This design comes from an exercise in tuning for small area and a short achievable clock period on the open sky130 flow, not from production work.
At most, simulation tests tie the RTL to the original design; equivalence was not proved.
Some runs may be left out. An edit can pass the tests and still lose a function that they never use.
No functional check of the RTL was part of runs 2 to 4.
Power figures rest on the tool's default switching activity, not on a simulated workload.

**design/flow/config.mk**
```make
export PLATFORM = sky130hd
export DESIGN_NAME = risc16b
export DESIGN_NICKNAME = risc16b
export VERILOG_FILES = /design/flow/design.v
export SDC_FILE = /design/flow/constraint.sdc
export NUM_CORES = 4
export LEC_CHECK = 0
export CAP_MARGIN = 20
export CORE_MARGIN = 2
export CORE_UTILIZATION = 40
export PLACE_DENSITY = 0.6
export SLEW_MARGIN = 20
```
**design/flow/constraint.sdc**
```tcl
create_clock -name core_clock -period 7.0 [get_ports {clk}]
set_input_delay 1.4000 -clock core_clock [delete_from_list [all_inputs] [get_ports {clk}]]
set_output_delay 1.4000 -clock core_clock [all_outputs]
set_load 0.01 [all_outputs]
```
**design/flow/design.v**
```verilog
`default_nettype none
  module risc16b
    (
     input wire 	 clk,
     input wire 	 rst,
     output logic [15:0] i_addr,
     output logic 	 i_oe,
     input wire [15:0] 	 i_din,
     output logic [15:0] d_addr,
     output logic 	 d_oe,
     input wire [15:0] 	 d_din,
     output logic [15:0] d_dout,
     output logic [1:0]  d_we
     );
   logic [15:0] 	 alu_ain, alu_bin, alu_dout;
   logic [3:0] 		 alu_op;
   logic [2:0] 		 reg_file_rnum1, reg_file_rnum2, reg_file_wnum;
   logic [15:0] 	 reg_file_dout1, reg_file_dout2, reg_file_din;
   logic 		 reg_file_we;
   logic [15:0] 	 ex_result_in;
   logic 		 ex_reg_file_we_in, ex_reg_file_we_reg;
   logic [15:0] 	 ex_result_reg;  
   logic [15:0] 	 ex_ir;          
   alu16 alu16_inst(.ain(alu_ain), .bin(alu_bin), .op(alu_op), .dout(alu_dout));
   reg_file reg_file_inst
     (.clk(clk), .rst(rst), .we(reg_file_we),
      .rnum1(reg_file_rnum1), .rnum2(reg_file_rnum2), .wnum(reg_file_wnum),
      .dout1(reg_file_dout1), .dout2(reg_file_dout2), .din(reg_file_din));
   logic [15:0] 	 if_pc;  
   logic [15:0] 	 if_ir;  
   logic [15:0] 	 if_pc_bta;
   logic 		 if_pc_we;
   always_ff @(posedge clk) begin
      if(rst)
	if_pc <= 16'd0;
      else if (if_pc_we == 1)
        if_pc <= if_pc_bta;
      else
        if_pc <= if_pc + 16'd2;
   end
   always_ff @(posedge clk) begin
      if (rst)
        if_ir <= 16'd0;
      else
        if_ir <= i_din;
   end
   assign i_oe = 1'b1;
   assign i_addr = if_pc;
   logic [15:0]   id_operand_reg1, id_operand_reg2;  
   logic [15:0]   id_ir;  
   logic [15:0]   id_imm_reg;  
   logic [15:0]   id_pc;
   logic [15:0]   id_operand_in1, id_imm_in;
   assign reg_file_rnum1 = if_ir[10:8];
   assign reg_file_rnum2 = if_ir[7:5];
   assign if_pc_bta = (id_imm_in + if_pc);
   always_ff @(posedge clk) begin
      if (rst)
        id_pc <= 16'd0;
      else 
        id_pc <= if_pc;
   end   
   always_comb begin
      if (rst)
        id_operand_in1 = 16'd0;
      else if(if_ir[10:8]== id_ir[10:8] & ex_reg_file_we_in == 1)
	id_operand_in1 = ex_result_in;
      else if(if_ir[10:8]==ex_ir[10:8] & reg_file_we == 1)
	id_operand_in1 = ex_result_reg;
      else 
        id_operand_in1 = reg_file_dout1;
   end
   always_ff @(posedge clk) begin
      if(rst)
	id_operand_reg1 <= 16'b0;
      else
	id_operand_reg1 <= id_operand_in1;
   end
   always_comb begin
      if(if_ir[15:11] == 5'b10000 && id_operand_in1 == 0)
	if_pc_we = 1'b1;
      else if(if_ir[15:11] == 5'b10001 && id_operand_in1 != 0)
	if_pc_we = 1'b1;
      else if(if_ir[15:11] == 5'b10010 && id_operand_in1[15] == 1)
	if_pc_we = 1'b1;
      else if(if_ir[15:11] == 5'b10011 && id_operand_in1[15] == 0)
	if_pc_we = 1'b1;
      else if(if_ir[15:11] == 5'b11000)
	if_pc_we = 1'b1;
      else
	if_pc_we = 1'b0;
   end  
   always_ff @(posedge clk) begin
      if (rst)
        id_imm_reg <= 16'd0;
      else
	id_imm_reg <= id_imm_in;
   end
   always_ff @(posedge clk) begin
      if (rst) 
        id_ir <= 16'd0;
      else
        id_ir <= if_ir;
   end
   always_ff @(posedge clk) begin
      if (rst)
        id_operand_reg2 <= 16'd0;
      else if(if_ir[7:5]== id_ir[10:8] & ex_reg_file_we_in == 1)
	id_operand_reg2 <= ex_result_in;
      else if(if_ir[7:5]== ex_ir[10:8] & reg_file_we == 1)
	id_operand_reg2 <= ex_result_reg;
      else 
        id_operand_reg2 <= reg_file_dout2;
   end
   always_comb begin
      if(if_ir[15:11] == 5'b00100 || if_ir[15] == 1'b1)
	id_imm_in = {{8{if_ir[7]}}, if_ir[7:0]};
      else
	id_imm_in = {8'b0, if_ir[7:0]};      
   end  
   logic [15:0]       ex_operand_reg1;
   assign ex_reg_file_we_in = (id_ir == 16'h0 ||  id_ir[15] == 1'h1 || (id_ir[15:11]==5'b0 && id_ir[4]==1'b1 && id_ir[0] == 1'b0)) ? 1'b0 : 1'b1;
   always_ff @(posedge clk) begin
      if (rst)
	ex_reg_file_we_reg <= 16'd0;
      else
	ex_reg_file_we_reg <= ex_reg_file_we_in;
   end
   assign d_addr = id_operand_reg2;
   always_comb begin
      if(id_ir[15:11]==5'b0 && (id_ir[4] == 1'b1 && id_ir[0] == 1'b1))
	d_oe = 1'd1;
      else
	d_oe = 1'd0;
   end
   always_comb begin
      if(id_ir[4:0] == 5'b10000 && id_ir[15:11] == 5'b0)
	d_dout = id_operand_reg1;
      else if(id_ir[4:0] == 5'b10010 && id_operand_reg2[0] == 1'b0) begin
	 d_dout[7:0] = 0;
	 d_dout[15:8] = id_operand_reg1[7:0];
      end
      else if(id_ir[4:0] == 5'b10010 && id_operand_reg2[0] == 1'b1) begin
	 d_dout[7:0] = id_operand_reg1[7:0];
	 d_dout[15:8] = 0;
      end
      else
	d_dout = 16'b0;
   end  
   always_comb begin
      if(id_ir[15:11]==5'b0 && id_ir[4:0] == 5'b10000)
	d_we = 2'b11;
      else if(id_ir[15:11]==5'b0 && id_ir[4:0] == 5'b10010)begin
	 if(id_operand_reg2[0] == 1'b0)
	   d_we = 2'b01;
	 else
	   d_we = 2'b10;
      end
      else
	d_we = 2'b00;
   end
   always_ff @(posedge clk) begin
      if(rst)
	ex_result_reg <= 16'd0;
      else
	ex_result_reg <= ex_result_in;
   end
   always_comb begin
      if( id_ir[15:11] == 5'b00000 && id_ir[4:0]== 5'b10011   )begin
	 if(id_operand_reg2[0]==1'b0)begin
	    ex_result_in[7:0] = d_din[15:8]  ;
	    ex_result_in[15:8] = 8'b0;
	 end
	 else begin
	    ex_result_in[15:8]= 8'b0;
	    ex_result_in[7:0]=d_din[7:0];
	 end
      end
      else if (id_ir[15:11]==5'd0 && id_ir[4:0]==5'b10001)begin
	 ex_result_in = d_din;
      end
      else
	ex_result_in = alu_dout;
   end  
   always_comb begin
      if(id_ir[15] == 1'b1)
	alu_ain = id_pc;
      else
	alu_ain = id_operand_reg1;
   end
   always_ff @(posedge clk) begin
      if (rst)
	ex_ir <= 16'd0;
      else
	ex_ir <= id_ir;
   end
   always_comb begin
      if(id_ir[15] == 1'b1)
	alu_op <= 4'b0100;
      else
	if (id_ir[14:11] == 4'b0000 )
	  alu_op <= id_ir[3:0];
	else
	  alu_op <= id_ir[14:11];
   end
   always_comb begin
      if (id_ir[15:11] == 5'b00000)
	alu_bin = id_operand_reg2;
      else
	alu_bin = id_imm_reg;
   end
   assign reg_file_wnum = ex_ir[10:8];
   assign reg_file_din = ex_result_reg;
   assign reg_file_we = ex_reg_file_we_reg;
endmodule
module reg_file
  (
   input wire 	       clk, rst,
   input wire [2:0]    rnum1, rnum2,
   output logic [15:0] dout1, dout2,
   input wire [2:0]    wnum,
   input wire [15:0]   din,
   input wire 	       we
   );
   logic [15:0]        registers[8];
   assign dout1 = registers[rnum1];
   assign dout2 = registers[rnum2];
   always_ff @(posedge clk) begin
      if (rst)
	for (int i = 0; i < 8; i++) registers[i] <= 16'h0000;
      else if (we)
	registers[wnum] <= din;
   end
endmodule
module alu16
  (
   input wire [15:0]   ain, bin,
   input wire [3:0]    op,
   output logic [15:0] dout
   );
   always_comb begin
      case(op)
	4'b0000 : dout = ain;
	4'b0001 : dout = bin;
	4'b0010 : dout = ~bin;
	4'b0011 : dout = ain ^ bin;
	4'b0100 : dout = ain + bin;
	4'b0101 : dout = ain - bin;
	4'b0110 : dout = bin << 8;
	4'b0111 : dout = bin >> 8;
	4'b1000 : dout = bin << 1;
	4'b1001 : dout = bin >> 1;
	4'b1010 : dout = ain & bin;
	4'b1011 : dout = ain|bin;
	4'b1100 : begin
	   if(ain - bin > 0)
	     dout = 255 - ain + bin;
	   else
	     dout = 255 - bin + ain;
	end
	default : dout = 16'h0000;
      endcase  
   end
endmodule
`default_nettype wire
```
**design/flow/run.sh**
```bash
#!/bin/bash
# synth_recipe.tcl (not shown) runs the flow's synth.tcl, then flattens the netlist and writes it again
# the make line also repeats each setting of config.mk as NAME=value (left out here)
make -C /OpenROAD-flow-scripts/flow DESIGN_CONFIG=/design/flow/config.mk WORK_HOME=/design/flow/orfs CLKGATE_MAP_FILE= SYNTH_SCRIPT=/design/flow/synth_recipe.tcl finish
```
==> metrics.sh, run 1 <==
CRIT_REQUIRED_NS=7.44
PIN_COUNT=86
NUMBER_OF_OPTIMIZATION_ITERATIONS_IN_THE_FIRST_DETAILED_ROUTE_PASS=7
GLOBALROUTEMET3UTIL=0.0383
SYNTH.LIB_CELLS_USED.DISTINCT=100
SYNTH.MUX.AREA_FRACTION=0.133
NUMBER_OF_CLOCK_SINKS=245
INTPOWER_uW=3520
LAYOUT.CELLS.LARGEST_CLASS='multi-input combinational cells'
GRT_MAX_DEGREE=89
WORSTSETUPSTARTPOINT='id_ir[11]'
SYNTH_AREA_IN_SIMPLE_GATES=0.196
DRT-INITIAL-DRC-COUNT=1555
FINAL-CLK-CELL-SHARE=0.0401
HIGHEST_LAYER='met4'
ROUTE.MET3.WL_MM=4.49
FINAL-SETUP-VIOL-COUNT=0
CRIT-REG2REG-LAUNCH='id_ir[11]'
TIMING.CRITICAL_PATH.TO='if_pc[13]'
NETSWITCHINGFRACTION=0.384
DRT_WL_TOTAL_MM=70.5
MET2_USAGE=0.496
CRITICAL_PATH.SLOWEST_CELL='sky130_fd_sc_hd__or4_4'
IR_DROP_WORST_CASE_VDD_V=0.000245
SYNTH.NET_COUNT=2034
N_TAP_CELL=600
FF_LATCH_AREA_SQ_MM=0.00619
RUN_STATUS='timing/DRC/antenna clean'
COMBPWRFRAC=0.443
MULTIINPUTGATEAREA_SQ_MM=0.0114
SHARE_CLK_OF_TOTAL_POWER=0.248
FILLER_CELL_COUNT=4313
CTS_REPAIR_RESIZE_COUNT=6
CP_NUM_CELLS=24
TRITONCTS='built'
WORSTPATHCELLLIST='or4_4 -> nor2_8 -> mux2i_1 -> inv_1 -> buf_4 -> ha_1 -> ha_1 -> nor2b_1 -> o31a_1 -> o211ai_1 -> a21oi_1 -> nor4_1 -> o22ai_1 -> maj3_1 -> mux2i_1 -> nor4b_2 -> o41ai_2 -> o22ai_2 -> o21ba_1 -> a21oi_1 -> o311a_1 -> buf_4 -> o22a_1 -> a311oi_1'
ROUTE.MET2.WL_MM=33.5
HOLD_CLASS='reg -> reg'
VIA_PER_INST=6.01
MULTI_INPUT_LOGIC_CELL_COUNT=1476
SHARE_SEQ_OF_TOTAL_POWER=0.310
GROUTE.LAYER.MET1.USAGE=0.370
CLOCK.FMAX_GHz=0.148
==> run 1: synth_stat cells, types with 22 or more instances <==
| master | instances | area, sq um |
|---|---|---|
| sky130_fd_sc_hd__dfxtp_1 | 117 | 2340 |
| sky130_fd_sc_hd__mux2_2 | 22 | 248 |
| sky130_fd_sc_hd__nor3_1 | 48 | 240 |
| sky130_fd_sc_hd__ha_1 | 89 | 1110 |
| sky130_fd_sc_hd__nand3_1 | 37 | 185 |
| sky130_fd_sc_hd__edfxtp_1 | 128 | 3840 |
| sky130_fd_sc_hd__xor2_1 | 22 | 193 |
| sky130_fd_sc_hd__inv_1 | 73 | 274 |
| sky130_fd_sc_hd__a21oi_1 | 96 | 480 |
| sky130_fd_sc_hd__nor2_1 | 151 | 567 |
| sky130_fd_sc_hd__mux4_2 | 64 | 1440 |
| sky130_fd_sc_hd__nand2_1 | 116 | 435 |
| sky130_fd_sc_hd__mux2i_1 | 72 | 721 |
| sky130_fd_sc_hd__clkbuf_1 | 73 | 274 |
| sky130_fd_sc_hd__o22ai_1 | 23 | 144 |
| sky130_fd_sc_hd__o21ai_0 | 97 | 485 |
| sky130_fd_sc_hd__xnor2_1 | 67 | 587 |
| sky130_fd_sc_hd__a211oi_1 | 28 | 210 |
| sky130_fd_sc_hd__nor2b_1 | 63 | 394 |
| sky130_fd_sc_hd__and2_1 | 146 | 913 |
==> run 1: power groups by stage <==
stage	logic (uW)	clock network, uW	registers (uW)
finish	2530	1420	1770
floorplan	1490	0	1720
global route	2700	1490	1780
global placement	2380	0	1790
detailed placement	2380	0	1790
CTS	2400	1440	1760
==> run 1: metrics by stage <==
stage	std cells	setup WS [ns]	hold slack [ns]	total power, uW
final	2696	0.248	0.466	5720
after global routing	2696	-0.0170	0.488	5970
after CTS	2689	0.0118	0.468	5610
after detailed placement	2642	-0.335	0.460	4170
after global placement	2641	-0.314	0.465	4180
after floorplan	1902	0.0472	0.442	3210
==> run 1: placed cells by master, fill, tap and decap left out, drive strengths merged, types with 23 or more instances in the layout <==
cell           netlist  routed
mux4                64      64
inv                 75      76
clkbuf              73      33
nor3                48      48
ha                  89      89
nand3               37      37
buf                 33     174
edfxtp             128     128
mux2i               72      72
and2               146     146
a21oi              101     101
nand2              116     116
a211oi              31      31
xnor2               67      67
clkdlybuf4s50        0      83
o22ai               23      23
o211ai              24      24
dfxtp              117     117
o21ai              101     101
nor2b               63      63
nor2               152     152
Run 1, cells colored by class:
Scale: 2 px per um.
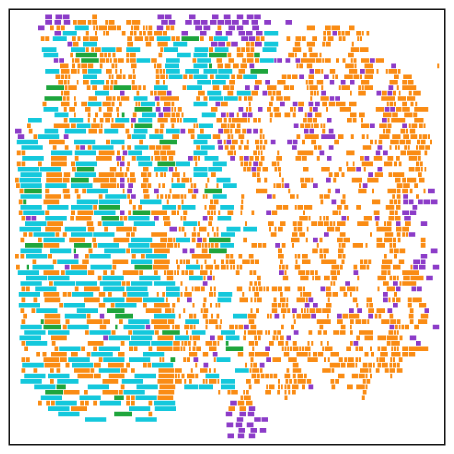
Key: green = clock drivers and dummy loads [cells 43, share of their area 4.2%]; orange = all other logic [cells 1551, share of their area 56%]; purple = other buffers and delay cells [cells 257, share of their area 10%]; cyan = flip-flops [cells 245, share of their area 30%]

Run 1, a small window of the routed layout:
Window x 44 to 64, y 44 to 64 um. Cells in gray, sequential cells in the stronger gray; small squares are vias.
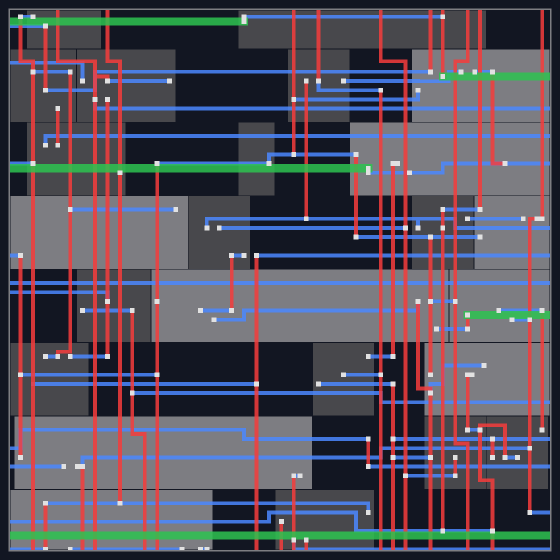
Key: blue = met1; red = met2; green = met3
Sequential cells in the window: 5. 18 logic cells have their middle in the window. Most frequent: and2_1 (6), edfxtp_1 (5), mux2i_1 (3). Netlist names of flops here include reg_file_inst.registers (5).

Run 1, nets reached from selected ports:
Scale: 3 px per um.
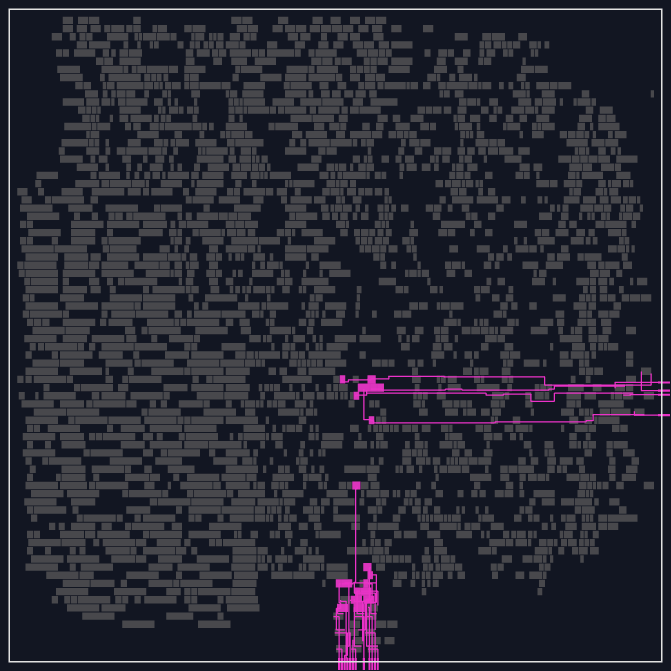
Key: magenta = d_din [bits 16, direction input, edge 12 bottom, 4 right, end cells 19, buffers 16, wire 853 um]

## Run 2: files that changed since run 1, shown whole
==> design/flow/design.v <==
`default_nettype none
module risc16b
  (
   input wire          clk,
   input wire          rst,
   output logic [15:0] i_addr,
   output logic        i_oe,
   input wire [15:0]   i_din,
   output logic [15:0] d_addr,
   output logic        d_oe,
   input wire [15:0]   d_din,
   output logic [15:0] d_dout,
   output logic [1:0]  d_we
   );
   logic [15:0] pc;         
   logic [15:0] ir1;        
   logic        v1;         
   logic [15:0] ir2;        
   logic        v2;         
   logic [7:0]  sa, sb;     
   logic [15:0] rf [8];     
   logic [7:0]  zf;         
   wire [4:0]  op2   = ir2[15:11];
   wire [4:0]  fn2   = ir2[4:0];
   wire        rform = (op2 == 5'b00000);
   wire [3:0]  aop   = rform ? fn2[3:0] : op2[3:0];
   wire        is_lw  = rform & (fn2 == 5'b10001);
   wire        is_lbu = rform & (fn2 == 5'b10011);
   wire        is_ld  = is_lw | is_lbu;
   logic [15:0] af;
   always_comb
     for (int i = 0; i < 16; i++)
       af[i] = ~is_ld & (aop == i);
   logic [15:0] ra, rb;
   always_comb begin
      ra = 16'd0;
      rb = 16'd0;
      for (int i = 0; i < 8; i++) begin
         ra = ra | (rf[i] & {16{sa[i]}});
         rb = rb | (rf[i] & {16{sb[i]}});
      end
   end
   wire [15:0] b = rform ? rb : {{8{ir2[7] & (op2 == 5'b00100)}}, ir2[7:0]};
   wire a_add = af[4];
   wire a_sub = af[5];
   wire a_rsb = af[12];           
   wire arith = a_add | a_sub | a_rsb;
   wire inv_b = a_sub | af[2];
   wire c_x   = af[0];                            
   wire c_y   = af[1] | af[2];            
   wire c_p   = arith | af[3] | af[11];   
   wire c_g   = af[10] | af[11];          
   wire s_l8  = af[6];
   wire s_r8  = af[7];
   wire s_l1  = af[8];
   wire s_r1  = af[9];
   logic [15:0] binc;                     
   always_comb begin
      logic t;
      binc[7:0] = b[7:0];
      t = a_rsb;
      for (int i = 8; i < 16; i++) begin
         binc[i] = b[i] ^ t;
         t = t & b[i];
      end
   end
   wire [15:0] x = ra ^ {16{a_rsb}};
   wire [15:0] y = binc ^ {16{inv_b}};
   wire        cin = a_sub;
   wire [15:0] p = x ^ y;
   wire [15:0] g = x & y;
   logic [15:0] cg, cp;    
   always_comb begin
      logic [15:0] gg, pp;
      gg = g;
      pp = p;
      gg[0] = g[0] | (p[0] & cin);
      for (int l = 0; l < 4; l++)
        for (int i = 0; i < 16; i++)
          if ((i >> l) & 1) begin
             gg[i] = gg[i] | (pp[i] & gg[((i >> l) << l) - 1]);
             pp[i] = pp[i] & pp[((i >> l) << l) - 1];
          end
      cg = gg;
      cp = pp;
   end
   wire [15:0] c = {cg[14:0], cin};       
   wire [15:0] lu = (p & {16{c_p}}) | (g & {16{c_g}}) | (x & {16{c_x}}) | (y & {16{c_y}});
   wire [15:0] sh = ({b[7:0], 8'd0} & {16{s_l8}}) | ({8'd0, b[15:8]} & {16{s_r8}}) |
                    ({b[14:0], 1'b0} & {16{s_l1}}) | ({1'b0, b[15:1]} & {16{s_r1}});
   wire [7:0]  lbyte = rb[0] ? d_din[7:0] : d_din[15:8];
   wire [15:0] ld = is_lw ? d_din : {8'd0, lbyte & {8{is_lbu}}};
   wire [15:0] res = (lu ^ (c & {16{arith}})) | sh | ld;
   wire [15:0] kz = {x[14:0] | y[14:0], cin};
   wire        z_arith = ((p ^ kz) == 16'd0);
   wire        z_ls    = ((lu | sh) == 16'd0);
   wire        zlo     = (d_din[7:0] == 8'd0);
   wire        zhi     = (d_din[15:8] == 8'd0);
   wire        z_ld    = is_lw ? (zlo & zhi) : (rb[0] ? zlo : zhi);
   wire        res_zero = arith ? z_arith : is_ld ? z_ld : z_ls;
   wire we = v2 & ~ir2[15] & ~(rform & fn2[4] & ~fn2[0]);
   assign d_addr = rb;
   assign d_oe   = v2 & rform & fn2[4] & fn2[0];
   assign d_dout = {fn2[1] ? ra[7:0] : ra[15:8], ra[7:0]};
   wire   st_w   = v2 & rform & (fn2 == 5'b10000);
   wire   st_b   = v2 & rform & (fn2 == 5'b10010);
   assign d_we   = {st_w | (st_b & rb[0]), st_w | (st_b & ~rb[0])};
   wire [15:0] wdata = res & {16{~rst}};
   wire        wzero = res_zero | rst;
   always_ff @(posedge clk)
     for (int i = 0; i < 8; i++)
       if (rst | (we & sa[i])) begin
          rf[i] <= wdata;
          zf[i] <= wzero;
       end
   wire [4:0] op1 = ir1[15:11];
   logic [7:0] da, db;
   always_comb
     for (int i = 0; i < 8; i++) begin
        da[i] = (ir1[10:8] == i);
        db[i] = (ir1[7:5] == i);
     end
   logic z_rd, n_rd;
   always_comb begin
      z_rd = 1'b0;
      n_rd = 1'b0;
      for (int i = 0; i < 8; i++) begin
         z_rd = z_rd | (da[i] & zf[i]);
         n_rd = n_rd | (da[i] & rf[i][15]);
      end
   end
   wire fwd = we & ((da & sa) != 8'd0);
   wire z   = fwd ? res_zero : z_rd;
   wire n   = fwd ? res[15] : n_rd;
   wire taken = v1 & ((op1 == 5'b10000 &  z) | (op1 == 5'b10001 & ~z) |
                      (op1 == 5'b10010 &  n) | (op1 == 5'b10011 & ~n) |
                      (op1 == 5'b11000));
   wire [7:0]  lo_t;
   wire        c8;
   assign {c8, lo_t} = {1'b0, pc[7:0]} + {1'b0, ir1[7:0]};
   wire [7:0]  hi_inc = pc[15:8] + 8'd1;
   wire [7:0]  hi_dec = pc[15:8] - 8'd1;
   wire [6:0]  lo_inc;
   wire        c8i;
   assign {c8i, lo_inc} = {1'b0, pc[7:1]} + 8'd1;
   wire        s8 = ir1[7];
   wire [15:0] target = {(c8 & ~s8) ? hi_inc : (~c8 & s8) ? hi_dec : pc[15:8], lo_t};
   wire [15:0] pc2    = {c8i ? hi_inc : pc[15:8], lo_inc, pc[0]};
   always_ff @(posedge clk) begin
      pc  <= (taken ? target : pc2) & {16{~rst}};
      v1  <= ~rst;
      v2  <= v1 & ~rst;
      ir1 <= i_din;
      ir2 <= ir1;
      sa  <= da;
      sb  <= db;
   end
   assign i_addr = pc;
   assign i_oe   = 1'b1;
endmodule
`default_nettype wire
==> design/flow/config.mk <==
export PLATFORM = sky130hd
export DESIGN_NAME = risc16b
export DESIGN_NICKNAME = risc16b
export VERILOG_FILES = /design/flow/design.v
export SDC_FILE = /design/flow/constraint.sdc
export NUM_CORES = 4
export LEC_CHECK = 0
export CAP_MARGIN = 20
export CORE_MARGIN = 2
export CORE_UTILIZATION = 40
export PLACE_DENSITY = 0.6
export SETUP_SLACK_MARGIN = 4
export SLEW_MARGIN = 20
Run 2, a small window of the routed layout:
Window x 33 to 53, y 33 to 53 um. Cells in gray, sequential cells in the stronger gray; small squares are vias.
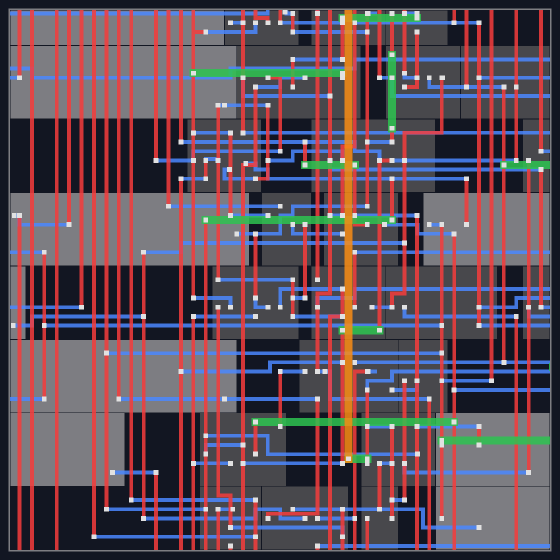
Key: blue = met1; red = met2; green = met3; orange = met4
Netlist names of flops here include rf (3), sa (1). Most frequent: a22oi_1 (5), edfxtp_1 (3). 21 logic cells have their middle in the window. Sequential cells in the window: 4.

Run 2, cells colored by class:
Scale: 3 px per um.
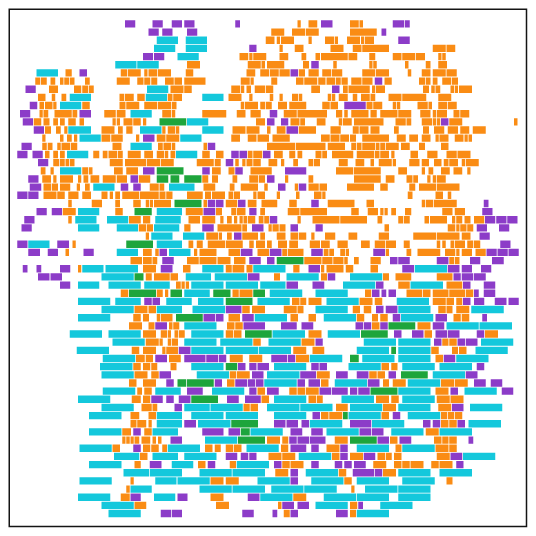
Key: cyan = flip-flops [cells 199, share of their area 35%]; purple = other buffers and delay cells [cells 267, share of their area 17%]; orange = all other logic [cells 817, share of their area 44%]; green = clock drivers and dummy loads [cells 32, share of their area 3.9%]
CORE AREA: 0.0278 sq mm
final design instance area without fill: 0.0159 sq mm
Finished Core Util: 0.573
# rows: 61
Seq area share: 0.341

==> metrics.sh, run 2 <==
POWER_DENSITY_CELLS_mW_PER_MM2=218
TIMING.FINAL.WS_SETUP_NS=1.81  # +1.56 ns
ROOT_BUFFER='sky130_fd_sc_hd__clkbuf_16'
SYNTH.NET_COUNT=1166  # -43%
FINALWEIGHTEDCONGESTION=0.923
TIMING.CRITICAL_PATH.FANOUT_MAX=7
CRIT_ARRIVAL_NS=5.56
NUMBER_OF_CLOCK_SINKS=199  # -19%
SYNTH_WARNINGS=2
SHARE_CLK_OF_TOTAL_POWER=0.284  # +0.036
SEQ_AREA_FRAC_SYNTH=0.474
YOSYS-TOP-CELLS-AREA='sky130_fd_sc_hd__edfxtp_1, sky130_fd_sc_hd__dfxtp_1, sky130_fd_sc_hd__a22oi_1, sky130_fd_sc_hd__ha_1, sky130_fd_sc_hd__xnor2_1'
FILLER_CELL_COUNT=2299  # -47%
VIAS_IN_THE_FIRST_GLOBAL_ROUTE=10100
MOSTFREQUENTLAYOUTCELL='sky130_fd_sc_hd__edfxtp_1'
SYNTH.LIB_CELLS_USED.DISTINCT=67  # -33%
WORSTPATHCELLLIST='buf_6 -> nor4_2 -> o21ai_1 -> o21ba_2 -> ha_4 -> ha_4 -> ha_4 -> xor2_2 -> ha_1 -> a2111oi_1 -> nor3_2 -> a21oi_2 -> xnor2_2 -> or3_1 -> a31o_1 -> a22o_4 -> or3_4 -> o311a_1 -> a211oi_2'
SYNTHESIS.AREA_SQ_MM=0.0113
DRTANTENNAVIOLNETS=0
NETSWITCHINGFRACTION=0.325  # -0.0597
HOLD_BUFFERS=0
SYNTHTOPCELLSBYCOUNT='sky130_fd_sc_hd__a22oi_1, sky130_fd_sc_hd__edfxtp_1, sky130_fd_sc_hd__nand2_1'
POST_ROUTE_CELLS_DRIVE_ABOVE_1_SHARE=0.362
DIEWIDTH_UM=172
TRITONCTS='built'
SYNTHESIS.INSTANCES=1081
SYNTH_TOP_AREA_SHARE=0.362  # +0.150
NUMBER_OF_OPTIMIZATION_ITERATIONS_IN_THE_FIRST_DETAILED_ROUTE_PASS=9  # +2
SYNTH.MOST_COMMON_CELL='sky130_fd_sc_hd__a22oi_1'
DIE_HEIGHT_UM=172
WORST-SLEW-PIN-TRANSITION_NS=1.18
SYNTH-ASYNC-RESET-RATIO=0
DRT_WL_TOTAL_MM=43.5  # -38%
SYNTH.FF_LATCH_COUNT=199
VIA_PER_INST=6.27  # +4.3%
IR_DROP_WORST_CASE_VDD_V=0.000179  # -27%
GRT_MAX_DEGREE=39  # -56%
PLACE_WORST_SETUP_SLACK_NS=0.913  # +1.25 ns
TOTAL_POWER_uW=3460  # -39%
CLOCK.FMAX_GHz=0.193  # +30%
CLOCK_TREE.HTREE_LEVEL_COUNT=4
SHARE_SEQ_OF_TOTAL_POWER=0.425  # +0.115
FINAL-SETUP-VIOL-COUNT=0  # unchanged
CRIT_PATH_END_KIND='flip-flop'
FIN_WORST_HOLD_SLACK_NS=0.368  # -0.0980 ns
FF2FF_PATH_DEPTH=19
LARGESTREGISTERS='rf: 128 flops, ir1: 16 flops, pc: 16 flops'
INTPOWER_uW=2340  # -34%
SYNTHDOMINANTAREACELLTYPE='sky130_fd_sc_hd__edfxtp_1'
FINALCRITICALPERIOD_NS=5.19
CP_NUM_CELLS=19  # -21%
CRIT_REQUIRED_NS=7.37  # -0.07 ns
HOLD_CLASS='reg -> reg'
DRT-INITIAL-DRC-COUNT=1541  # -0.90%
COMBPWRFRAC=0.291  # -0.152
COMMONEST_CELLS_AFTER_ROUTING_FILL_AND_TAPS_ASIDE='sky130_fd_sc_hd__edfxtp_1, sky130_fd_sc_hd__buf_4, sky130_fd_sc_hd__buf_6, sky130_fd_sc_hd__a22oi_1, sky130_fd_sc_hd__a22oi_2'
CRITICAL_PATH.SLOWEST_CELL='sky130_fd_sc_hd__a2111oi_1'
WL_PER_CELL_UM=25.7
RUN_STATUS='timing/DRC/antenna clean'
GRT_ANTENNA_BEFORE_REPAIR=1
Run 2, nets reached from selected ports:
Scale: 3 px per um.
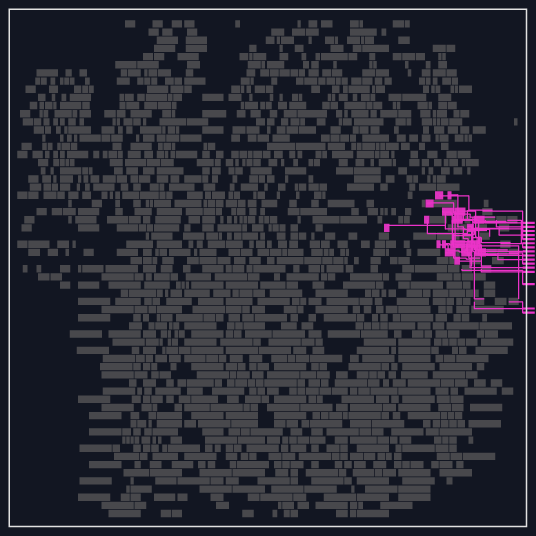
Key: magenta = d_din [bits 16, direction input, edge right, end cells 21, buffers 16, wire 726 um]
quantity of I/O buffers inserted on ports: 84
I/O pin count: 86

-- run 2: metrics by stage --
step,cell area (sq um),utilization,std cells
final,15900,0.573,1693
after global routing,15900,0.573,1693
after CTS,15000,0.541,1651
after detailed placement,12800,0.460,1504
after global placement,12800,0.460,1504
after floorplan,11600,-,1081
-- run 2: kinds of logic (layout without fill, tap and decap cells) --
| logic type | count (synthesis) | in the layout | synth area share |
|---|---|---|---|
| compound gates | 334 | 334 | 0.219 |
| simple gates | 288 | 289 | 0.132 |
| flops | 199 | 199 | 0.474 |
| buf+inv | 115 | 348 | 0.0406 |
| xor+xnor | 68 | 68 | 0.0528 |
| fa+ha+maj | 51 | 51 | 0.0579 |
| mux | 25 | 25 | 0.0238 |
| other cells | 1 | 1 | 0.000332 |
-- run 2: routing by layer --
layer	wire length, um	up-vias	share of wire	track usage
met5	0	-	0	0
met1	17700	5200	0.41	0.389
met2	20000	655	0.46	0.460
met4	1680	0	0.039	0.114
li1	-	4647	-	-
met3	4100	106	0.094	0.0497
-- run 2: worst paths after layout --
path                 from  endpoint  slack (ns)
setup reg to reg  ir2[15]     pc[9]        1.81
hold / removal    ir1[13]   ir2[13]        0.37
hold reg to reg   ir1[13]   ir2[13]        0.37
setup / recovery  ir2[15]     pc[9]        1.81
-- run 2: area by class of cell --
class | instances | area, sq um | share of cell area
multi-input cells | 768 | 6640 | 0.417
flip-flops and latches | 199 | 5430 | 0.341
repair buffers | 267 | 2600 | 0.163
well taps | 378 | 473 | 0.0297
clock buffers | 18 | 450 | 0.0283
inverters | 49 | 188 | 0.0118
clock inverters | 14 | 148 | 0.00927
-- run 2: power by group through the flow --
stage,sequential (uW),combinational [uW],clock (uW)
2_1_floorplan,1450,470,0
6_report,1470,1010,985
3_5_place_dp,1490,737,0
3_3_place_gp,1490,736,0
5_1_grt,1480,1060,1040
4_1_cts,1460,896,992
-- run 2: what timing repair did --
action / 4_1_cts / 5_1_grt
resized for setup: 344 / 137
pin swaps: 67 / 67
cloned: 1 / 0
endpoints found under the setup margin: 323 / 273
setup buffers: 114 / 41
--- run 3 (changed files replaced; the others as in run 2) ---
==> design/flow/design.v <==
`default_nettype none
module risc16b
  (
   input wire          clk,
   input wire          rst,
   output logic [15:0] i_addr,
   output logic        i_oe,
   input wire [15:0]   i_din,
   output logic [15:0] d_addr,
   output logic        d_oe,
   input wire [15:0]   d_din,
   output logic [15:0] d_dout,
   output logic [1:0]  d_we
   );
   logic [15:0] pc;         
   logic [15:0] ir1;        
   logic        v1;         
   logic [15:0] rf [8];     
   logic [7:0]  zf;         
   logic [7:0]  sa, sb;     
   logic [7:0]  imm;        
   logic        imm_sx;     
   logic        a_rsb;      
   logic        inv_b;      
   logic        a_sub;      
   logic        arith;      
   logic        c_p, c_g, c_x, c_y;         
   logic        s_l8, s_r8, s_l1, s_r1;     
   logic        is_lw, is_lbu;
   logic        we;         
   logic        st_w, st_b, ld_oe;
   logic        dsel;       
   logic [15:0] ra, rb;
   always_comb begin
      ra = 16'd0;
      rb = 16'd0;
      for (int i = 0; i < 8; i++) begin
         ra = ra | (rf[i] & {16{sa[i]}});
         rb = rb | (rf[i] & {16{sb[i]}});
      end
   end
   wire [15:0] b = rb | {{8{imm_sx}}, imm};
   logic [15:0] y;
   always_comb begin
      y[7:0] = b[7:0] ^ {8{inv_b}};
      for (int i = 8; i < 16; i++)
        y[i] = b[i] ^ (inv_b | (a_rsb & (&(b[15:8] | (8'hff << (i - 8))))));
   end
   wire [15:0] x = ra ^ {16{a_rsb}};
   wire        cin = a_sub;
   wire [15:0] p = x ^ y;
   wire [16:0] s17 = {x, 1'b1} + {y, cin};
   wire [15:0] sum = s17[16:1];
   wire        nr = ~rst;
   wire [15:0] g  = x & y;
   wire [15:0] lu = (p & {16{c_p & nr}}) | (g & {16{c_g & nr}}) |
                    (x & {16{c_x & nr}}) | (y & {16{c_y & nr}});
   wire [15:0] sh = ({b[7:0], 8'd0} & {16{s_l8 & nr}}) | ({8'd0, b[15:8]} & {16{s_r8 & nr}}) |
                    ({b[14:0], 1'b0} & {16{s_l1 & nr}}) | ({1'b0, b[15:1]} & {16{s_r1 & nr}});
   wire [7:0]  lbyte = rb[0] ? d_din[7:0] : d_din[15:8];
   wire [15:0] ld = ({16{is_lw & nr}} & d_din) | {8'd0, lbyte & {8{is_lbu & nr}}};
   wire [15:0] res = lu | sh | ld | (sum & {16{arith & nr}});
   wire [15:0] kz = {x[14:0] | y[14:0], cin};
   wire        z_arith = ((p ^ kz) == 16'd0);
   wire        z_ls    = ((lu | sh) == 16'd0);   
   wire        zlo     = (d_din[7:0] == 8'd0);
   wire        zhi     = (d_din[15:8] == 8'd0);
   wire        z_ld    = is_lw ? (zlo & zhi) : (rb[0] ? zlo : zhi);
   wire        res_zero = arith ? z_arith : (is_lw | is_lbu) ? z_ld : z_ls;
   assign d_addr = rb;
   assign d_oe   = ld_oe;
   assign d_dout = {dsel ? ra[7:0] : ra[15:8], ra[7:0]};
   assign d_we   = {st_w | (st_b & rb[0]), st_w | (st_b & ~rb[0])};
   wire [15:0] wdata = res;
   wire        wzero = res_zero | rst;
   always_ff @(posedge clk)
     for (int i = 0; i < 8; i++)
       if (rst | (we & sa[i])) begin
          rf[i] <= wdata;
          zf[i] <= wzero;
       end
   wire [4:0] op1 = ir1[15:11];
   wire [4:0] fn1 = ir1[4:0];
   logic [7:0] da, db;
   always_comb
     for (int i = 0; i < 8; i++) begin
        da[i] = (ir1[10:8] == i);
        db[i] = (ir1[7:5] == i);
     end
   logic z_rd, n_rd;
   always_comb begin
      z_rd = 1'b0;
      n_rd = 1'b0;
      for (int i = 0; i < 8; i++) begin
         z_rd = z_rd | (da[i] & zf[i]);
         n_rd = n_rd | (da[i] & rf[i][15]);
      end
   end
   wire fwd = we & ((da & sa) != 8'd0);
   wire z   = fwd ? res_zero : z_rd;
   wire n   = fwd ? res[15] : n_rd;
   wire taken = v1 & ((op1 == 5'b10000 &  z) | (op1 == 5'b10001 & ~z) |
                      (op1 == 5'b10010 &  n) | (op1 == 5'b10011 & ~n) |
                      (op1 == 5'b11000));
   wire [7:0]  lo_t;
   wire        c8;
   assign {c8, lo_t} = {1'b0, pc[7:0]} + {1'b0, ir1[7:0]};
   wire [7:0]  hi_inc = pc[15:8] + 8'd1;
   wire [7:0]  hi_dec = pc[15:8] - 8'd1;
   wire [6:0]  lo_inc;
   wire        c8i;
   assign {c8i, lo_inc} = {1'b0, pc[7:1]} + 8'd1;
   wire        s8 = ir1[7];
   wire [15:0] target = {(c8 & ~s8) ? hi_inc : (~c8 & s8) ? hi_dec : pc[15:8], lo_t};
   wire [15:0] pc2    = {c8i ? hi_inc : pc[15:8], lo_inc, pc[0]};
   wire        rform1 = (op1 == 5'b00000);
   wire [3:0]  aop1   = rform1 ? fn1[3:0] : op1[3:0];
   wire        ld1    = rform1 & fn1[4] & fn1[0];           
   wire        lw1    = rform1 & (fn1 == 5'b10001);
   wire        lbu1   = rform1 & (fn1 == 5'b10011);
   logic [15:0] af;                        
   always_comb
     for (int i = 0; i < 16; i++)
       af[i] = ~op1[4] & ~lw1 & ~lbu1 & (aop1 == i);
   wire        ok1    = v1 & ~rst;
   always_ff @(posedge clk) begin
      pc     <= (taken ? target : pc2) & {16{~rst}};
      v1     <= ~rst;
      ir1    <= i_din;
      sa     <= da;
      sb     <= db & {8{rform1}};
      imm    <= ir1[7:0] & {8{~rform1}};
      imm_sx <= (op1 == 5'b00100) & ir1[7];
      a_rsb  <= af[12];
      inv_b  <= af[5] | af[2];
      a_sub  <= af[5];
      arith  <= af[4] | af[5] | af[12];
      c_p    <= af[3] | af[11];
      c_g    <= af[10] | af[11];
      c_x    <= af[0];
      c_y    <= af[1] | af[2];
      s_l8   <= af[6];
      s_r8   <= af[7];
      s_l1   <= af[8];
      s_r1   <= af[9];
      is_lw  <= lw1;
      is_lbu <= lbu1;
      we     <= ok1 & ~op1[4] & ~(rform1 & fn1[4] & ~fn1[0]);
      st_w   <= ok1 & rform1 & (fn1 == 5'b10000);
      st_b   <= ok1 & rform1 & (fn1 == 5'b10010);
      ld_oe  <= ok1 & ld1;
      dsel   <= fn1[1];
   end
   assign i_addr = pc;
   assign i_oe   = 1'b1;
endmodule
`default_nettype wire
==> design/flow/config.mk <==
export PLATFORM = sky130hd
export DESIGN_NAME = risc16b
export DESIGN_NICKNAME = risc16b
export VERILOG_FILES = /design/flow/design.v
export SDC_FILE = /design/flow/constraint.sdc
export NUM_CORES = 4
export LEC_CHECK = 0
export ABC_AREA = 1
export CAP_MARGIN = 20
export CORE_MARGIN = 2
export CORE_UTILIZATION = 40
export PLACE_DENSITY = 0.6
export SETUP_SLACK_MARGIN = 3.8
export SLEW_MARGIN = 20
export TNS_END_PERCENT = 0
Run 3, metal layers overlaid:
Scale: 2 px per um. Only two layers are drawn.
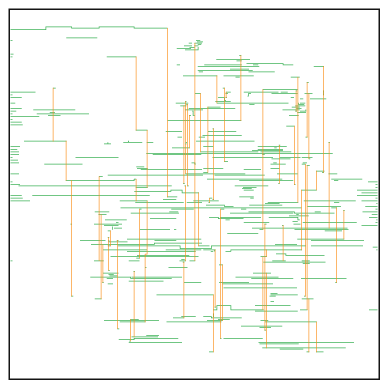
Key: orange = met4 [wire length 1990 um]; green = met3 [wire length 3870 um]
drt wl/cell: 20.6 um
vias after detailed routing: 12500
post-detailed-routing wire length: 47.6 mm
global router's overall resource usage: 0.278

Run 3, cells colored by class:
Scale: 2 px per um.
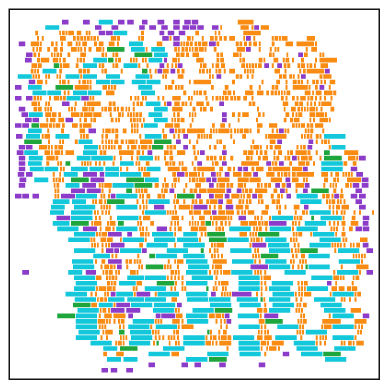
Key: cyan = flip-flops [cells 213, share of their area 35%]; purple = other buffers and delay cells [cells 193, share of their area 12%]; orange = all other logic [cells 1420, share of their area 48%]; green = clock drivers and dummy loads [cells 46, share of their area 5.1%]

==> metrics.sh, run 3 <==
RUN_STATUS='timing/DRC/antenna clean'
PLACE_WORST_SETUP_SLACK_NS=1.46  # +0.551 ns
FINALCRITICALPERIOD_NS=3.93  # -1.26 ns
CLOCK_TREE.HTREE_LEVEL_COUNT=1  # -3
WORST_REG_TO_REG_SETUP_SLACK_NS=3.07  # +1.26 ns
SYNTHTOPCELLSBYCOUNT='sky130_fd_sc_hd__nand2_1, sky130_fd_sc_hd__inv_1, sky130_fd_sc_hd__edfxtp_1'
CRITICAL_PATH.SLOWEST_CELL='sky130_fd_sc_hd__dfxtp_4'
VIAS_IN_THE_FIRST_GLOBAL_ROUTE=11800  # +17%
PIN_COUNT=86  # unchanged
M1WIRELENGTH_MM=19.8  # +12%
REG2REG_TO='pc[0]'
LAYOUT.CELL_AREA.NON_FILLER_SQ_MM=0.0168  # +5.6%
HOLD_BUFFERS=0  # unchanged
NUMBER_OF_OPTIMIZATION_ITERATIONS_IN_THE_FIRST_DETAILED_ROUTE_PASS=5  # -4
DIEWIDTH_UM=184  # +7.1%
SYNTH_TOP_AREA_SHARE=0.314  # -0.0477
SYNTH.NET_COUNT=1766  # +51%
MOSTFREQUENTLAYOUTCELL='sky130_fd_sc_hd__nand2_1'
CORE-AREA_SQ_MM=0.0318  # +14%
DRT-INITIAL-DRC-COUNT=1425  # -7.5%
SYNTHESIS.INSTANCES=1688  # +56%
PLACED_AREA_SQ_MM=0.0143  # +12%
CRIT-REG2REG-LAUNCH='sb[3]'
TIMING.FINAL.WS_SETUP_NS=3.07  # +1.26 ns
SEQ_AREA_FRAC_SYNTH=0.433  # -0.0409
HOLD_CLASS='reg -> reg'
FINISHED_CORE_UTIL=0.529  # -0.0444
SYNTHDOMINANTAREACELLTYPE='sky130_fd_sc_hd__edfxtp_1'
BUFFER_PORTS.INSERTED=84  # unchanged
ROUTE.MET2.WL_MM=21.9  # +9.4%
GLOBALROUTEMET3UTIL=0.0421  # -0.00758
GRT_MAX_DEGREE=34  # -13%
GROUTE.LAYER.MET1.USAGE=0.366  # -0.0234
CLOCK.FMAX_GHz=0.254  # +32%
FINISH.CELL_COUNT_WITHOUT_FILLERS=2307  # +36%
SYNTH_WARNINGS=2  # unchanged
MIN_FROM='ir1[6]'
MET2_USAGE=0.467  # +0.00629
SYNTH.MOST_COMMON_CELL='sky130_fd_sc_hd__nand2_1'
WORST-SLEW-PIN-TRANSITION_NS=1.16  # -0.0180 ns
TOTAL_POWER_uW=3430  # -0.98%
ROUTE.MET3.WL_MM=3.87  # -5.6%
Run 3, a small window of the routed layout:
Window x 36 to 56, y 36 to 56 um. Cells in gray, sequential cells in the stronger gray; small squares are vias.
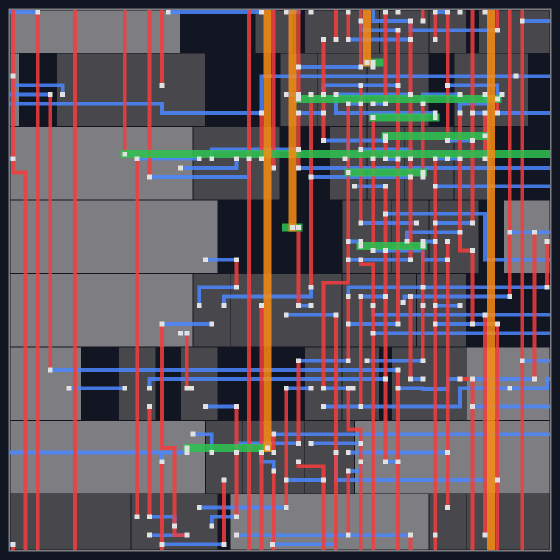
Key: orange = met4; green = met3; blue = met1; red = met2
Most frequent: nand2_1 (7). Netlist names of flops here include zf (5), sa (2). Sequential cells in the window: 7. 40 logic cells have their middle in the window.

[run 3: cell count changes after synthesis, moves of 25 or more]
cell | previous run | this run
sky130_fd_sc_hd__a22oi_1 | 145 | 1
sky130_fd_sc_hd__inv_1 | 49 | 153
sky130_fd_sc_hd__clkbuf_1 | 51 | 10
sky130_fd_sc_hd__xnor2_1 | 38 | 13
sky130_fd_sc_hd__nor2_1 | 61 | 135
sky130_fd_sc_hd__nand3_1 | 18 | 106
sky130_fd_sc_hd__nand2_1 | 64 | 613
[run 3: worst max path at each step]
| stage | slack (ns) | depth (start not counted) | end | from |
|---|---|---|---|---|
| 5_1_grt | 2.85 | 30 | pc[0] | sb[7] |
| 3_3_place_gp | 1.52 | 24 | pc[4] | rst |
| 6_report | 3.07 | 30 | pc[0] | sb[3] |
| 4_1_cts | 3.24 | 30 | pc[14] | sb[0] |
| 3_5_place_dp | 1.46 | 24 | pc[4] | rst |
| 2_1_floorplan | 3.62 | 31 | pc[10] | sb[6] |
[run 3: final cells by class]
class / count / area [sq um]
Fill cell: 2954 / 15000
Clock buffer: 30 / 666
Inverter: 170 / 673
Tap cell: 435 / 544
Clock inverter: 16 / 158
Multi-Input combinational cell: 1250 / 7120
Sequential cell: 213 / 5660
Timing Repair Buffer: 193 / 1990
[run 3: report_power, final]
group	switching [uW]	internal [uW]	leakage, uW
Combinational	404	261	0.00527
Clock	546	734	0.000401
Sequential	61.5	1420	0.00203
[run 3: worst reg2reg max path: cells and delay by family, from the launching register on]
kind | cells | cell delay [ns]
buffers and inverters | 6 | 0.69
adders and majority gates | 1 | 0.29
AOI/OAI and AO/OA | 1 | 0.05
DFF | 1 | 0.41
and+or+nand+nor | 22 | 2.41
[run 3: repair_timing]
| action | CTS | global route |
|---|---|---|
| cloned | 2 | 2 |
| setup buffers | 63 | 19 |
| gates resized for setup | 192 | 70 |
| pin swaps | 51 | 46 |
| setup endpoints to repair | 230 | 178 |
[run 3: kinds of logic (layout without fill, tap and decap cells)]
logic type / count (synthesis) / after routing / synth area share
AND/OR/NAND/NOR: 976 / 977 / 0.328
flip-flops: 213 / 213 / 0.433
XOR/XNOR: 37 / 37 / 0.0249
buffers and inverters: 226 / 409 / 0.0828
adder cells (fa/ha/maj): 44 / 44 / 0.0435
other: 1 / 1 / 0.000289
AO/OA/AOI/OAI: 191 / 191 / 0.0870
==> run 3 -> run 4 <==
--- a/design/flow/config.mk
+++ b/design/flow/config.mk
@@ -5,7 +5,6 @@
 export SDC_FILE = /design/flow/constraint.sdc
 export NUM_CORES = 4
 export LEC_CHECK = 0
-export ABC_AREA = 1
 export CAP_MARGIN = 20
 export CORE_MARGIN = 2
 export CORE_UTILIZATION = 40
Run 4, cells colored by class:
Scale: 3 px per um.
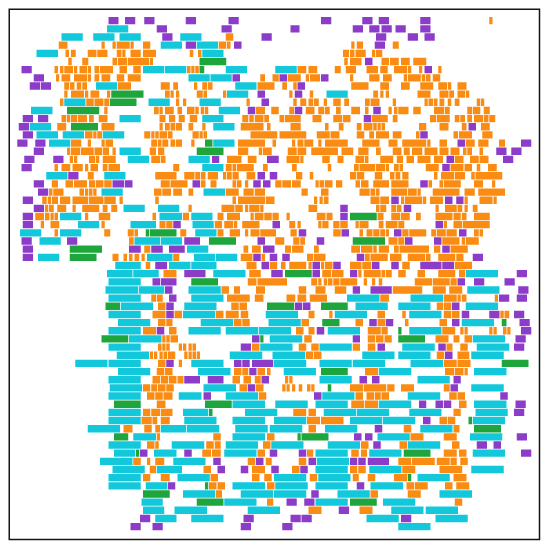
Key: cyan = flip-flops [cells 213, share of their area 38%]; green = clock drivers and dummy loads [cells 44, share of their area 5.5%]; purple = other buffers and delay cells [cells 217, share of their area 13%]; orange = all other logic [cells 858, share of their area 43%]

Run 4, nets reached from selected ports:
Scale: 3 px per um.
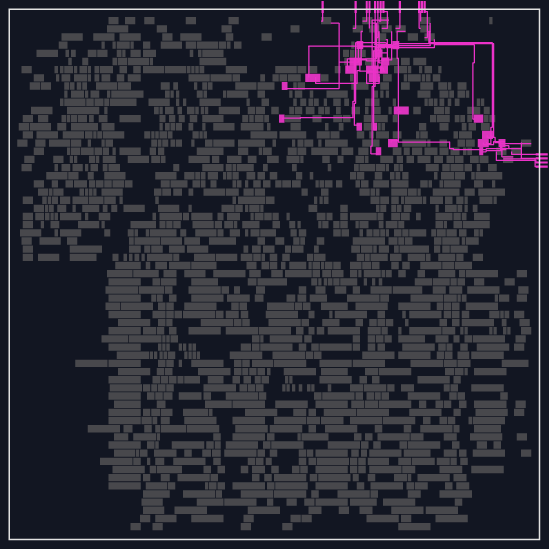
Key: magenta = d_din [bits 16, direction input, edge 12 top, 4 right, end cells 24, buffers 16, wire 911 um]

==> metrics.sh, run 4 <==
FILLER_CELL_COUNT=2593  # -12%
SYNTHDOMINANTAREACELLTYPE='sky130_fd_sc_hd__edfxtp_1'
SYNTHESIS.INSTANCES=1136  # -33%
SYNTH.LIB_CELLS_USED.DISTINCT=78
BUFFER_PORTS.INSERTED=84  # unchanged
SYN_TO_FINAL_GROWTH_PCT=30.1
RUN_STATUS='timing/DRC/antenna clean'
VIAS=10700  # -15%
SEQ_AREA_FRAC_SYNTH=0.474  # +0.0408
DRTANTENNAVIOLNETS=0
WORSTPATHCELLLIST='buf_6 -> buf_4 -> a22oi_1 -> nand4_1 -> buf_4 -> nor2_4 -> nor4b_2 -> or2_4 -> xnor2_2 -> ha_4 -> buf_4 -> a222oi_1 -> o221ai_1 -> nand3b_1 -> o211a_1 -> a211oi_4 -> mux2i_2 -> a41oi_2 -> mux2_4'
CLOCK-SKEW-FINAL_NS=0.0167
CTS_INSERTED_BUFFERS=24
FINALWEIGHTEDCONGESTION=1.00
DRT_WL_TOTAL_MM=44.4  # -6.7%
CLOCK_TREE.HTREE_LEVEL_COUNT=1  # unchanged
CTS.PATH.MAX_BUFFERS=3
SYNTH.MOST_COMMON_CELL='sky130_fd_sc_hd__edfxtp_1'
PIN_COUNT=86  # unchanged
GRT_MAX_DEGREE=20  # -41%
WORST_SKEW_PAIR.LATE_LATENCY_NS=0.53
GRT_PASS1_WL_MM=65.1
CRITICAL_PATH.SLOWEST_CELL='sky130_fd_sc_hd__dfxtp_4'
CRIT_REQUIRED_NS=7.42
ROOT_BUFFER='sky130_fd_sc_hd__clkbuf_16'
SYNTH_WARNINGS=2  # unchanged
GLOBAL_ROUTE.USAGE.TOTAL=0.281  # +0.00261
DIEWIDTH_UM=176  # -4.3%
CRIT_ARRIVAL_NS=5.36
HOLD_BUFFERS=0  # unchanged
FINAL_NET_COUNT=1392
PLACE_WORST_SETUP_SLACK_NS=0.878  # -0.586 ns
HOLD_CLASS='reg -> reg'
PLACE.DETAILED.INSTANCES=1560
MOSTFREQUENTLAYOUTCELL='sky130_fd_sc_hd__edfxtp_1'
FINALCRITICALPERIOD_NS=4.95  # +1.02 ns
WORST-SLEW-PIN-TRANSITION_NS=1.16  # -0.00275 ns
MAX_FLOP_REGISTER='rf'
ROW_COUNT=63
YOSYS-TOP-CELLS-AREA='sky130_fd_sc_hd__edfxtp_1, sky130_fd_sc_hd__dfxtp_1, sky130_fd_sc_hd__a22oi_1, sky130_fd_sc_hd__ha_1, sky130_fd_sc_hd__xnor2_1'
CORE-AREA_SQ_MM=0.0294  # -7.5%
WORST-PATH-BUF-INV=4
CLOCK.FMAX_GHz=0.202  # -21%
SYNTH.NET_COUNT=1214  # -31%
VIAS_IN_THE_FIRST_GLOBAL_ROUTE=10400  # -12%
TOTAL_POWER_uW=3440  # +0.28%
SYNTHTOPCELLSBYCOUNT='sky130_fd_sc_hd__edfxtp_1, sky130_fd_sc_hd__a22oi_1, sky130_fd_sc_hd__nor2_1'
WL_PER_CELL_UM=25.8  # +25%
DRT-INITIAL-DRC-COUNT=1521  # +6.7%
CAP_VIOLATIONS=0
SYNTH_TOP_AREA_SHARE=0.344  # +0.0296
DOMINANTREGCELLSYNTH='sky130_fd_sc_hd__edfxtp_1'
SYNTHESIS.AREA_SQ_MM=0.0119
WORST_PATH_LARGEST_CELL_DELAY_NS=0.40
VIA_PER_INST=6.19
NUMBER_OF_OPTIMIZATION_ITERATIONS_IN_THE_FIRST_DETAILED_ROUTE_PASS=9  # +4
Run 4, the worst timing path:
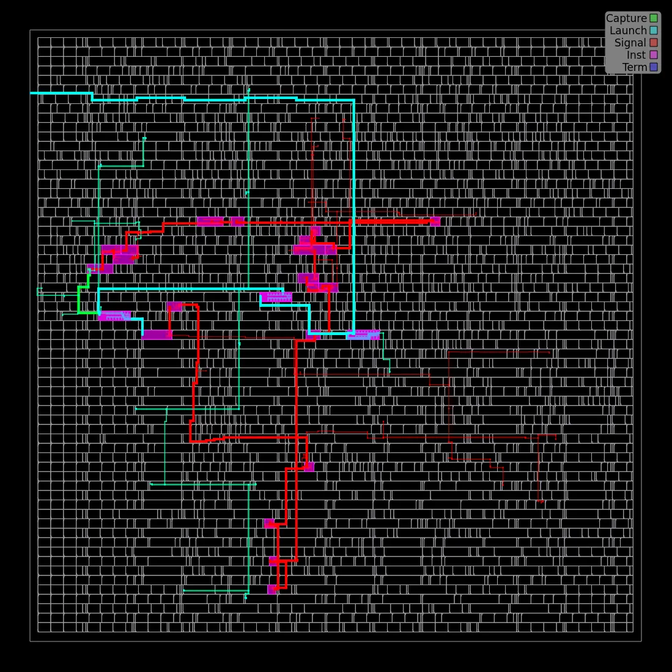
Sum Neg Setup Slack: 0 ns
number of non-filler instances in the completed layout: 1722
Final Worst Setup Slack: 2.05 ns
Finished Core Util: 0.525

run 4: per-layer routing:
metal | up-vias | GRT usage | wire (um)
met5 | - | 0 | 0
met4 | 0 | 0.121 | 1990
met3 | 154 | 0.0480 | 3980
met2 | 692 | 0.450 | 20500
met1 | 5120 | 0.375 | 17900
li1 | 4697 | - | -
run 4: cells by family (layout without fill, tap and decap cells):
family	Yosys count	count (layout)	share of synthesized area
muxes	21	21	0.0183
and+or+nand+nor	326	326	0.142
xor gates and xnor gates	75	75	0.0560
AOI/OAI and AO/OA	337	337	0.213
other	1	1	0.000316
adders and majority gates	44	44	0.0476
buffers and inverters	119	315	0.0491
DFF	213	213	0.474
run 4: report_power, final:
group | leakage [uW] | switching, uW | internal (uW)
Combinational | 0.00352 | 362 | 273
Sequential | 0.00204 | 74.8 | 1420
Clock | 0.000394 | 503 | 804
run 4: stage by stage:
step                hold WS (ns)  area (sq um)
floorplan                  0.422         11900
global placement           0.507         12900
detailed placement         0.511         12900
CTS                        0.534         15200
global route               0.562         15400
finish                     0.526         15400
run 4: path summary, 6_finish.rpt:
path | start | end | slack [ns] | cells past startpoint
worst max-delay path | sb[0] | pc[14] | 2.05 | 19
worst min-delay path | pc[15] | pc[15] | 0.53 | 2
worst max register to register | sb[0] | pc[14] | 2.05 | 19
worst min register to register | pc[15] | pc[15] | 0.53 | 2
run 4: layout make-up:
class / count / area [sq um] / area share
timing repair buffer: 217 / 1970 / 0.127
tap: 390 / 488 / 0.0316
sequential: 213 / 5670 / 0.367
inverter: 54 / 210 / 0.0136
multi-input combinational: 804 / 6290 / 0.407
clock inverter: 9 / 158 / 0.0102
clock buffer: 35 / 662 / 0.0429
run 4: worst reg2reg max path: cells and delay by family, from the launching register on:
kind / cells / cell delay [ns]
muxes: 2 / 0.64
and+or+nand+nor: 5 / 1.05
adders and majority gates: 1 / 0.25
xor gates and xnor gates: 1 / 0.23
buffers and inverters: 4 / 0.66
DFF: 1 / 0.40
AOI/OAI and AO/OA: 6 / 1.62
run 4: what timing repair did:
action                     in CTS  in global routing
gates resized for setup       121                 34
setup endpoints to repair     322                322
setup buffers                 103                 15
pin swaps                      60                 34
--- run 5 (changed files replaced; the others as in run 4) ---
==> design/flow/design.v <==
`default_nettype none
module risc16b
  (
   input wire          clk,
   input wire          rst,
   output logic [15:0] i_addr,
   output logic        i_oe,
   input wire [15:0]   i_din,
   output logic [15:0] d_addr,
   output logic        d_oe,
   input wire [15:0]   d_din,
   output logic [15:0] d_dout,
   output logic [1:0]  d_we
   );
   logic [15:0] pc;         
   logic [15:0] ir1;        
   logic        v1;         
   logic [15:0] rf [8];     
   logic [15:0] opa;        
   logic [15:0] opb;        
   logic [2:0]  dst;        
   logic        inv_r;      
   logic        a_rsb;      
   logic        arith;      
   logic        c_p, c_g, c_x, c_y, c_ny;   
   logic        s_l8, s_r8, s_l1, s_r1;     
   logic        is_lw, is_lbu;
   logic        we;         
   logic        st_w, st_b, ld_oe;
   logic        dsel;       
   wire [15:0] x = opa;
   wire [15:0] y = opb;
   wire [15:0] p   = x ^ y;
   wire [15:0] g   = x & y;
   wire [15:0] u   = {p[15:9], p[8] ^ a_rsb, x[7:0]};
   wire [15:0] v   = {g[14:9], (x[8] & y[8]) | (a_rsb & p[8]), 1'b0, y[7:0]};
   wire [15:0] sum = u + v;
   wire [15:0] lu = (p & {16{c_p}}) | (g & {16{c_g}}) |
                    (x & {16{c_x}}) | (y & {16{c_y}}) | (~y & {16{c_ny}});
   wire [15:0] sh = ({y[7:0], 8'd0} & {16{s_l8}}) | ({8'd0, y[15:8]} & {16{s_r8}}) |
                    ({y[14:0], 1'b0} & {16{s_l1}}) | ({1'b0, y[15:1]} & {16{s_r1}});
   wire [7:0]  lbyte = y[0] ? d_din[7:0] : d_din[15:8];
   wire [15:0] ld = ({16{is_lw}} & d_din) | {8'd0, lbyte & {8{is_lbu}}};
   wire [15:0] res = lu | sh | ld | ((sum ^ {16{inv_r}}) & {16{arith}});
   wire [15:0] kz = inv_r ? {u[14:0] & v[14:0], 1'b0} : {u[14:0] | v[14:0], 1'b0};
   wire        z_arith = ((u ^ v ^ {16{inv_r}} ^ kz) == 16'd0);
   wire        z_ls    = ((lu | sh) == 16'd0);
   wire        zlo     = (d_din[7:0] == 8'd0);
   wire        zhi     = (d_din[15:8] == 8'd0);
   wire        z_ld    = is_lw ? (zlo & zhi) : (y[0] ? zlo : zhi);
   wire        res_zero = arith ? z_arith : (is_lw | is_lbu) ? z_ld : z_ls;
   assign d_addr = y;
   assign d_oe   = ld_oe;
   assign d_dout = {dsel ? x[7:0] : x[15:8], x[7:0]};
   assign d_we   = {st_w | (st_b & y[0]), st_w | (st_b & ~y[0])};
   wire [15:0] wdata = res & {16{~rst}};
   always_ff @(posedge clk)
     for (int i = 0; i < 8; i++)
       if (rst | (we & (dst == i)))
         rf[i] <= wdata;
   wire [4:0] op1 = ir1[15:11];
   wire [4:0] fn1 = ir1[4:0];
   wire [2:0] d1  = ir1[10:8];
   wire [2:0] s1  = ir1[7:5];
   wire [15:0] rfa = rf[d1];
   wire [15:0] rfb = rf[s1];
   wire        fwd_a = we & (d1 == dst);
   wire        fwd_b = we & (s1 == dst);
   wire z = fwd_a ? res_zero : (rfa == 16'd0);
   wire n = fwd_a ? res[15] : rfa[15];
   wire taken = v1 & ((op1 == 5'b10000 &  z) | (op1 == 5'b10001 & ~z) |
                      (op1 == 5'b10010 &  n) | (op1 == 5'b10011 & ~n) |
                      (op1 == 5'b11000));
   wire [7:0]  lo_t;
   wire        c8;
   assign {c8, lo_t} = {1'b0, pc[7:0]} + {1'b0, ir1[7:0]};
   wire [7:0]  hi_inc = pc[15:8] + 8'd1;
   wire [7:0]  hi_dec = pc[15:8] - 8'd1;
   wire [6:0]  lo_inc;
   wire        c8i;
   assign {c8i, lo_inc} = {1'b0, pc[7:1]} + 8'd1;
   wire        s8 = ir1[7];
   wire [15:0] target = {(c8 & ~s8) ? hi_inc : (~c8 & s8) ? hi_dec : pc[15:8], lo_t};
   wire [15:0] pc2    = {c8i ? hi_inc : pc[15:8], lo_inc, pc[0]};
   wire        rform1 = (op1 == 5'b00000);
   wire [3:0]  aop1   = rform1 ? fn1[3:0] : op1[3:0];
   wire        lw1    = rform1 & (fn1 == 5'b10001);
   wire        lbu1   = rform1 & (fn1 == 5'b10011);
   wire        wr1    = ~op1[4] & ~(rform1 & fn1[4] & ~fn1[0]);
   logic [15:0] af;                        
   always_comb
     for (int i = 0; i < 16; i++)
       af[i] = wr1 & ~lw1 & ~lbu1 & (aop1 == i);
   wire        ok1    = v1 & ~rst;
   wire [15:0] imm1   = {{8{(op1 == 5'b00100) & ir1[7]}}, ir1[7:0]};
   wire [15:0] asel1  = fwd_a ? res : rfa;
   wire [15:0] bsel1  = ~rform1 ? imm1 : fwd_b ? res : rfb;
   always_ff @(posedge clk) begin
      pc     <= (taken ? target : pc2) & {16{~rst}};
      v1     <= ~rst;
      ir1    <= i_din;
      opa    <= asel1 ^ {16{af[5] | af[12]}};
      opb    <= bsel1;
      a_rsb  <= af[12];
      dst    <= d1;
      inv_r  <= af[5];
      arith  <= af[4] | af[5] | af[12];
      c_p    <= af[3] | af[11];
      c_g    <= af[10] | af[11];
      c_x    <= af[0];
      c_y    <= af[1];
      c_ny   <= af[2];
      s_l8   <= af[6];
      s_r8   <= af[7];
      s_l1   <= af[8];
      s_r1   <= af[9];
      is_lw  <= lw1;
      is_lbu <= lbu1;
      we     <= ok1 & wr1;
      st_w   <= ok1 & rform1 & (fn1 == 5'b10000);
      st_b   <= ok1 & rform1 & (fn1 == 5'b10010);
      ld_oe  <= ok1 & rform1 & fn1[4] & fn1[0];
      dsel   <= fn1[1];
   end
   assign i_addr = pc;
   assign i_oe   = 1'b1;
endmodule
`default_nettype wire
==> design/flow/config.mk <==
export PLATFORM = sky130hd
export DESIGN_NAME = risc16b
export DESIGN_NICKNAME = risc16b
export VERILOG_FILES = /design/flow/design.v
export SDC_FILE = /design/flow/constraint.sdc
export NUM_CORES = 4
export LEC_CHECK = 0
export ABC_AREA = 1
export CAP_MARGIN = 20
export CORE_MARGIN = 2
export CORE_UTILIZATION = 80
export PLACE_DENSITY = 0.85
export SETUP_SLACK_MARGIN = 4.5
export SLEW_MARGIN = 20
export TNS_END_PERCENT = 0
==> metrics.sh, run 5 <==
RUN_STATUS='stopped before the end'
FAILED_STAGE='global routing (5_1_grt)'
STOP_ERROR='[ERROR GRT-0116] Global routing finished with congestion. Check the congestion regions in the DRC Viewer.'
SYNTH_WARNINGS=2  # unchanged
FINALWEIGHTEDCONGESTION=1.14  # +14%
SYNTH_COMPOUND_GATE_AREA_SHARE=0.129  # -0.0843
ROW_COUNT=46  # -27%
MAIN_COMBINATIONAL_CELL_FAMILY_BY_AREA_AFTER_SYNTHESIS='simple AND/OR/NAND/NOR gates'
SYNTH_XOR_AREA_FRAC=0.0420  # -0.0140
VIAS_IN_THE_FIRST_GLOBAL_ROUTE=18100
GRT_PASS1_WL_MM=118
BUFFER_PORTS.INSERTED=84  # unchanged
SYNTHESIS.INSTANCES=1679  # +48%
POST_SYNTH_EDFFS=128
GRT_MAX_DEGREE=40
ROOT_BUFFER='sky130_fd_sc_hd__clkbuf_16'
INITIAL_UTILIZATION=0.823
SYNTH.LIB_CELLS_USED.DISTINCT=62  # -21%
YOSYS.AREA_SHARE.ADDER=0.0504  # +0.00272
DIEWIDTH_UM=132  # -25%
SYNTH.NET_COUNT=1764  # +45%
CLOCK_TREE.HTREE_LEVEL_COUNT=1  # unchanged
SYNTH.MUX.AREA_FRACTION=0.000858  # -0.0175
SYNTH_AREA_IN_SIMPLE_GATES=0.259  # +0.117
SYNTHESIS.AREA_SQ_MM=0.0131  # +10%
SYNTH-ASYNC-RESET-RATIO=0
SEQ_AREA_FRAC_SYNTH=0.426  # -0.0481
SYNTH_TOP_AREA_SHARE=0.293  # -0.0510
PIN_COUNT=86  # unchanged
DOMINANTREGCELLSYNTH='sky130_fd_sc_hd__edfxtp_1'
PLACE_WORST_SETUP_SLACK_NS=2.84  # +1.96 ns
CTS.PATH.MAX_BUFFERS=3  # unchanged
NUMBER_OF_CLOCK_SINKS=215
HOLD_BUFFERS=0  # unchanged
CTS_INSERTED_BUFFERS=22  # -8.3%
SYNTHDOMINANTAREACELLTYPE='sky130_fd_sc_hd__edfxtp_1'
SYNTHTOPCELLSBYCOUNT='sky130_fd_sc_hd__nand2_1, sky130_fd_sc_hd__inv_1, sky130_fd_sc_hd__nor2_1'
GLOBAL_ROUTE.USAGE.TOTAL=0.899
SYNTH.MOST_COMMON_CELL='sky130_fd_sc_hd__nand2_1'
YOSYS-TOP-CELLS-AREA='sky130_fd_sc_hd__edfxtp_1, sky130_fd_sc_hd__dfxtp_1, sky130_fd_sc_hd__nand2_1, sky130_fd_sc_hd__inv_1, sky130_fd_sc_hd__nor2_1'
PLACE.DETAILED.INSTANCES=1928  # +24%
[run 5: worst max path at each step]
stage / end / depth (start not counted) / start / slack [ns]
CTS: pc[13] / 16 / a_rsb / 4.13
detailed placement: rf[4][4] / 4 / rst / 2.84
global placement: rf[1][2] / 3 / rst / 2.81
floorplan: pc[4] / 17 / d_din[10] / 4.26
[run 5: kinds of logic after synthesis]
logic type                 count (synthesis)
other                                      1
and+or+nand+nor                          779
buffers and inverters                    277
DFF                                      215
xor gates and xnor gates                  62
AOI/OAI and AO/OA                        293
adders and majority gates                 51
muxes                                      1
[run 5: layer usage]
metal,GRT overflow,global-route usage
met5,11,0.575
met4,279,0.869
met3,89,0.780
met2,447,1.04
met1,130,0.895
[run 5: power by group through the flow]
stage                     combinational (uW)  clock [uW]  sequential [uW]
after CTS                                742        1260             1540
after detailed placement                 639           0             1560
after global placement                   611           0             1550
after floorplan                          445           0             1510
[run 5: repair_timing]
item	in CTS
cloned	3
buffers inserted	29
setup endpoints to repair	371
pin swaps	28
gates resized for setup	208
[run 5: per-stage QoR]
step	power [uW]	cell area [sq um]
3_5_place_dp	2200	14000
3_3_place_gp	2160	13900
4_1_cts	3540	15500
2_1_floorplan	1960	13200
==> run 5 -> run 6 <==
--- a/design/flow/config.mk
+++ b/design/flow/config.mk
@@ -8,8 +8,8 @@
 export ABC_AREA = 1
 export CAP_MARGIN = 20
 export CORE_MARGIN = 2
-export CORE_UTILIZATION = 80
-export PLACE_DENSITY = 0.85
+export CORE_UTILIZATION = 65
+export PLACE_DENSITY = 0.75
 export SETUP_SLACK_MARGIN = 4.5
 export SLEW_MARGIN = 20
 export TNS_END_PERCENT = 0
Run 6, nets reached from selected ports:
Scale: 4 px per um.
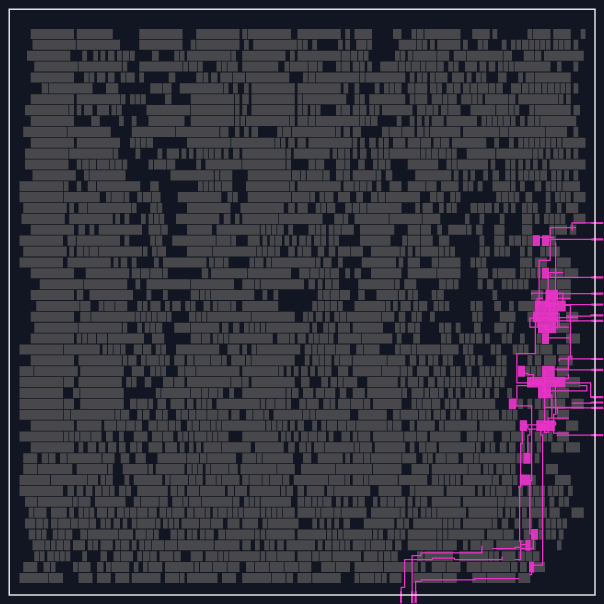
Key: magenta = d_din [bits 16, direction input, edge 13 right, 3 bottom, end cells 23, buffers 16, wire 678 um]

Run 6, cells colored by class:
Scale: 3 px per um.
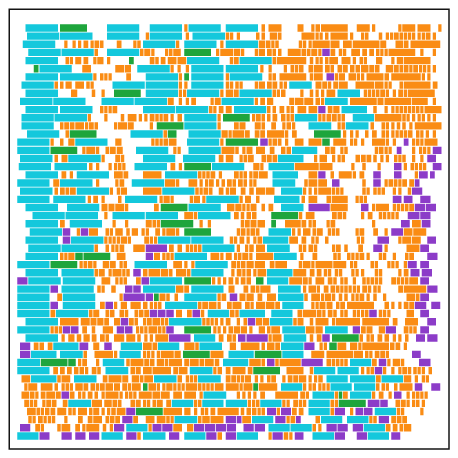
Key: green = clock drivers and dummy loads [cells 39, share of their area 4.7%]; orange = all other logic [cells 1405, share of their area 50%]; cyan = flip-flops [cells 215, share of their area 37%]; purple = other buffers and delay cells [cells 139, share of their area 8.3%]

==> metrics.sh, run 6 <==
RUN_STATUS='timing/DRC/antenna clean'
BUFFER_PORTS.INSERTED=84  # unchanged
PIN_COUNT=86  # unchanged
GRT_MAX_DEGREE=40
DOMINANTREGCELLSYNTH='sky130_fd_sc_hd__edfxtp_1'
SYNTH_COMPOUND_GATE_AREA_SHARE=0.129  # unchanged
SYNTH_TOP_AREA_SHARE=0.293  # unchanged
SYNTH.MUX.AREA_FRACTION=0.000858  # unchanged
HOLD_BUFFERS=0  # unchanged
ROW_COUNT=51  # +11%
YOSYS.AREA_SHARE.ADDER=0.0504  # unchanged
CTS_INSERTED_BUFFERS=22  # unchanged
ROOT_BUFFER='sky130_fd_sc_hd__clkbuf_16'
SYNTH.LIB_CELLS_USED.DISTINCT=62  # unchanged
SYNTH_XOR_AREA_FRAC=0.0420  # unchanged
CLOCK_TREE.HTREE_LEVEL_COUNT=1  # unchanged
POST_SYNTH_EDFFS=128  # unchanged
POWER_DENSITY_CELLS_mW_PER_MM2=221
GLOBAL_ROUTE.USAGE.TOTAL=0.400
VIAS_IN_THE_FIRST_GLOBAL_ROUTE=11800
DIEWIDTH_UM=146  # +11%
SYNTHESIS.INSTANCES=1679  # unchanged
SYNTHESIS.AREA_SQ_MM=0.0131  # unchanged
SYNTH_WARNINGS=2  # unchanged
CLOCK-SKEW-FINAL_NS=0.0151
TRITONCTS='built'
NUMBER_OF_CLOCK_SINKS=215  # unchanged
SYNTH-ASYNC-RESET-RATIO=0  # unchanged
INITIAL_UTILIZATION=0.667  # -0.155
CTS.PATH.MAX_BUFFERS=3  # unchanged
SYNTHTOPCELLSBYCOUNT='sky130_fd_sc_hd__nand2_1, sky130_fd_sc_hd__inv_1, sky130_fd_sc_hd__nor2_1'
SEQ_AREA_FRAC_SYNTH=0.426  # unchanged
CRIT_REQUIRED_NS=7.37
SYNTHDOMINANTAREACELLTYPE='sky130_fd_sc_hd__edfxtp_1'
VIAS=12800
Run 6, a small window of the routed layout:
Window x 27 to 47, y 27 to 47 um. Cells in gray, sequential cells in the stronger gray; small squares are vias.
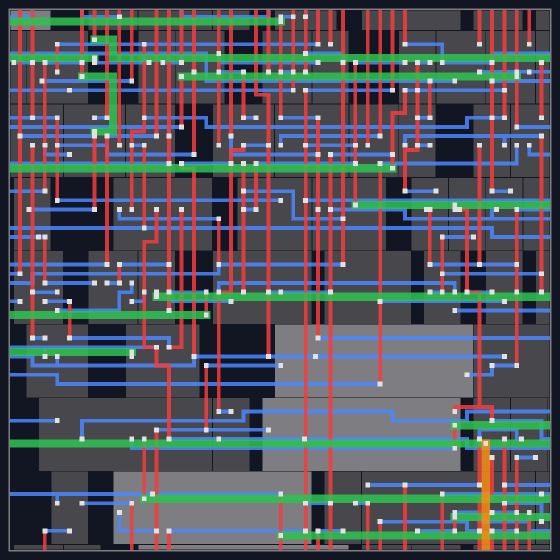
Key: red = met2; blue = met1; green = met3; orange = met4
Most frequent: nand2_1 (8), inv_1 (6). 45 logic cells have their middle in the window. Netlist names of flops here include dst (2), v1 (1). Sequential cells in the window: 3.

[run 6: cell counts after synthesis]
Identical to the previous run, type by type.
[run 6: logic make-up after synthesis]
group                    count (synthesis)
AO/OA/AOI/OAI                          293
XOR/XNOR                                62
adder cells (fa/ha/maj)                 51
buffers and inverters                  277
flip-flops                             215
multiplexers                             1
other                                    1
AND/OR/NAND/NOR                        779
[run 6: where the power goes]
group	switching (uW)	total [uW]	internal, uW
clock	497	1170	674
sequential	95.9	1540	1440
combinational	471	766	295
[run 6: area by class of cell]
cell class,count,area share
Timing Repair Buffer,139,0.0809
Clock buffer,24,0.0369
Timing Repair inverter,1,0.000319
Sequential cell,215,0.362
Multi-Input combinational cell,1191,0.437
Inverter,213,0.0526
Clock inverter,15,0.00901
Tap cell,265,0.0211
[run 6: routing by layer]
layer	share of wire	wire length, um	track usage
met5	0	0	0
met4	0.063	2820	0.205
met3	0.12	5360	0.0763
met2	0.46	20600	0.655
met1	0.35	15700	0.508
[run 6: worst min path at each step]
stage              to  slack (ns)  cells after the start
4_1_cts          dsel        0.47                      0
2_1_floorplan  dst[2]        0.33                      0
6_report       dst[0]        0.47                      0
3_3_place_gp     dsel        0.46                      0
5_1_grt        dst[0]        0.47                      0
3_5_place_dp     dsel        0.46                      0
[run 6: stage by stage]
step / util / hold WS [ns] / instance area, sq um / worst slack, ns / instances
after floorplan: - / 0.332 / 13200 / 4.26 / 1679
after global placement: 0.714 / 0.462 / 14000 / 3.06 / 1981
after detailed placement: 0.714 / 0.464 / 14000 / 2.98 / 1981
after CTS: 0.779 / 0.467 / 15300 / 4.14 / 2043
after global routing: 0.798 / 0.473 / 15700 / 3.91 / 2063
final: 0.798 / 0.466 / 15700 / 3.98 / 2063
[run 6: what timing repair did]
action                                  in CTS  in global routing
gates cloned                                 5                  0
endpoints found under the setup margin     359                354
hold endpoints to repair                     0                  0
pin swaps                                   26                 18
setup buffers                               18                 20
gates resized for setup                    183                 56
==> run 6 -> run 7 <==
--- a/design/flow/design.v
+++ b/design/flow/design.v
@@ -62,8 +62,15 @@
    wire [4:0] fn1 = ir1[4:0];
    wire [2:0] d1  = ir1[10:8];
    wire [2:0] s1  = ir1[7:5];
-   wire [15:0] rfa = rf[d1];
-   wire [15:0] rfb = rf[s1];
+   logic [15:0] rfa, rfb;
+   always_comb begin
+      rfa = 16'd0;
+      rfb = 16'd0;
+      for (int i = 0; i < 8; i++) begin
+         rfa = rfa | (rf[i] & {16{d1 == i}});
+         rfb = rfb | (rf[i] & {16{s1 == i}});
+      end
+   end
    wire        fwd_a = we & (d1 == dst);
    wire        fwd_b = we & (s1 == dst);
    wire z = fwd_a ? res_zero : (rfa == 16'd0);
@@ -74,11 +81,26 @@
    wire [7:0]  lo_t;
    wire        c8;
    assign {c8, lo_t} = {1'b0, pc[7:0]} + {1'b0, ir1[7:0]};
-   wire [7:0]  hi_inc = pc[15:8] + 8'd1;
-   wire [7:0]  hi_dec = pc[15:8] - 8'd1;
-   wire [6:0]  lo_inc;
-   wire        c8i;
-   assign {c8i, lo_inc} = {1'b0, pc[7:1]} + 8'd1;
+   logic [7:0] hi_inc, hi_dec;            
+   logic [6:0] lo_inc;                    
+   logic       c8i;
+   always_comb begin
+      logic ci, cd;
+      ci = 1'b1;
+      cd = 1'b1;
+      for (int i = 0; i < 8; i++) begin
+         hi_inc[i] = pc[8+i] ^ ci;
+         hi_dec[i] = pc[8+i] ^ cd;
+         ci = ci & pc[8+i];
+         cd = cd & ~pc[8+i];
+      end
+      ci = 1'b1;
+      for (int i = 0; i < 7; i++) begin
+         lo_inc[i] = pc[1+i] ^ ci;
+         ci = ci & pc[1+i];
+      end
+      c8i = ci;
+   end
    wire        s8 = ir1[7];
    wire [15:0] target = {(c8 & ~s8) ? hi_inc : (~c8 & s8) ? hi_dec : pc[15:8], lo_t};
    wire [15:0] pc2    = {c8i ? hi_inc : pc[15:8], lo_inc, pc[0]};
--- a/design/flow/config.mk
+++ b/design/flow/config.mk
@@ -10,6 +10,6 @@
 export CORE_MARGIN = 2
 export CORE_UTILIZATION = 65
 export PLACE_DENSITY = 0.75
-export SETUP_SLACK_MARGIN = 4.5
+export SETUP_SLACK_MARGIN = 4.0
 export SLEW_MARGIN = 20
 export TNS_END_PERCENT = 0
Run 7, the worst timing path:
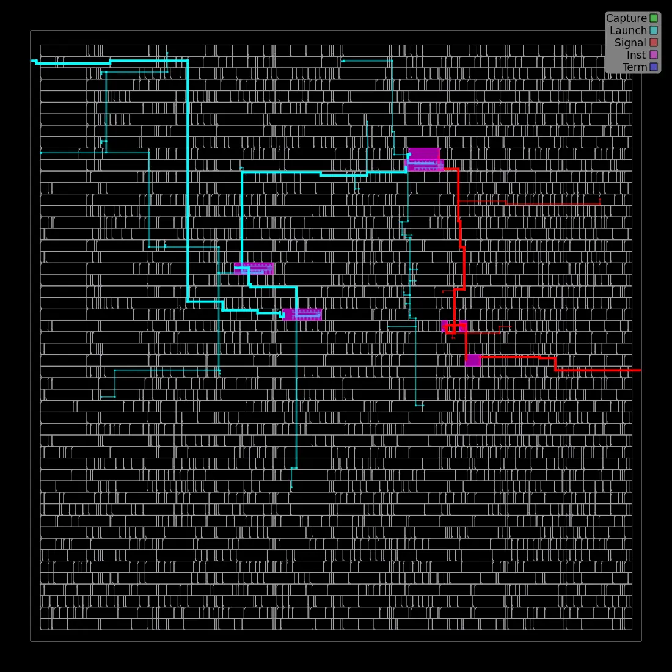
Finished Core Util: 0.762
Final Worst Setup Slack: 3.75 ns
post-route minimum period: 3.25 ns

Run 7, nets reached from selected ports:
Scale: 4 px per um.
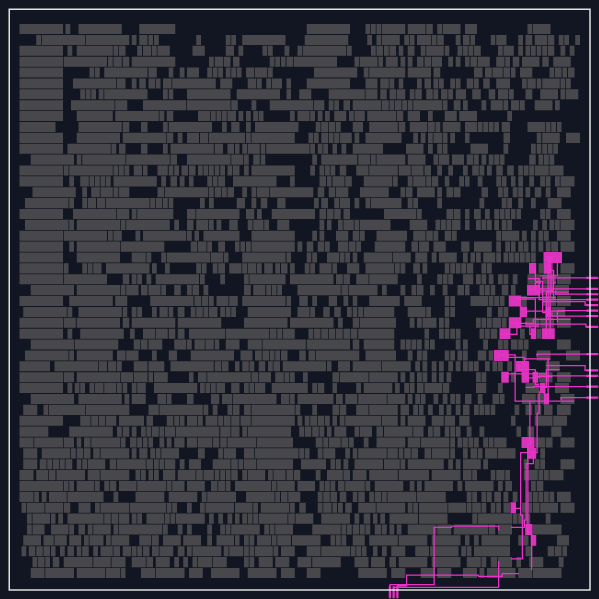
Key: magenta = d_din [bits 16, direction input, edge 13 right, 3 bottom, end cells 24, buffers 16, wire 650 um]

==> metrics.sh, run 7 <==
FINAL_NET_COUNT=1814
SHARE_SEQ_OF_TOTAL_POWER=0.439  # -0.003
ROW_COUNT=51  # unchanged
CRIT_REQUIRED_NS=5.60  # -1.77 ns
HOLD_BUFFERS=0  # unchanged
SYNTH-ASYNC-RESET-RATIO=0  # unchanged
SEQ_AREA_FRAC_SYNTH=0.433  # +0.00744
POST_SYNTH_EDFFS=128  # unchanged
DOMINANTREGCELLSYNTH='sky130_fd_sc_hd__edfxtp_1'
INITIAL_UTILIZATION=0.662  # -0.00501
POWER.LEAKAGE_uW=0.00643
SYNTH_TOP_AREA_SHARE=0.298  # +0.00512
FIN_CRIT_SH=0.464
CTS.CLK_SLEW.WORST_PATHS_NS=0.06
CRIT-REG2REG-LAUNCH='opb[4]'
GRT_ANTENNA_BEFORE_REPAIR=0
POWER-TOP-GROUP='registers'
CTS_INSERTED_BUFFERS=23  # +4.5%
BUFFER_PORTS.INSERTED=84  # unchanged
RUN_STATUS='timing/DRC/antenna clean'
INTPOWER_uW=2470  # +2.7%
MOSTFREQUENTLAYOUTCELL='sky130_fd_sc_hd__nand2_1'
NUMBER_OF_CLOCK_SINKS=215  # unchanged
POWER_DENSITY_CELLS_mW_PER_MM2=236  # +6.5%
MAX_FLOP_REGISTER='rf'
TIMING.CRITICAL_PATH.FANOUT_MAX=4
SHARE_CLK_OF_TOTAL_POWER=0.368  # +0.031
VIAS_IN_THE_FIRST_GLOBAL_ROUTE=11400  # -3.0%
COMB_POWER_uW=674  # -12%
SYNTHTOPCELLSBYCOUNT='sky130_fd_sc_hd__nand2_1, sky130_fd_sc_hd__inv_1, sky130_fd_sc_hd__nor2_1'
SYNTHDOMINANTAREACELLTYPE='sky130_fd_sc_hd__edfxtp_1'
TOTALNEGATIVESETUPSLACK_NS=0
VIA_PER_INST=6.18
WORSTSETUPSTARTPOINT='opa[3]'
NETSWITCHINGFRACTION=0.292  # -0.0139
SYNTHESIS.AREA_SQ_MM=0.0129  # -1.7%
CLOCK_TREE.HTREE_LEVEL_COUNT=1  # unchanged
POWERCLK_uW=1290  # +10%
DIEWIDTH_UM=145  # -0.84%
CLOCK-SKEW-FINAL_NS=0.0153  # +0.000230 ns
RSZ_0062_RAISED_AFTER_GLOBAL_ROUTING='yes'
WORST-SLEW-PIN-TRANSITION_NS=0.877
HOLD_VIOL=0
SYNTH.MOST_COMMON_CELL='sky130_fd_sc_hd__nand2_1'
TIMING.FINAL.MAX_SLEW_VIOLATIONS=0
SYNTH.LIB_CELLS_USED.DISTINCT=56  # -9.7%
CRITICAL_PATH_CLASS='reg -> out'
COMMONEST_CELLS_AFTER_ROUTING_FILL_AND_TAPS_ASIDE='sky130_fd_sc_hd__nand2_1, sky130_fd_sc_hd__inv_1, sky130_fd_sc_hd__nor2_1, sky130_fd_sc_hd__edfxtp_1, sky130_fd_sc_hd__clkdlybuf4s50_1'
POWERSEQ_uW=1530  # about the same
COMBPWRFRAC=0.193  # -0.028
TRITONCTS='built'
GRT_MAX_DEGREE=43  # +7.5%
CTS.PATH.MAX_BUFFERS=3  # unchanged
ROOT_BUFFER='sky130_fd_sc_hd__clkbuf_16'
PIN_COUNT=86  # unchanged
SYNTHESIS.INSTANCES=1648  # -1.8%
SYNTH_WARNINGS=2  # unchanged
SWITCHINGPOWER_uW=1020  # -3.9%
Run 7, metal layers overlaid:
Scale: 3 px per um. Only two layers are drawn.
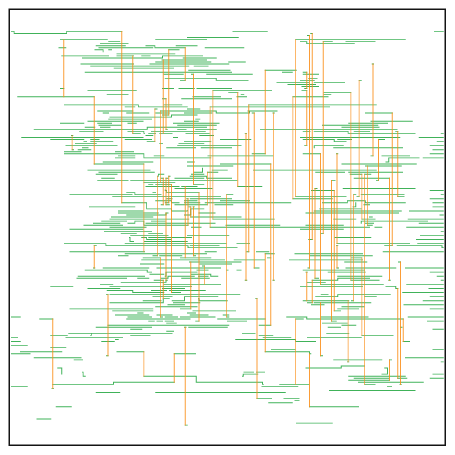
Key: orange = met4 [wire length 2280 um]; green = met3 [wire length 5400 um]
global router's overall resource usage: 0.401
post-detailed-routing wire length: 41.9 mm
vias after detailed routing: 12300
drt wl/cell: 21.0 um

==> run 7: cell types whose count changed after synthesis, sizes merged, moves of 9 or more <==
cell   before  now
nor2      200  174
nor3       31   15
ha         48   63
o22ai      35   44
nand4      19    9
o21ai     115  105
nand2     415  447
a21oi      89   76
==> run 7: path summary, 6_finish.rpt <==
kind                end  slack [ns]  depth (start not counted)
max reg2reg   rf[1][13]        3.80                         13
min                dsel        0.50                          0
max          d_dout[11]        3.75                          3
min reg2reg        dsel        0.50                          0
==> run 7: metrics by stage <==
step	cell area, sq um	worst slack [ns]	power, uW	hold WS [ns]	cells
CTS	14700	3.78	3460	0.488	1994
floorplan	12900	4.07	1950	0.332	1648
global placement	13800	3.31	2170	0.466	1949
detailed placement	13800	3.13	2180	0.487	1949
global route	14800	3.70	3610	0.498	1996
finish	14800	3.75	3500	0.498	1996
==> run 7: critical path, stage by stage, from the launching register on <==
cell                              delay [ns]
sky130_fd_sc_hd__dfxtp_1                0.49
sky130_fd_sc_hd__inv_1                  0.10
sky130_fd_sc_hd__a21oi_1                0.15
sky130_fd_sc_hd__clkdlybuf4s50_1        0.59
==> run 7: final cells by class <==
| type | instances | area (sq um) |
|---|---|---|
| multi-input cells | 1158 | 6260 |
| repair buffers | 103 | 1010 |
| clock inverters | 10 | 109 |
| well taps | 265 | 332 |
| inverters | 213 | 805 |
| clock buffers | 32 | 704 |
| flip-flops and latches | 215 | 5610 |
| fillers | 1429 | 4640 |
==> run 7: timing repair <==
action	CTS	global route
pin swaps	3	2
gates cloned	0	0
setup endpoints to repair	222	283
buffers inserted	3	2
gates resized for setup	27	17
==> run 7: per-layer routing <==
metal | part of all wire | wire length, um | GRT usage | vias up
met5 | 0 | 0 | 0 | -
met4 | 0.054 | 2280 | 0.195 | 0
met3 | 0.13 | 5400 | 0.0974 | 177
met2 | 0.44 | 18400 | 0.614 | 955
met1 | 0.38 | 15800 | 0.537 | 5594
li1 | - | - | - | 5618
==> run 7: kinds of logic (layout without fill, tap and decap cells) <==
logic type / after synthesis / after routing / synth area share
other: 1 / 1 / 0.000291
AOI/OAI and AO/OA: 299 / 299 / 0.140
adders and majority gates: 66 / 66 / 0.0658
DFF: 215 / 215 / 0.433
and+or+nand+nor: 742 / 742 / 0.238
xor gates and xnor gates: 49 / 49 / 0.0333
buffers and inverters: 275 / 358 / 0.0889
muxes: 1 / 1 / 0.000776
==> run 7 -> run 8 <==
--- a/design/flow/config.mk
+++ b/design/flow/config.mk
@@ -8,8 +8,8 @@
 export ABC_AREA = 1
 export CAP_MARGIN = 20
 export CORE_MARGIN = 2
-export CORE_UTILIZATION = 65
-export PLACE_DENSITY = 0.75
-export SETUP_SLACK_MARGIN = 4.0
+export CORE_UTILIZATION = 70
+export PLACE_DENSITY = 0.8
+export SETUP_SLACK_MARGIN = 5
 export SLEW_MARGIN = 20
 export TNS_END_PERCENT = 0
Run 8, cells colored by class:
Scale: 3 px per um.
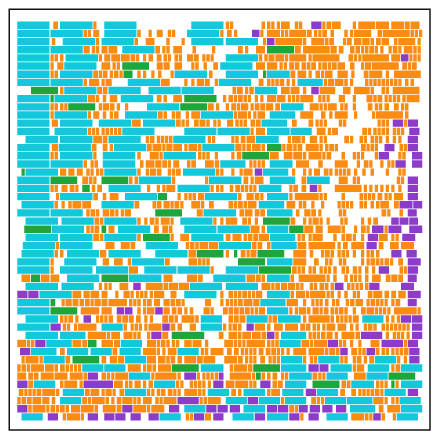
Key: purple = other buffers and delay cells [cells 106, share of their area 7.2%]; green = clock drivers and dummy loads [cells 40, share of their area 5.0%]; orange = all other logic [cells 1373, share of their area 50%]; cyan = flip-flops [cells 215, share of their area 38%]
Finished Core Util: 0.843
# rows: 49

Run 8, the worst timing path:
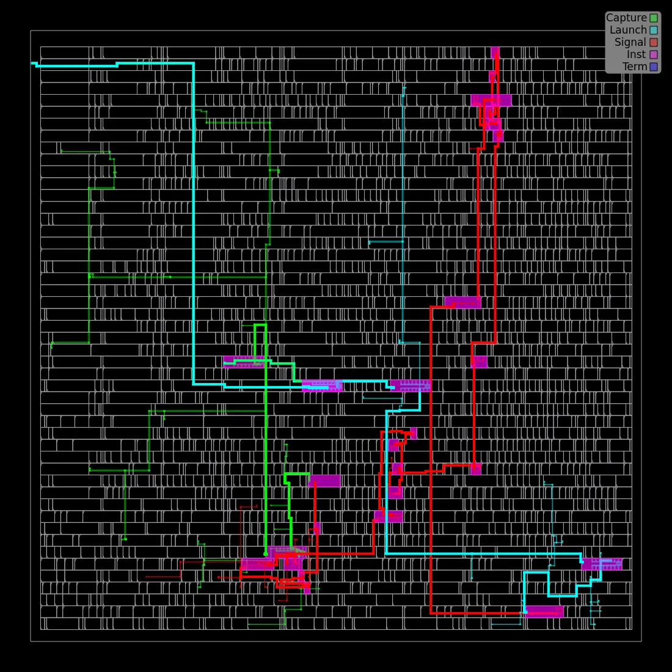
Final Worst Setup Slack: 4.02 ns
number of non-filler instances in the completed layout: 1963
post-route minimum period: 2.98 ns

==> metrics.sh, run 8 <==
RUN_STATUS='timing/DRC/antenna clean'
TRITONCTS='built'
GRT_ANTENNA_BEFORE_REPAIR=0  # unchanged
FIN_WORST_HOLD_SLACK_NS=0.442  # -0.0561 ns
YOSYS.AREA_SHARE.ADDER=0.0658  # unchanged
DOMINANTREGCELLSYNTH='sky130_fd_sc_hd__edfxtp_1'
SYNTHESIS.INSTANCES=1648  # unchanged
FILLER_CELL_COUNT=1069  # -25%
SYNTH-ASYNC-RESET-RATIO=0  # unchanged
DIEWIDTH_UM=140  # -3.5%
SYNTH.MUX.AREA_FRACTION=0.000776  # unchanged
MOSTFREQUENTLAYOUTCELL='sky130_fd_sc_hd__nand2_1'
SYNTH_COMPOUND_GATE_AREA_SHARE=0.140  # unchanged
NETSWITCHINGFRACTION=0.310  # +0.0178
VIAS_IN_THE_FIRST_GLOBAL_ROUTE=12300  # +7.7%
HOLD_VIOL=0  # unchanged
GLOBAL_ROUTE.USAGE.TOTAL=0.444  # +0.0428
CLOCK_TREE.HTREE_LEVEL_COUNT=1  # unchanged
GRT_MAX_DEGREE=43  # unchanged
TIMING.CRITICAL_PATH.FANOUT_MAX=8  # +4
MAIN_COMBINATIONAL_CELL_FAMILY_BY_AREA_AFTER_SYNTHESIS='simple AND/OR/NAND/NOR gates'
COMBPWRFRAC=0.212  # +0.019
TOTALNEGATIVESETUPSLACK_NS=0  # unchanged
PLACE.DETAILED.INSTANCES=1904  # -2.3%
INTPOWER_uW=2400  # -3.0%
Run 8, a small window of the routed layout:
Window x 25 to 45, y 25 to 45 um. Cells in gray, sequential cells in the stronger gray; small squares are vias.
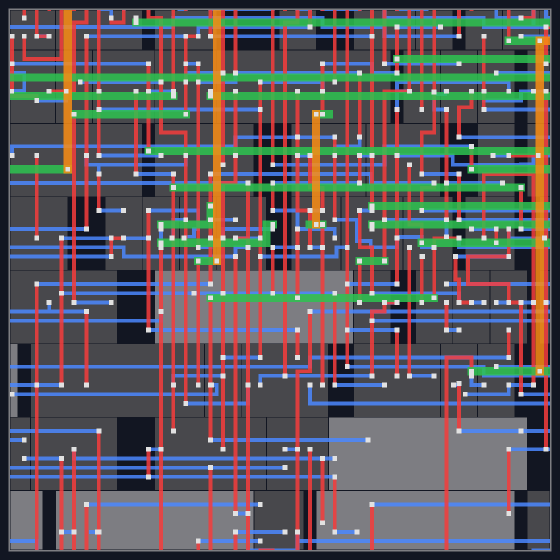
Key: red = met2; orange = met4; blue = met1; green = met3
51 logic cells have their middle in the window. Most frequent: nand2_1 (12), inv_1 (5). Netlist names of flops here include dst (3), v1 (1). Sequential cells in the window: 4.

-- run 8: layer usage --
layer | up-vias | part of all wire | GRT usage
met2 | 1237 | 0.45 | 0.711
li1 | 5615 | - | -
met5 | - | 0 | 0
met4 | 0 | 0.067 | 0.242
met1 | 5857 | 0.35 | 0.556
met3 | 265 | 0.14 | 0.111
-- run 8: worst max-delay path by stage --
stage | end | slack [ns] | cells after the start
finish | pc[3] | 4.02 | 20
global placement | rf[4][9] | 3.41 | 3
CTS | rf[7][13] | 4.07 | 14
detailed placement | rf[0][12] | 3.35 | 12
floorplan | pc[5] | 4.23 | 16
global route | pc[3] | 3.95 | 17
-- run 8: power by group through the flow --
| stage | logic (uW) | registers [uW] | clock network [uW] |
|---|---|---|---|
| CTS | 687 | 1530 | 1190 |
| detailed placement | 634 | 1550 | 0 |
| global placement | 616 | 1550 | 0 |
| global route | 785 | 1540 | 1240 |
| floorplan | 439 | 1510 | 0 |
| finish | 736 | 1540 | 1210 |
-- run 8: cell type report --
class                   count  area [sq um]  area share
well taps                 229           287      0.0189
inverters                 213           805      0.0530
flip-flops and latches    215          5670       0.373
repair buffers            106          1070      0.0703
multi-input cells        1160          6620       0.435
clock inverters            12           151     0.00996
clock buffers              28           593      0.0390
-- run 8: through the flow --
stage               utilization  setup slack (ns)  total power, uW
finish                    0.843              4.02             3480
global route              0.843              3.95             3560
CTS                       0.831              4.07             3400
detailed placement        0.764              3.35             2190
global placement          0.764              3.41             2170
floorplan                     -              4.23             1950
-- run 8: logic make-up after synthesis --
| family | after synthesis |
|---|---|
| AND/OR/NAND/NOR | 742 |
| AO/OA/AOI/OAI | 299 |
| buffers and inverters | 275 |
| flip-flops | 215 |
| adder cells (fa/ha/maj) | 66 |
| XOR/XNOR | 49 |
| other | 1 |
| multiplexers | 1 |
-- run 8: timing repair --
item                                    CTS  global route
resized for setup                       118            61
hold buffers                              0             0
buffers inserted                         11             5
pin swaps                                14            20
cloned                                    2             1
endpoints found under the setup margin  374           374
==> run 8 -> run 9 <==
--- a/design/flow/config.mk
+++ b/design/flow/config.mk
@@ -10,6 +10,6 @@
 export CORE_MARGIN = 2
 export CORE_UTILIZATION = 70
 export PLACE_DENSITY = 0.8
-export SETUP_SLACK_MARGIN = 5
+export SETUP_SLACK_MARGIN = 4.5
 export SLEW_MARGIN = 20
 export TNS_END_PERCENT = 0
Run 9, metal layers overlaid:
Scale: 3 px per um. Only two layers are drawn.
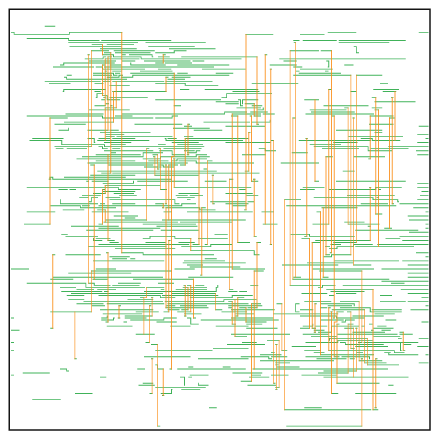
Key: orange = met4 [wire length 3010 um]; green = met3 [wire length 6100 um]
post-detailed-routing wire length: 44.7 mm
drt wl/cell: 22.8 um
vias after detailed routing: 13000
global router's overall resource usage: 0.444

==> metrics.sh, run 9 <==
RUN_STATUS='timing/DRC/antenna clean'
TIMING.CRITICAL_PATH.FANOUT_MAX=8  # unchanged
POWER.LEAKAGE_uW=0.00652
TRITONCTS='built'
FINALCRITICALPERIOD_NS=2.98  # unchanged
SYNTH.AVG_CELL_AREA_SQ_UM=7.82
SLEW_HEADROOM=0.374
FIN_WORST_HOLD_SLACK_NS=0.442  # unchanged
DIE_HEIGHT_UM=140
SYNTHESIS.INSTANCES=1648  # unchanged
TOTALNEGATIVESETUPSLACK_NS=0  # unchanged
DETAILEDPLACEMENTHPWL_MM=30.7
POST_SYNTH_EDFFS=128
CLOCK_TREE.HTREE_LEVEL_COUNT=1  # unchanged
MOSTFREQUENTLAYOUTCELL='sky130_fd_sc_hd__nand2_1'
HOLD_BUFFERS=0  # unchanged
INTPOWER_uW=2400  # unchanged
ROW_COUNT=49  # unchanged
WORST_PATH_LARGEST_CELL_DELAY_NS=0.49
CTS_INSERTED_BUFFERS=22
DOMINANTREGCELLSYNTH='sky130_fd_sc_hd__edfxtp_1'
NETSWITCHINGFRACTION=0.310  # unchanged
INITIAL_UTILIZATION=0.715
PIN_COUNT=86
GRT_ANTENNA_BEFORE_REPAIR=0  # unchanged
SHARE_SEQ_OF_TOTAL_POWER=0.442
GRT_MAX_DEGREE=43  # unchanged
CRITICAL_PATH_CLASS='reg -> reg'
VIAS_IN_THE_FIRST_GLOBAL_ROUTE=12300  # unchanged
POST_ROUTE_CELLS_DRIVE_ABOVE_1_SHARE=0.119
TIMING.CRITICAL_PATH.MAX_DELAY_FAMILY='simple AND/OR/NAND/NOR gates'
SWITCHINGPOWER_uW=1080
SYNTHDOMINANTAREACELLTYPE='sky130_fd_sc_hd__edfxtp_1'
SYNTH-ASYNC-RESET-RATIO=0  # unchanged
HOLD_VIOL=0  # unchanged
COMBPWRFRAC=0.212  # about the same
CP_NUM_CELLS=20  # unchanged
TIMING.CRITICAL_PATH.TO='pc[3]'
DIEWIDTH_UM=140  # unchanged
Run 9, nets reached from selected ports:
Scale: 4 px per um.
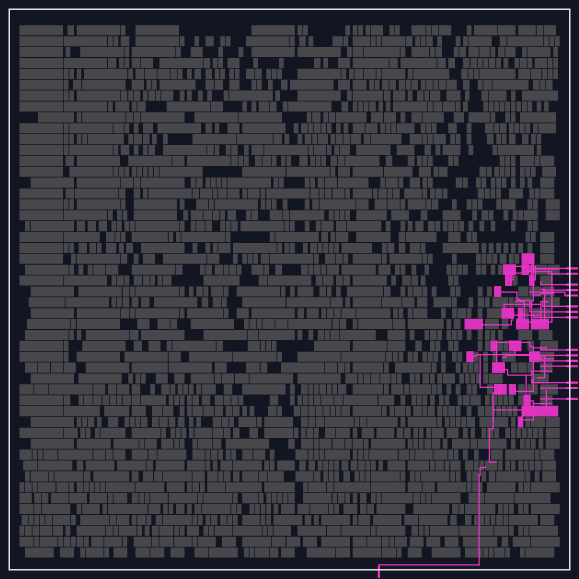
Key: magenta = d_din [bits 16, direction input, edge 15 right, 1 bottom, end cells 24, buffers 16, wire 505 um]

-- run 9: worst min-delay path by stage --
stage,start,to,slack (ns),cells past startpoint
after CTS,ir1[1],dsel,0.46,0
after global placement,ir1[1],dsel,0.45,0
after detailed placement,ir1[1],dsel,0.47,0
final,ir1[10],dst[2],0.44,0
after global routing,ir1[10],dst[2],0.44,0
after floorplan,ir1[8],dst[0],0.33,0
-- run 9: power by group through the flow --
| stage | Combinational, uW | Clock [uW] | Sequential (uW) |
|---|---|---|---|
| 6_report | 736 | 1210 | 1540 |
| 5_1_grt | 785 | 1240 | 1540 |
| 4_1_cts | 687 | 1190 | 1530 |
| 3_5_place_dp | 634 | 0 | 1550 |
| 3_3_place_gp | 616 | 0 | 1550 |
| 2_1_floorplan | 439 | 0 | 1510 |
-- run 9: cell families (layout without fill, tap and decap cells) --
kind of cell	after synthesis	in the layout	synth area share
mux	1	1	0.000776
xor+xnor	49	49	0.0333
flops	215	215	0.433
simple gates	742	744	0.238
fa+ha+maj	66	66	0.0658
buf+inv	275	359	0.0889
other cells	1	1	0.000291
compound gates	299	299	0.140
-- run 9: final cells by class --
class,count,area (sq um)
clock buffer,28,593
clock inverter,12,151
fill,1069,2830
inverter,213,805
multi-input combinational,1160,6620
sequential,215,5670
tap,229,287
timing repair buffer,106,1070
-- run 9: repair_timing --
| action | CTS | global route |
|---|---|---|
| buffers inserted | 11 | 5 |
| pin swaps | 14 | 20 |
| hold endpoints to repair | 0 | 0 |
| resized for setup | 118 | 61 |
| setup endpoints to repair | 372 | 371 |
| cloned | 2 | 1 |
-- run 9: layer usage --
layer / GRT usage / vias up / routed length, um
li1: - / 5615 / -
met1: 0.556 / 5857 / 15600
met2: 0.711 / 1237 / 20000
met3: 0.111 / 265 / 6100
met4: 0.242 / 0 / 3010
met5: 0 / - / 0
-- run 9: stage by stage --
stage	power, uW	worst slack (ns)	cells	utilization	area [sq um]
after global placement	2170	3.41	1904	0.764	13800
after detailed placement	2190	3.35	1904	0.764	13800
final	3480	4.02	1963	0.843	15200
after floorplan	1950	4.23	1648	-	12900
after CTS	3400	4.07	1957	0.831	15000
after global routing	3560	3.95	1963	0.843	15200
==> run 9 -> run 10 <==
--- a/design/flow/config.mk
+++ b/design/flow/config.mk
@@ -9,6 +9,7 @@
 export CAP_MARGIN = 20
 export CORE_MARGIN = 2
 export CORE_UTILIZATION = 70
+export CTS_BUF_LIST = sky130_fd_sc_hd__clkbuf_4 sky130_fd_sc_hd__clkbuf_8
 export PLACE_DENSITY = 0.8
 export SETUP_SLACK_MARGIN = 4.5
 export SLEW_MARGIN = 20
Run 10, a small window of the routed layout:
Window x 25 to 45, y 25 to 45 um. Cells in gray, sequential cells in the stronger gray; small squares are vias.
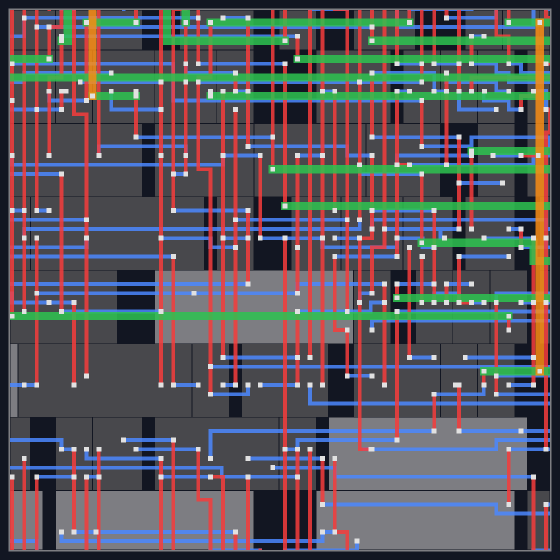
Key: green = met3; blue = met1; red = met2; orange = met4
Netlist names of flops here include dst (3), v1 (1). 48 logic cells have their middle in the window. Sequential cells in the window: 4. Most frequent: nand2_1 (14).

Run 10, cells colored by class:
Scale: 3 px per um.
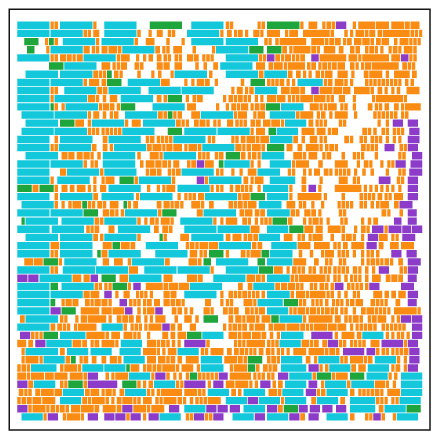
Key: green = clock drivers and dummy loads [cells 63, share of their area 4.8%]; cyan = flip-flops [cells 215, share of their area 38%]; orange = all other logic [cells 1372, share of their area 50%]; purple = other buffers and delay cells [cells 106, share of their area 7.4%]

==> metrics.sh, run 10 <==
INITIAL_UTILIZATION=0.715  # unchanged
POST_SYNTH_EDFFS=128  # unchanged
SYNTH-ASYNC-RESET-RATIO=0  # unchanged
SYNTH.AVG_CELL_AREA_SQ_UM=7.82  # unchanged
SLEW_HEADROOM=0.365  # -0.00844
CTS_INSERTED_BUFFERS=36  # +64%
SYNTHDOMINANTAREACELLTYPE='sky130_fd_sc_hd__edfxtp_1'
PIN_COUNT=86  # unchanged
DRT_WL_TOTAL_MM=44.8  # +0.18%
CRITICAL_PATH_CLASS='reg -> out'
MOSTFREQUENTLAYOUTCELL='sky130_fd_sc_hd__nand2_1'
LAYOUT.CELL_AREA.NON_FILLER_SQ_MM=0.0151  # -0.53%
DETAILEDPLACEMENTHPWL_MM=30.7  # unchanged
WORST_PATH_LARGEST_CELL_DELAY_NS=0.39  # -0.10 ns
ROW_COUNT=49  # unchanged
PLACED_AREA_SQ_MM=0.0138  # unchanged
HOLD_VIOL=0  # unchanged
HOLD_BUFFERS=0  # unchanged
MULTIINPUTGATEAREA_SQ_MM=0.00655  # -1.0%
GRT_MAX_DEGREE=43  # unchanged
CLOCK_TREE.HTREE_LEVEL_COUNT=2  # +1
DIE_HEIGHT_UM=140  # unchanged
TRITONCTS='built'
RUN_STATUS='timing/DRC/antenna clean'
POWER.LEAKAGE_uW=0.00652  # about the same
GRT_ANTENNA_BEFORE_REPAIR=0  # unchanged
TIMING.CRITICAL_PATH.FANOUT_MAX=9  # +1
VIAS_IN_THE_FIRST_GLOBAL_ROUTE=12400  # +0.34%
Run 10, metal layers overlaid:
Scale: 3 px per um. Only two layers are drawn.
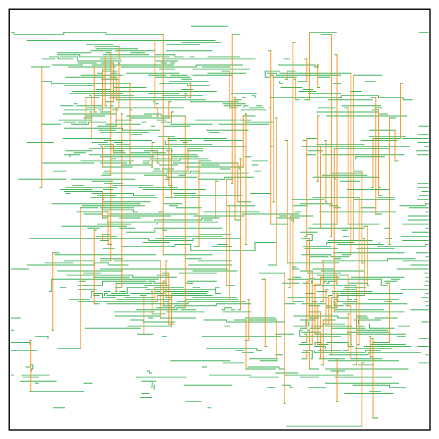
Key: green = met3 [wire length 6050 um]; orange = met4 [wire length 2650 um]
vias after detailed routing: 13100
drt wl/cell: 22.6 um

## run 10: cell counts after synthesis
Identical to the previous run, type by type.
## run 10: cell type report
cell class	count	area share
clock buffer	44	0.0372
inverter	213	0.0534
multi-input combinational	1159	0.433
timing repair buffer	106	0.0725
clock inverter	19	0.0103
tap	229	0.0190
sequential	215	0.374
## run 10: cells by family after synthesis
group                    synth area share
AND/OR/NAND/NOR                     0.238
AO/OA/AOI/OAI                       0.140
buffers and inverters              0.0889
flip-flops                          0.433
adder cells (fa/ha/maj)            0.0658
XOR/XNOR                           0.0333
other                            0.000291
multiplexers                     0.000776
## run 10: where the power goes
part	leakage (uW)	internal [uW]	switching, uW
clock network	0.000371	610	545
registers	0.00205	1440	95.5
logic	0.00410	274	460
## run 10: through the flow
step | utilization | std cells | worst slack (ns) | hold slack [ns]
2_1_floorplan | - | 1648 | 4.23 | 0.332
3_3_place_gp | 0.764 | 1904 | 3.41 | 0.455
3_5_place_dp | 0.764 | 1904 | 3.35 | 0.465
4_1_cts | 0.828 | 1981 | 4.04 | 0.468
5_1_grt | 0.838 | 1985 | 3.91 | 0.471
6_report | 0.838 | 1985 | 4.01 | 0.466
## run 10: repair_timing
item                                   CTS  global route
buffers inserted                        12             4
pin swaps                               12             9
setup endpoints to repair              371           364
gates cloned                             2             0
endpoints found under the hold margin    0             0
gates resized for setup                111            43
## run 10: layer usage
| metal | wire length, um | GRT usage | vias up |
|---|---|---|---|
| li1 | - | - | 5651 |
| met1 | 15900 | 0.572 | 5911 |
| met2 | 20200 | 0.723 | 1242 |
| met3 | 6050 | 0.108 | 271 |
| met4 | 2650 | 0.216 | 0 |
| met5 | 0 | 0 | - |
## run 10: final timing paths
kind	startpoint	to	slack, ns	depth (start not counted)
worst max-delay path	dsel	d_dout[15]	4.01	3
worst min-delay path	ir1[9]	dst[1]	0.47	0
worst max register to register	opb[1]	rf[7][9]	4.01	13
worst min register to register	ir1[9]	dst[1]	0.47	0

[port drivers added, routing unchanged]
No port has a modelled driver above. Below, the same layouts with a new extraction and two added sets of constraints.
Step 1 assumes that a clkbuf_16 drives the clock port and a buf_2 every other input.
Step 2 times the ports against the registers' clock, not the clock port: input delays grow and output delays shrink by t, the midpoint of the rising clock arrivals with the driver on.
Three values: ideal ports, drivers, drivers and shift; two values: the first two.
run | t (ns) | slack for setup (ns) | cell pins on the clock port's net
run 1 | 0.579 | 0.248 / 0.248 / 0.248 | 1
run 2 | 0.485 | 1.810 / 1.810 / 1.810 | 1
run 3 | 0.579 | 3.070 / 3.070 / 2.697 | 1
run 4 | 0.573 | 2.055 / 2.055 / 1.580 | 1
run 6 | 0.550 | 3.981 / 3.981 / 3.547 | 1
run 7 | 0.558 | 3.750 / 3.703 / 3.312 | 1
run 8 | 0.573 | 4.024 / 3.977 / 3.509 | 1
run 9 | 0.573 | 4.024 / 3.977 / 3.509 | 1
run 10 | 0.571 | 4.006 / 3.960 / 3.466 | 1
After both steps every run listed still meets setup and hold. The setup slack of run 10, which loses most, moves by -0.046 ns with the drivers and by -0.540 ns with both steps.
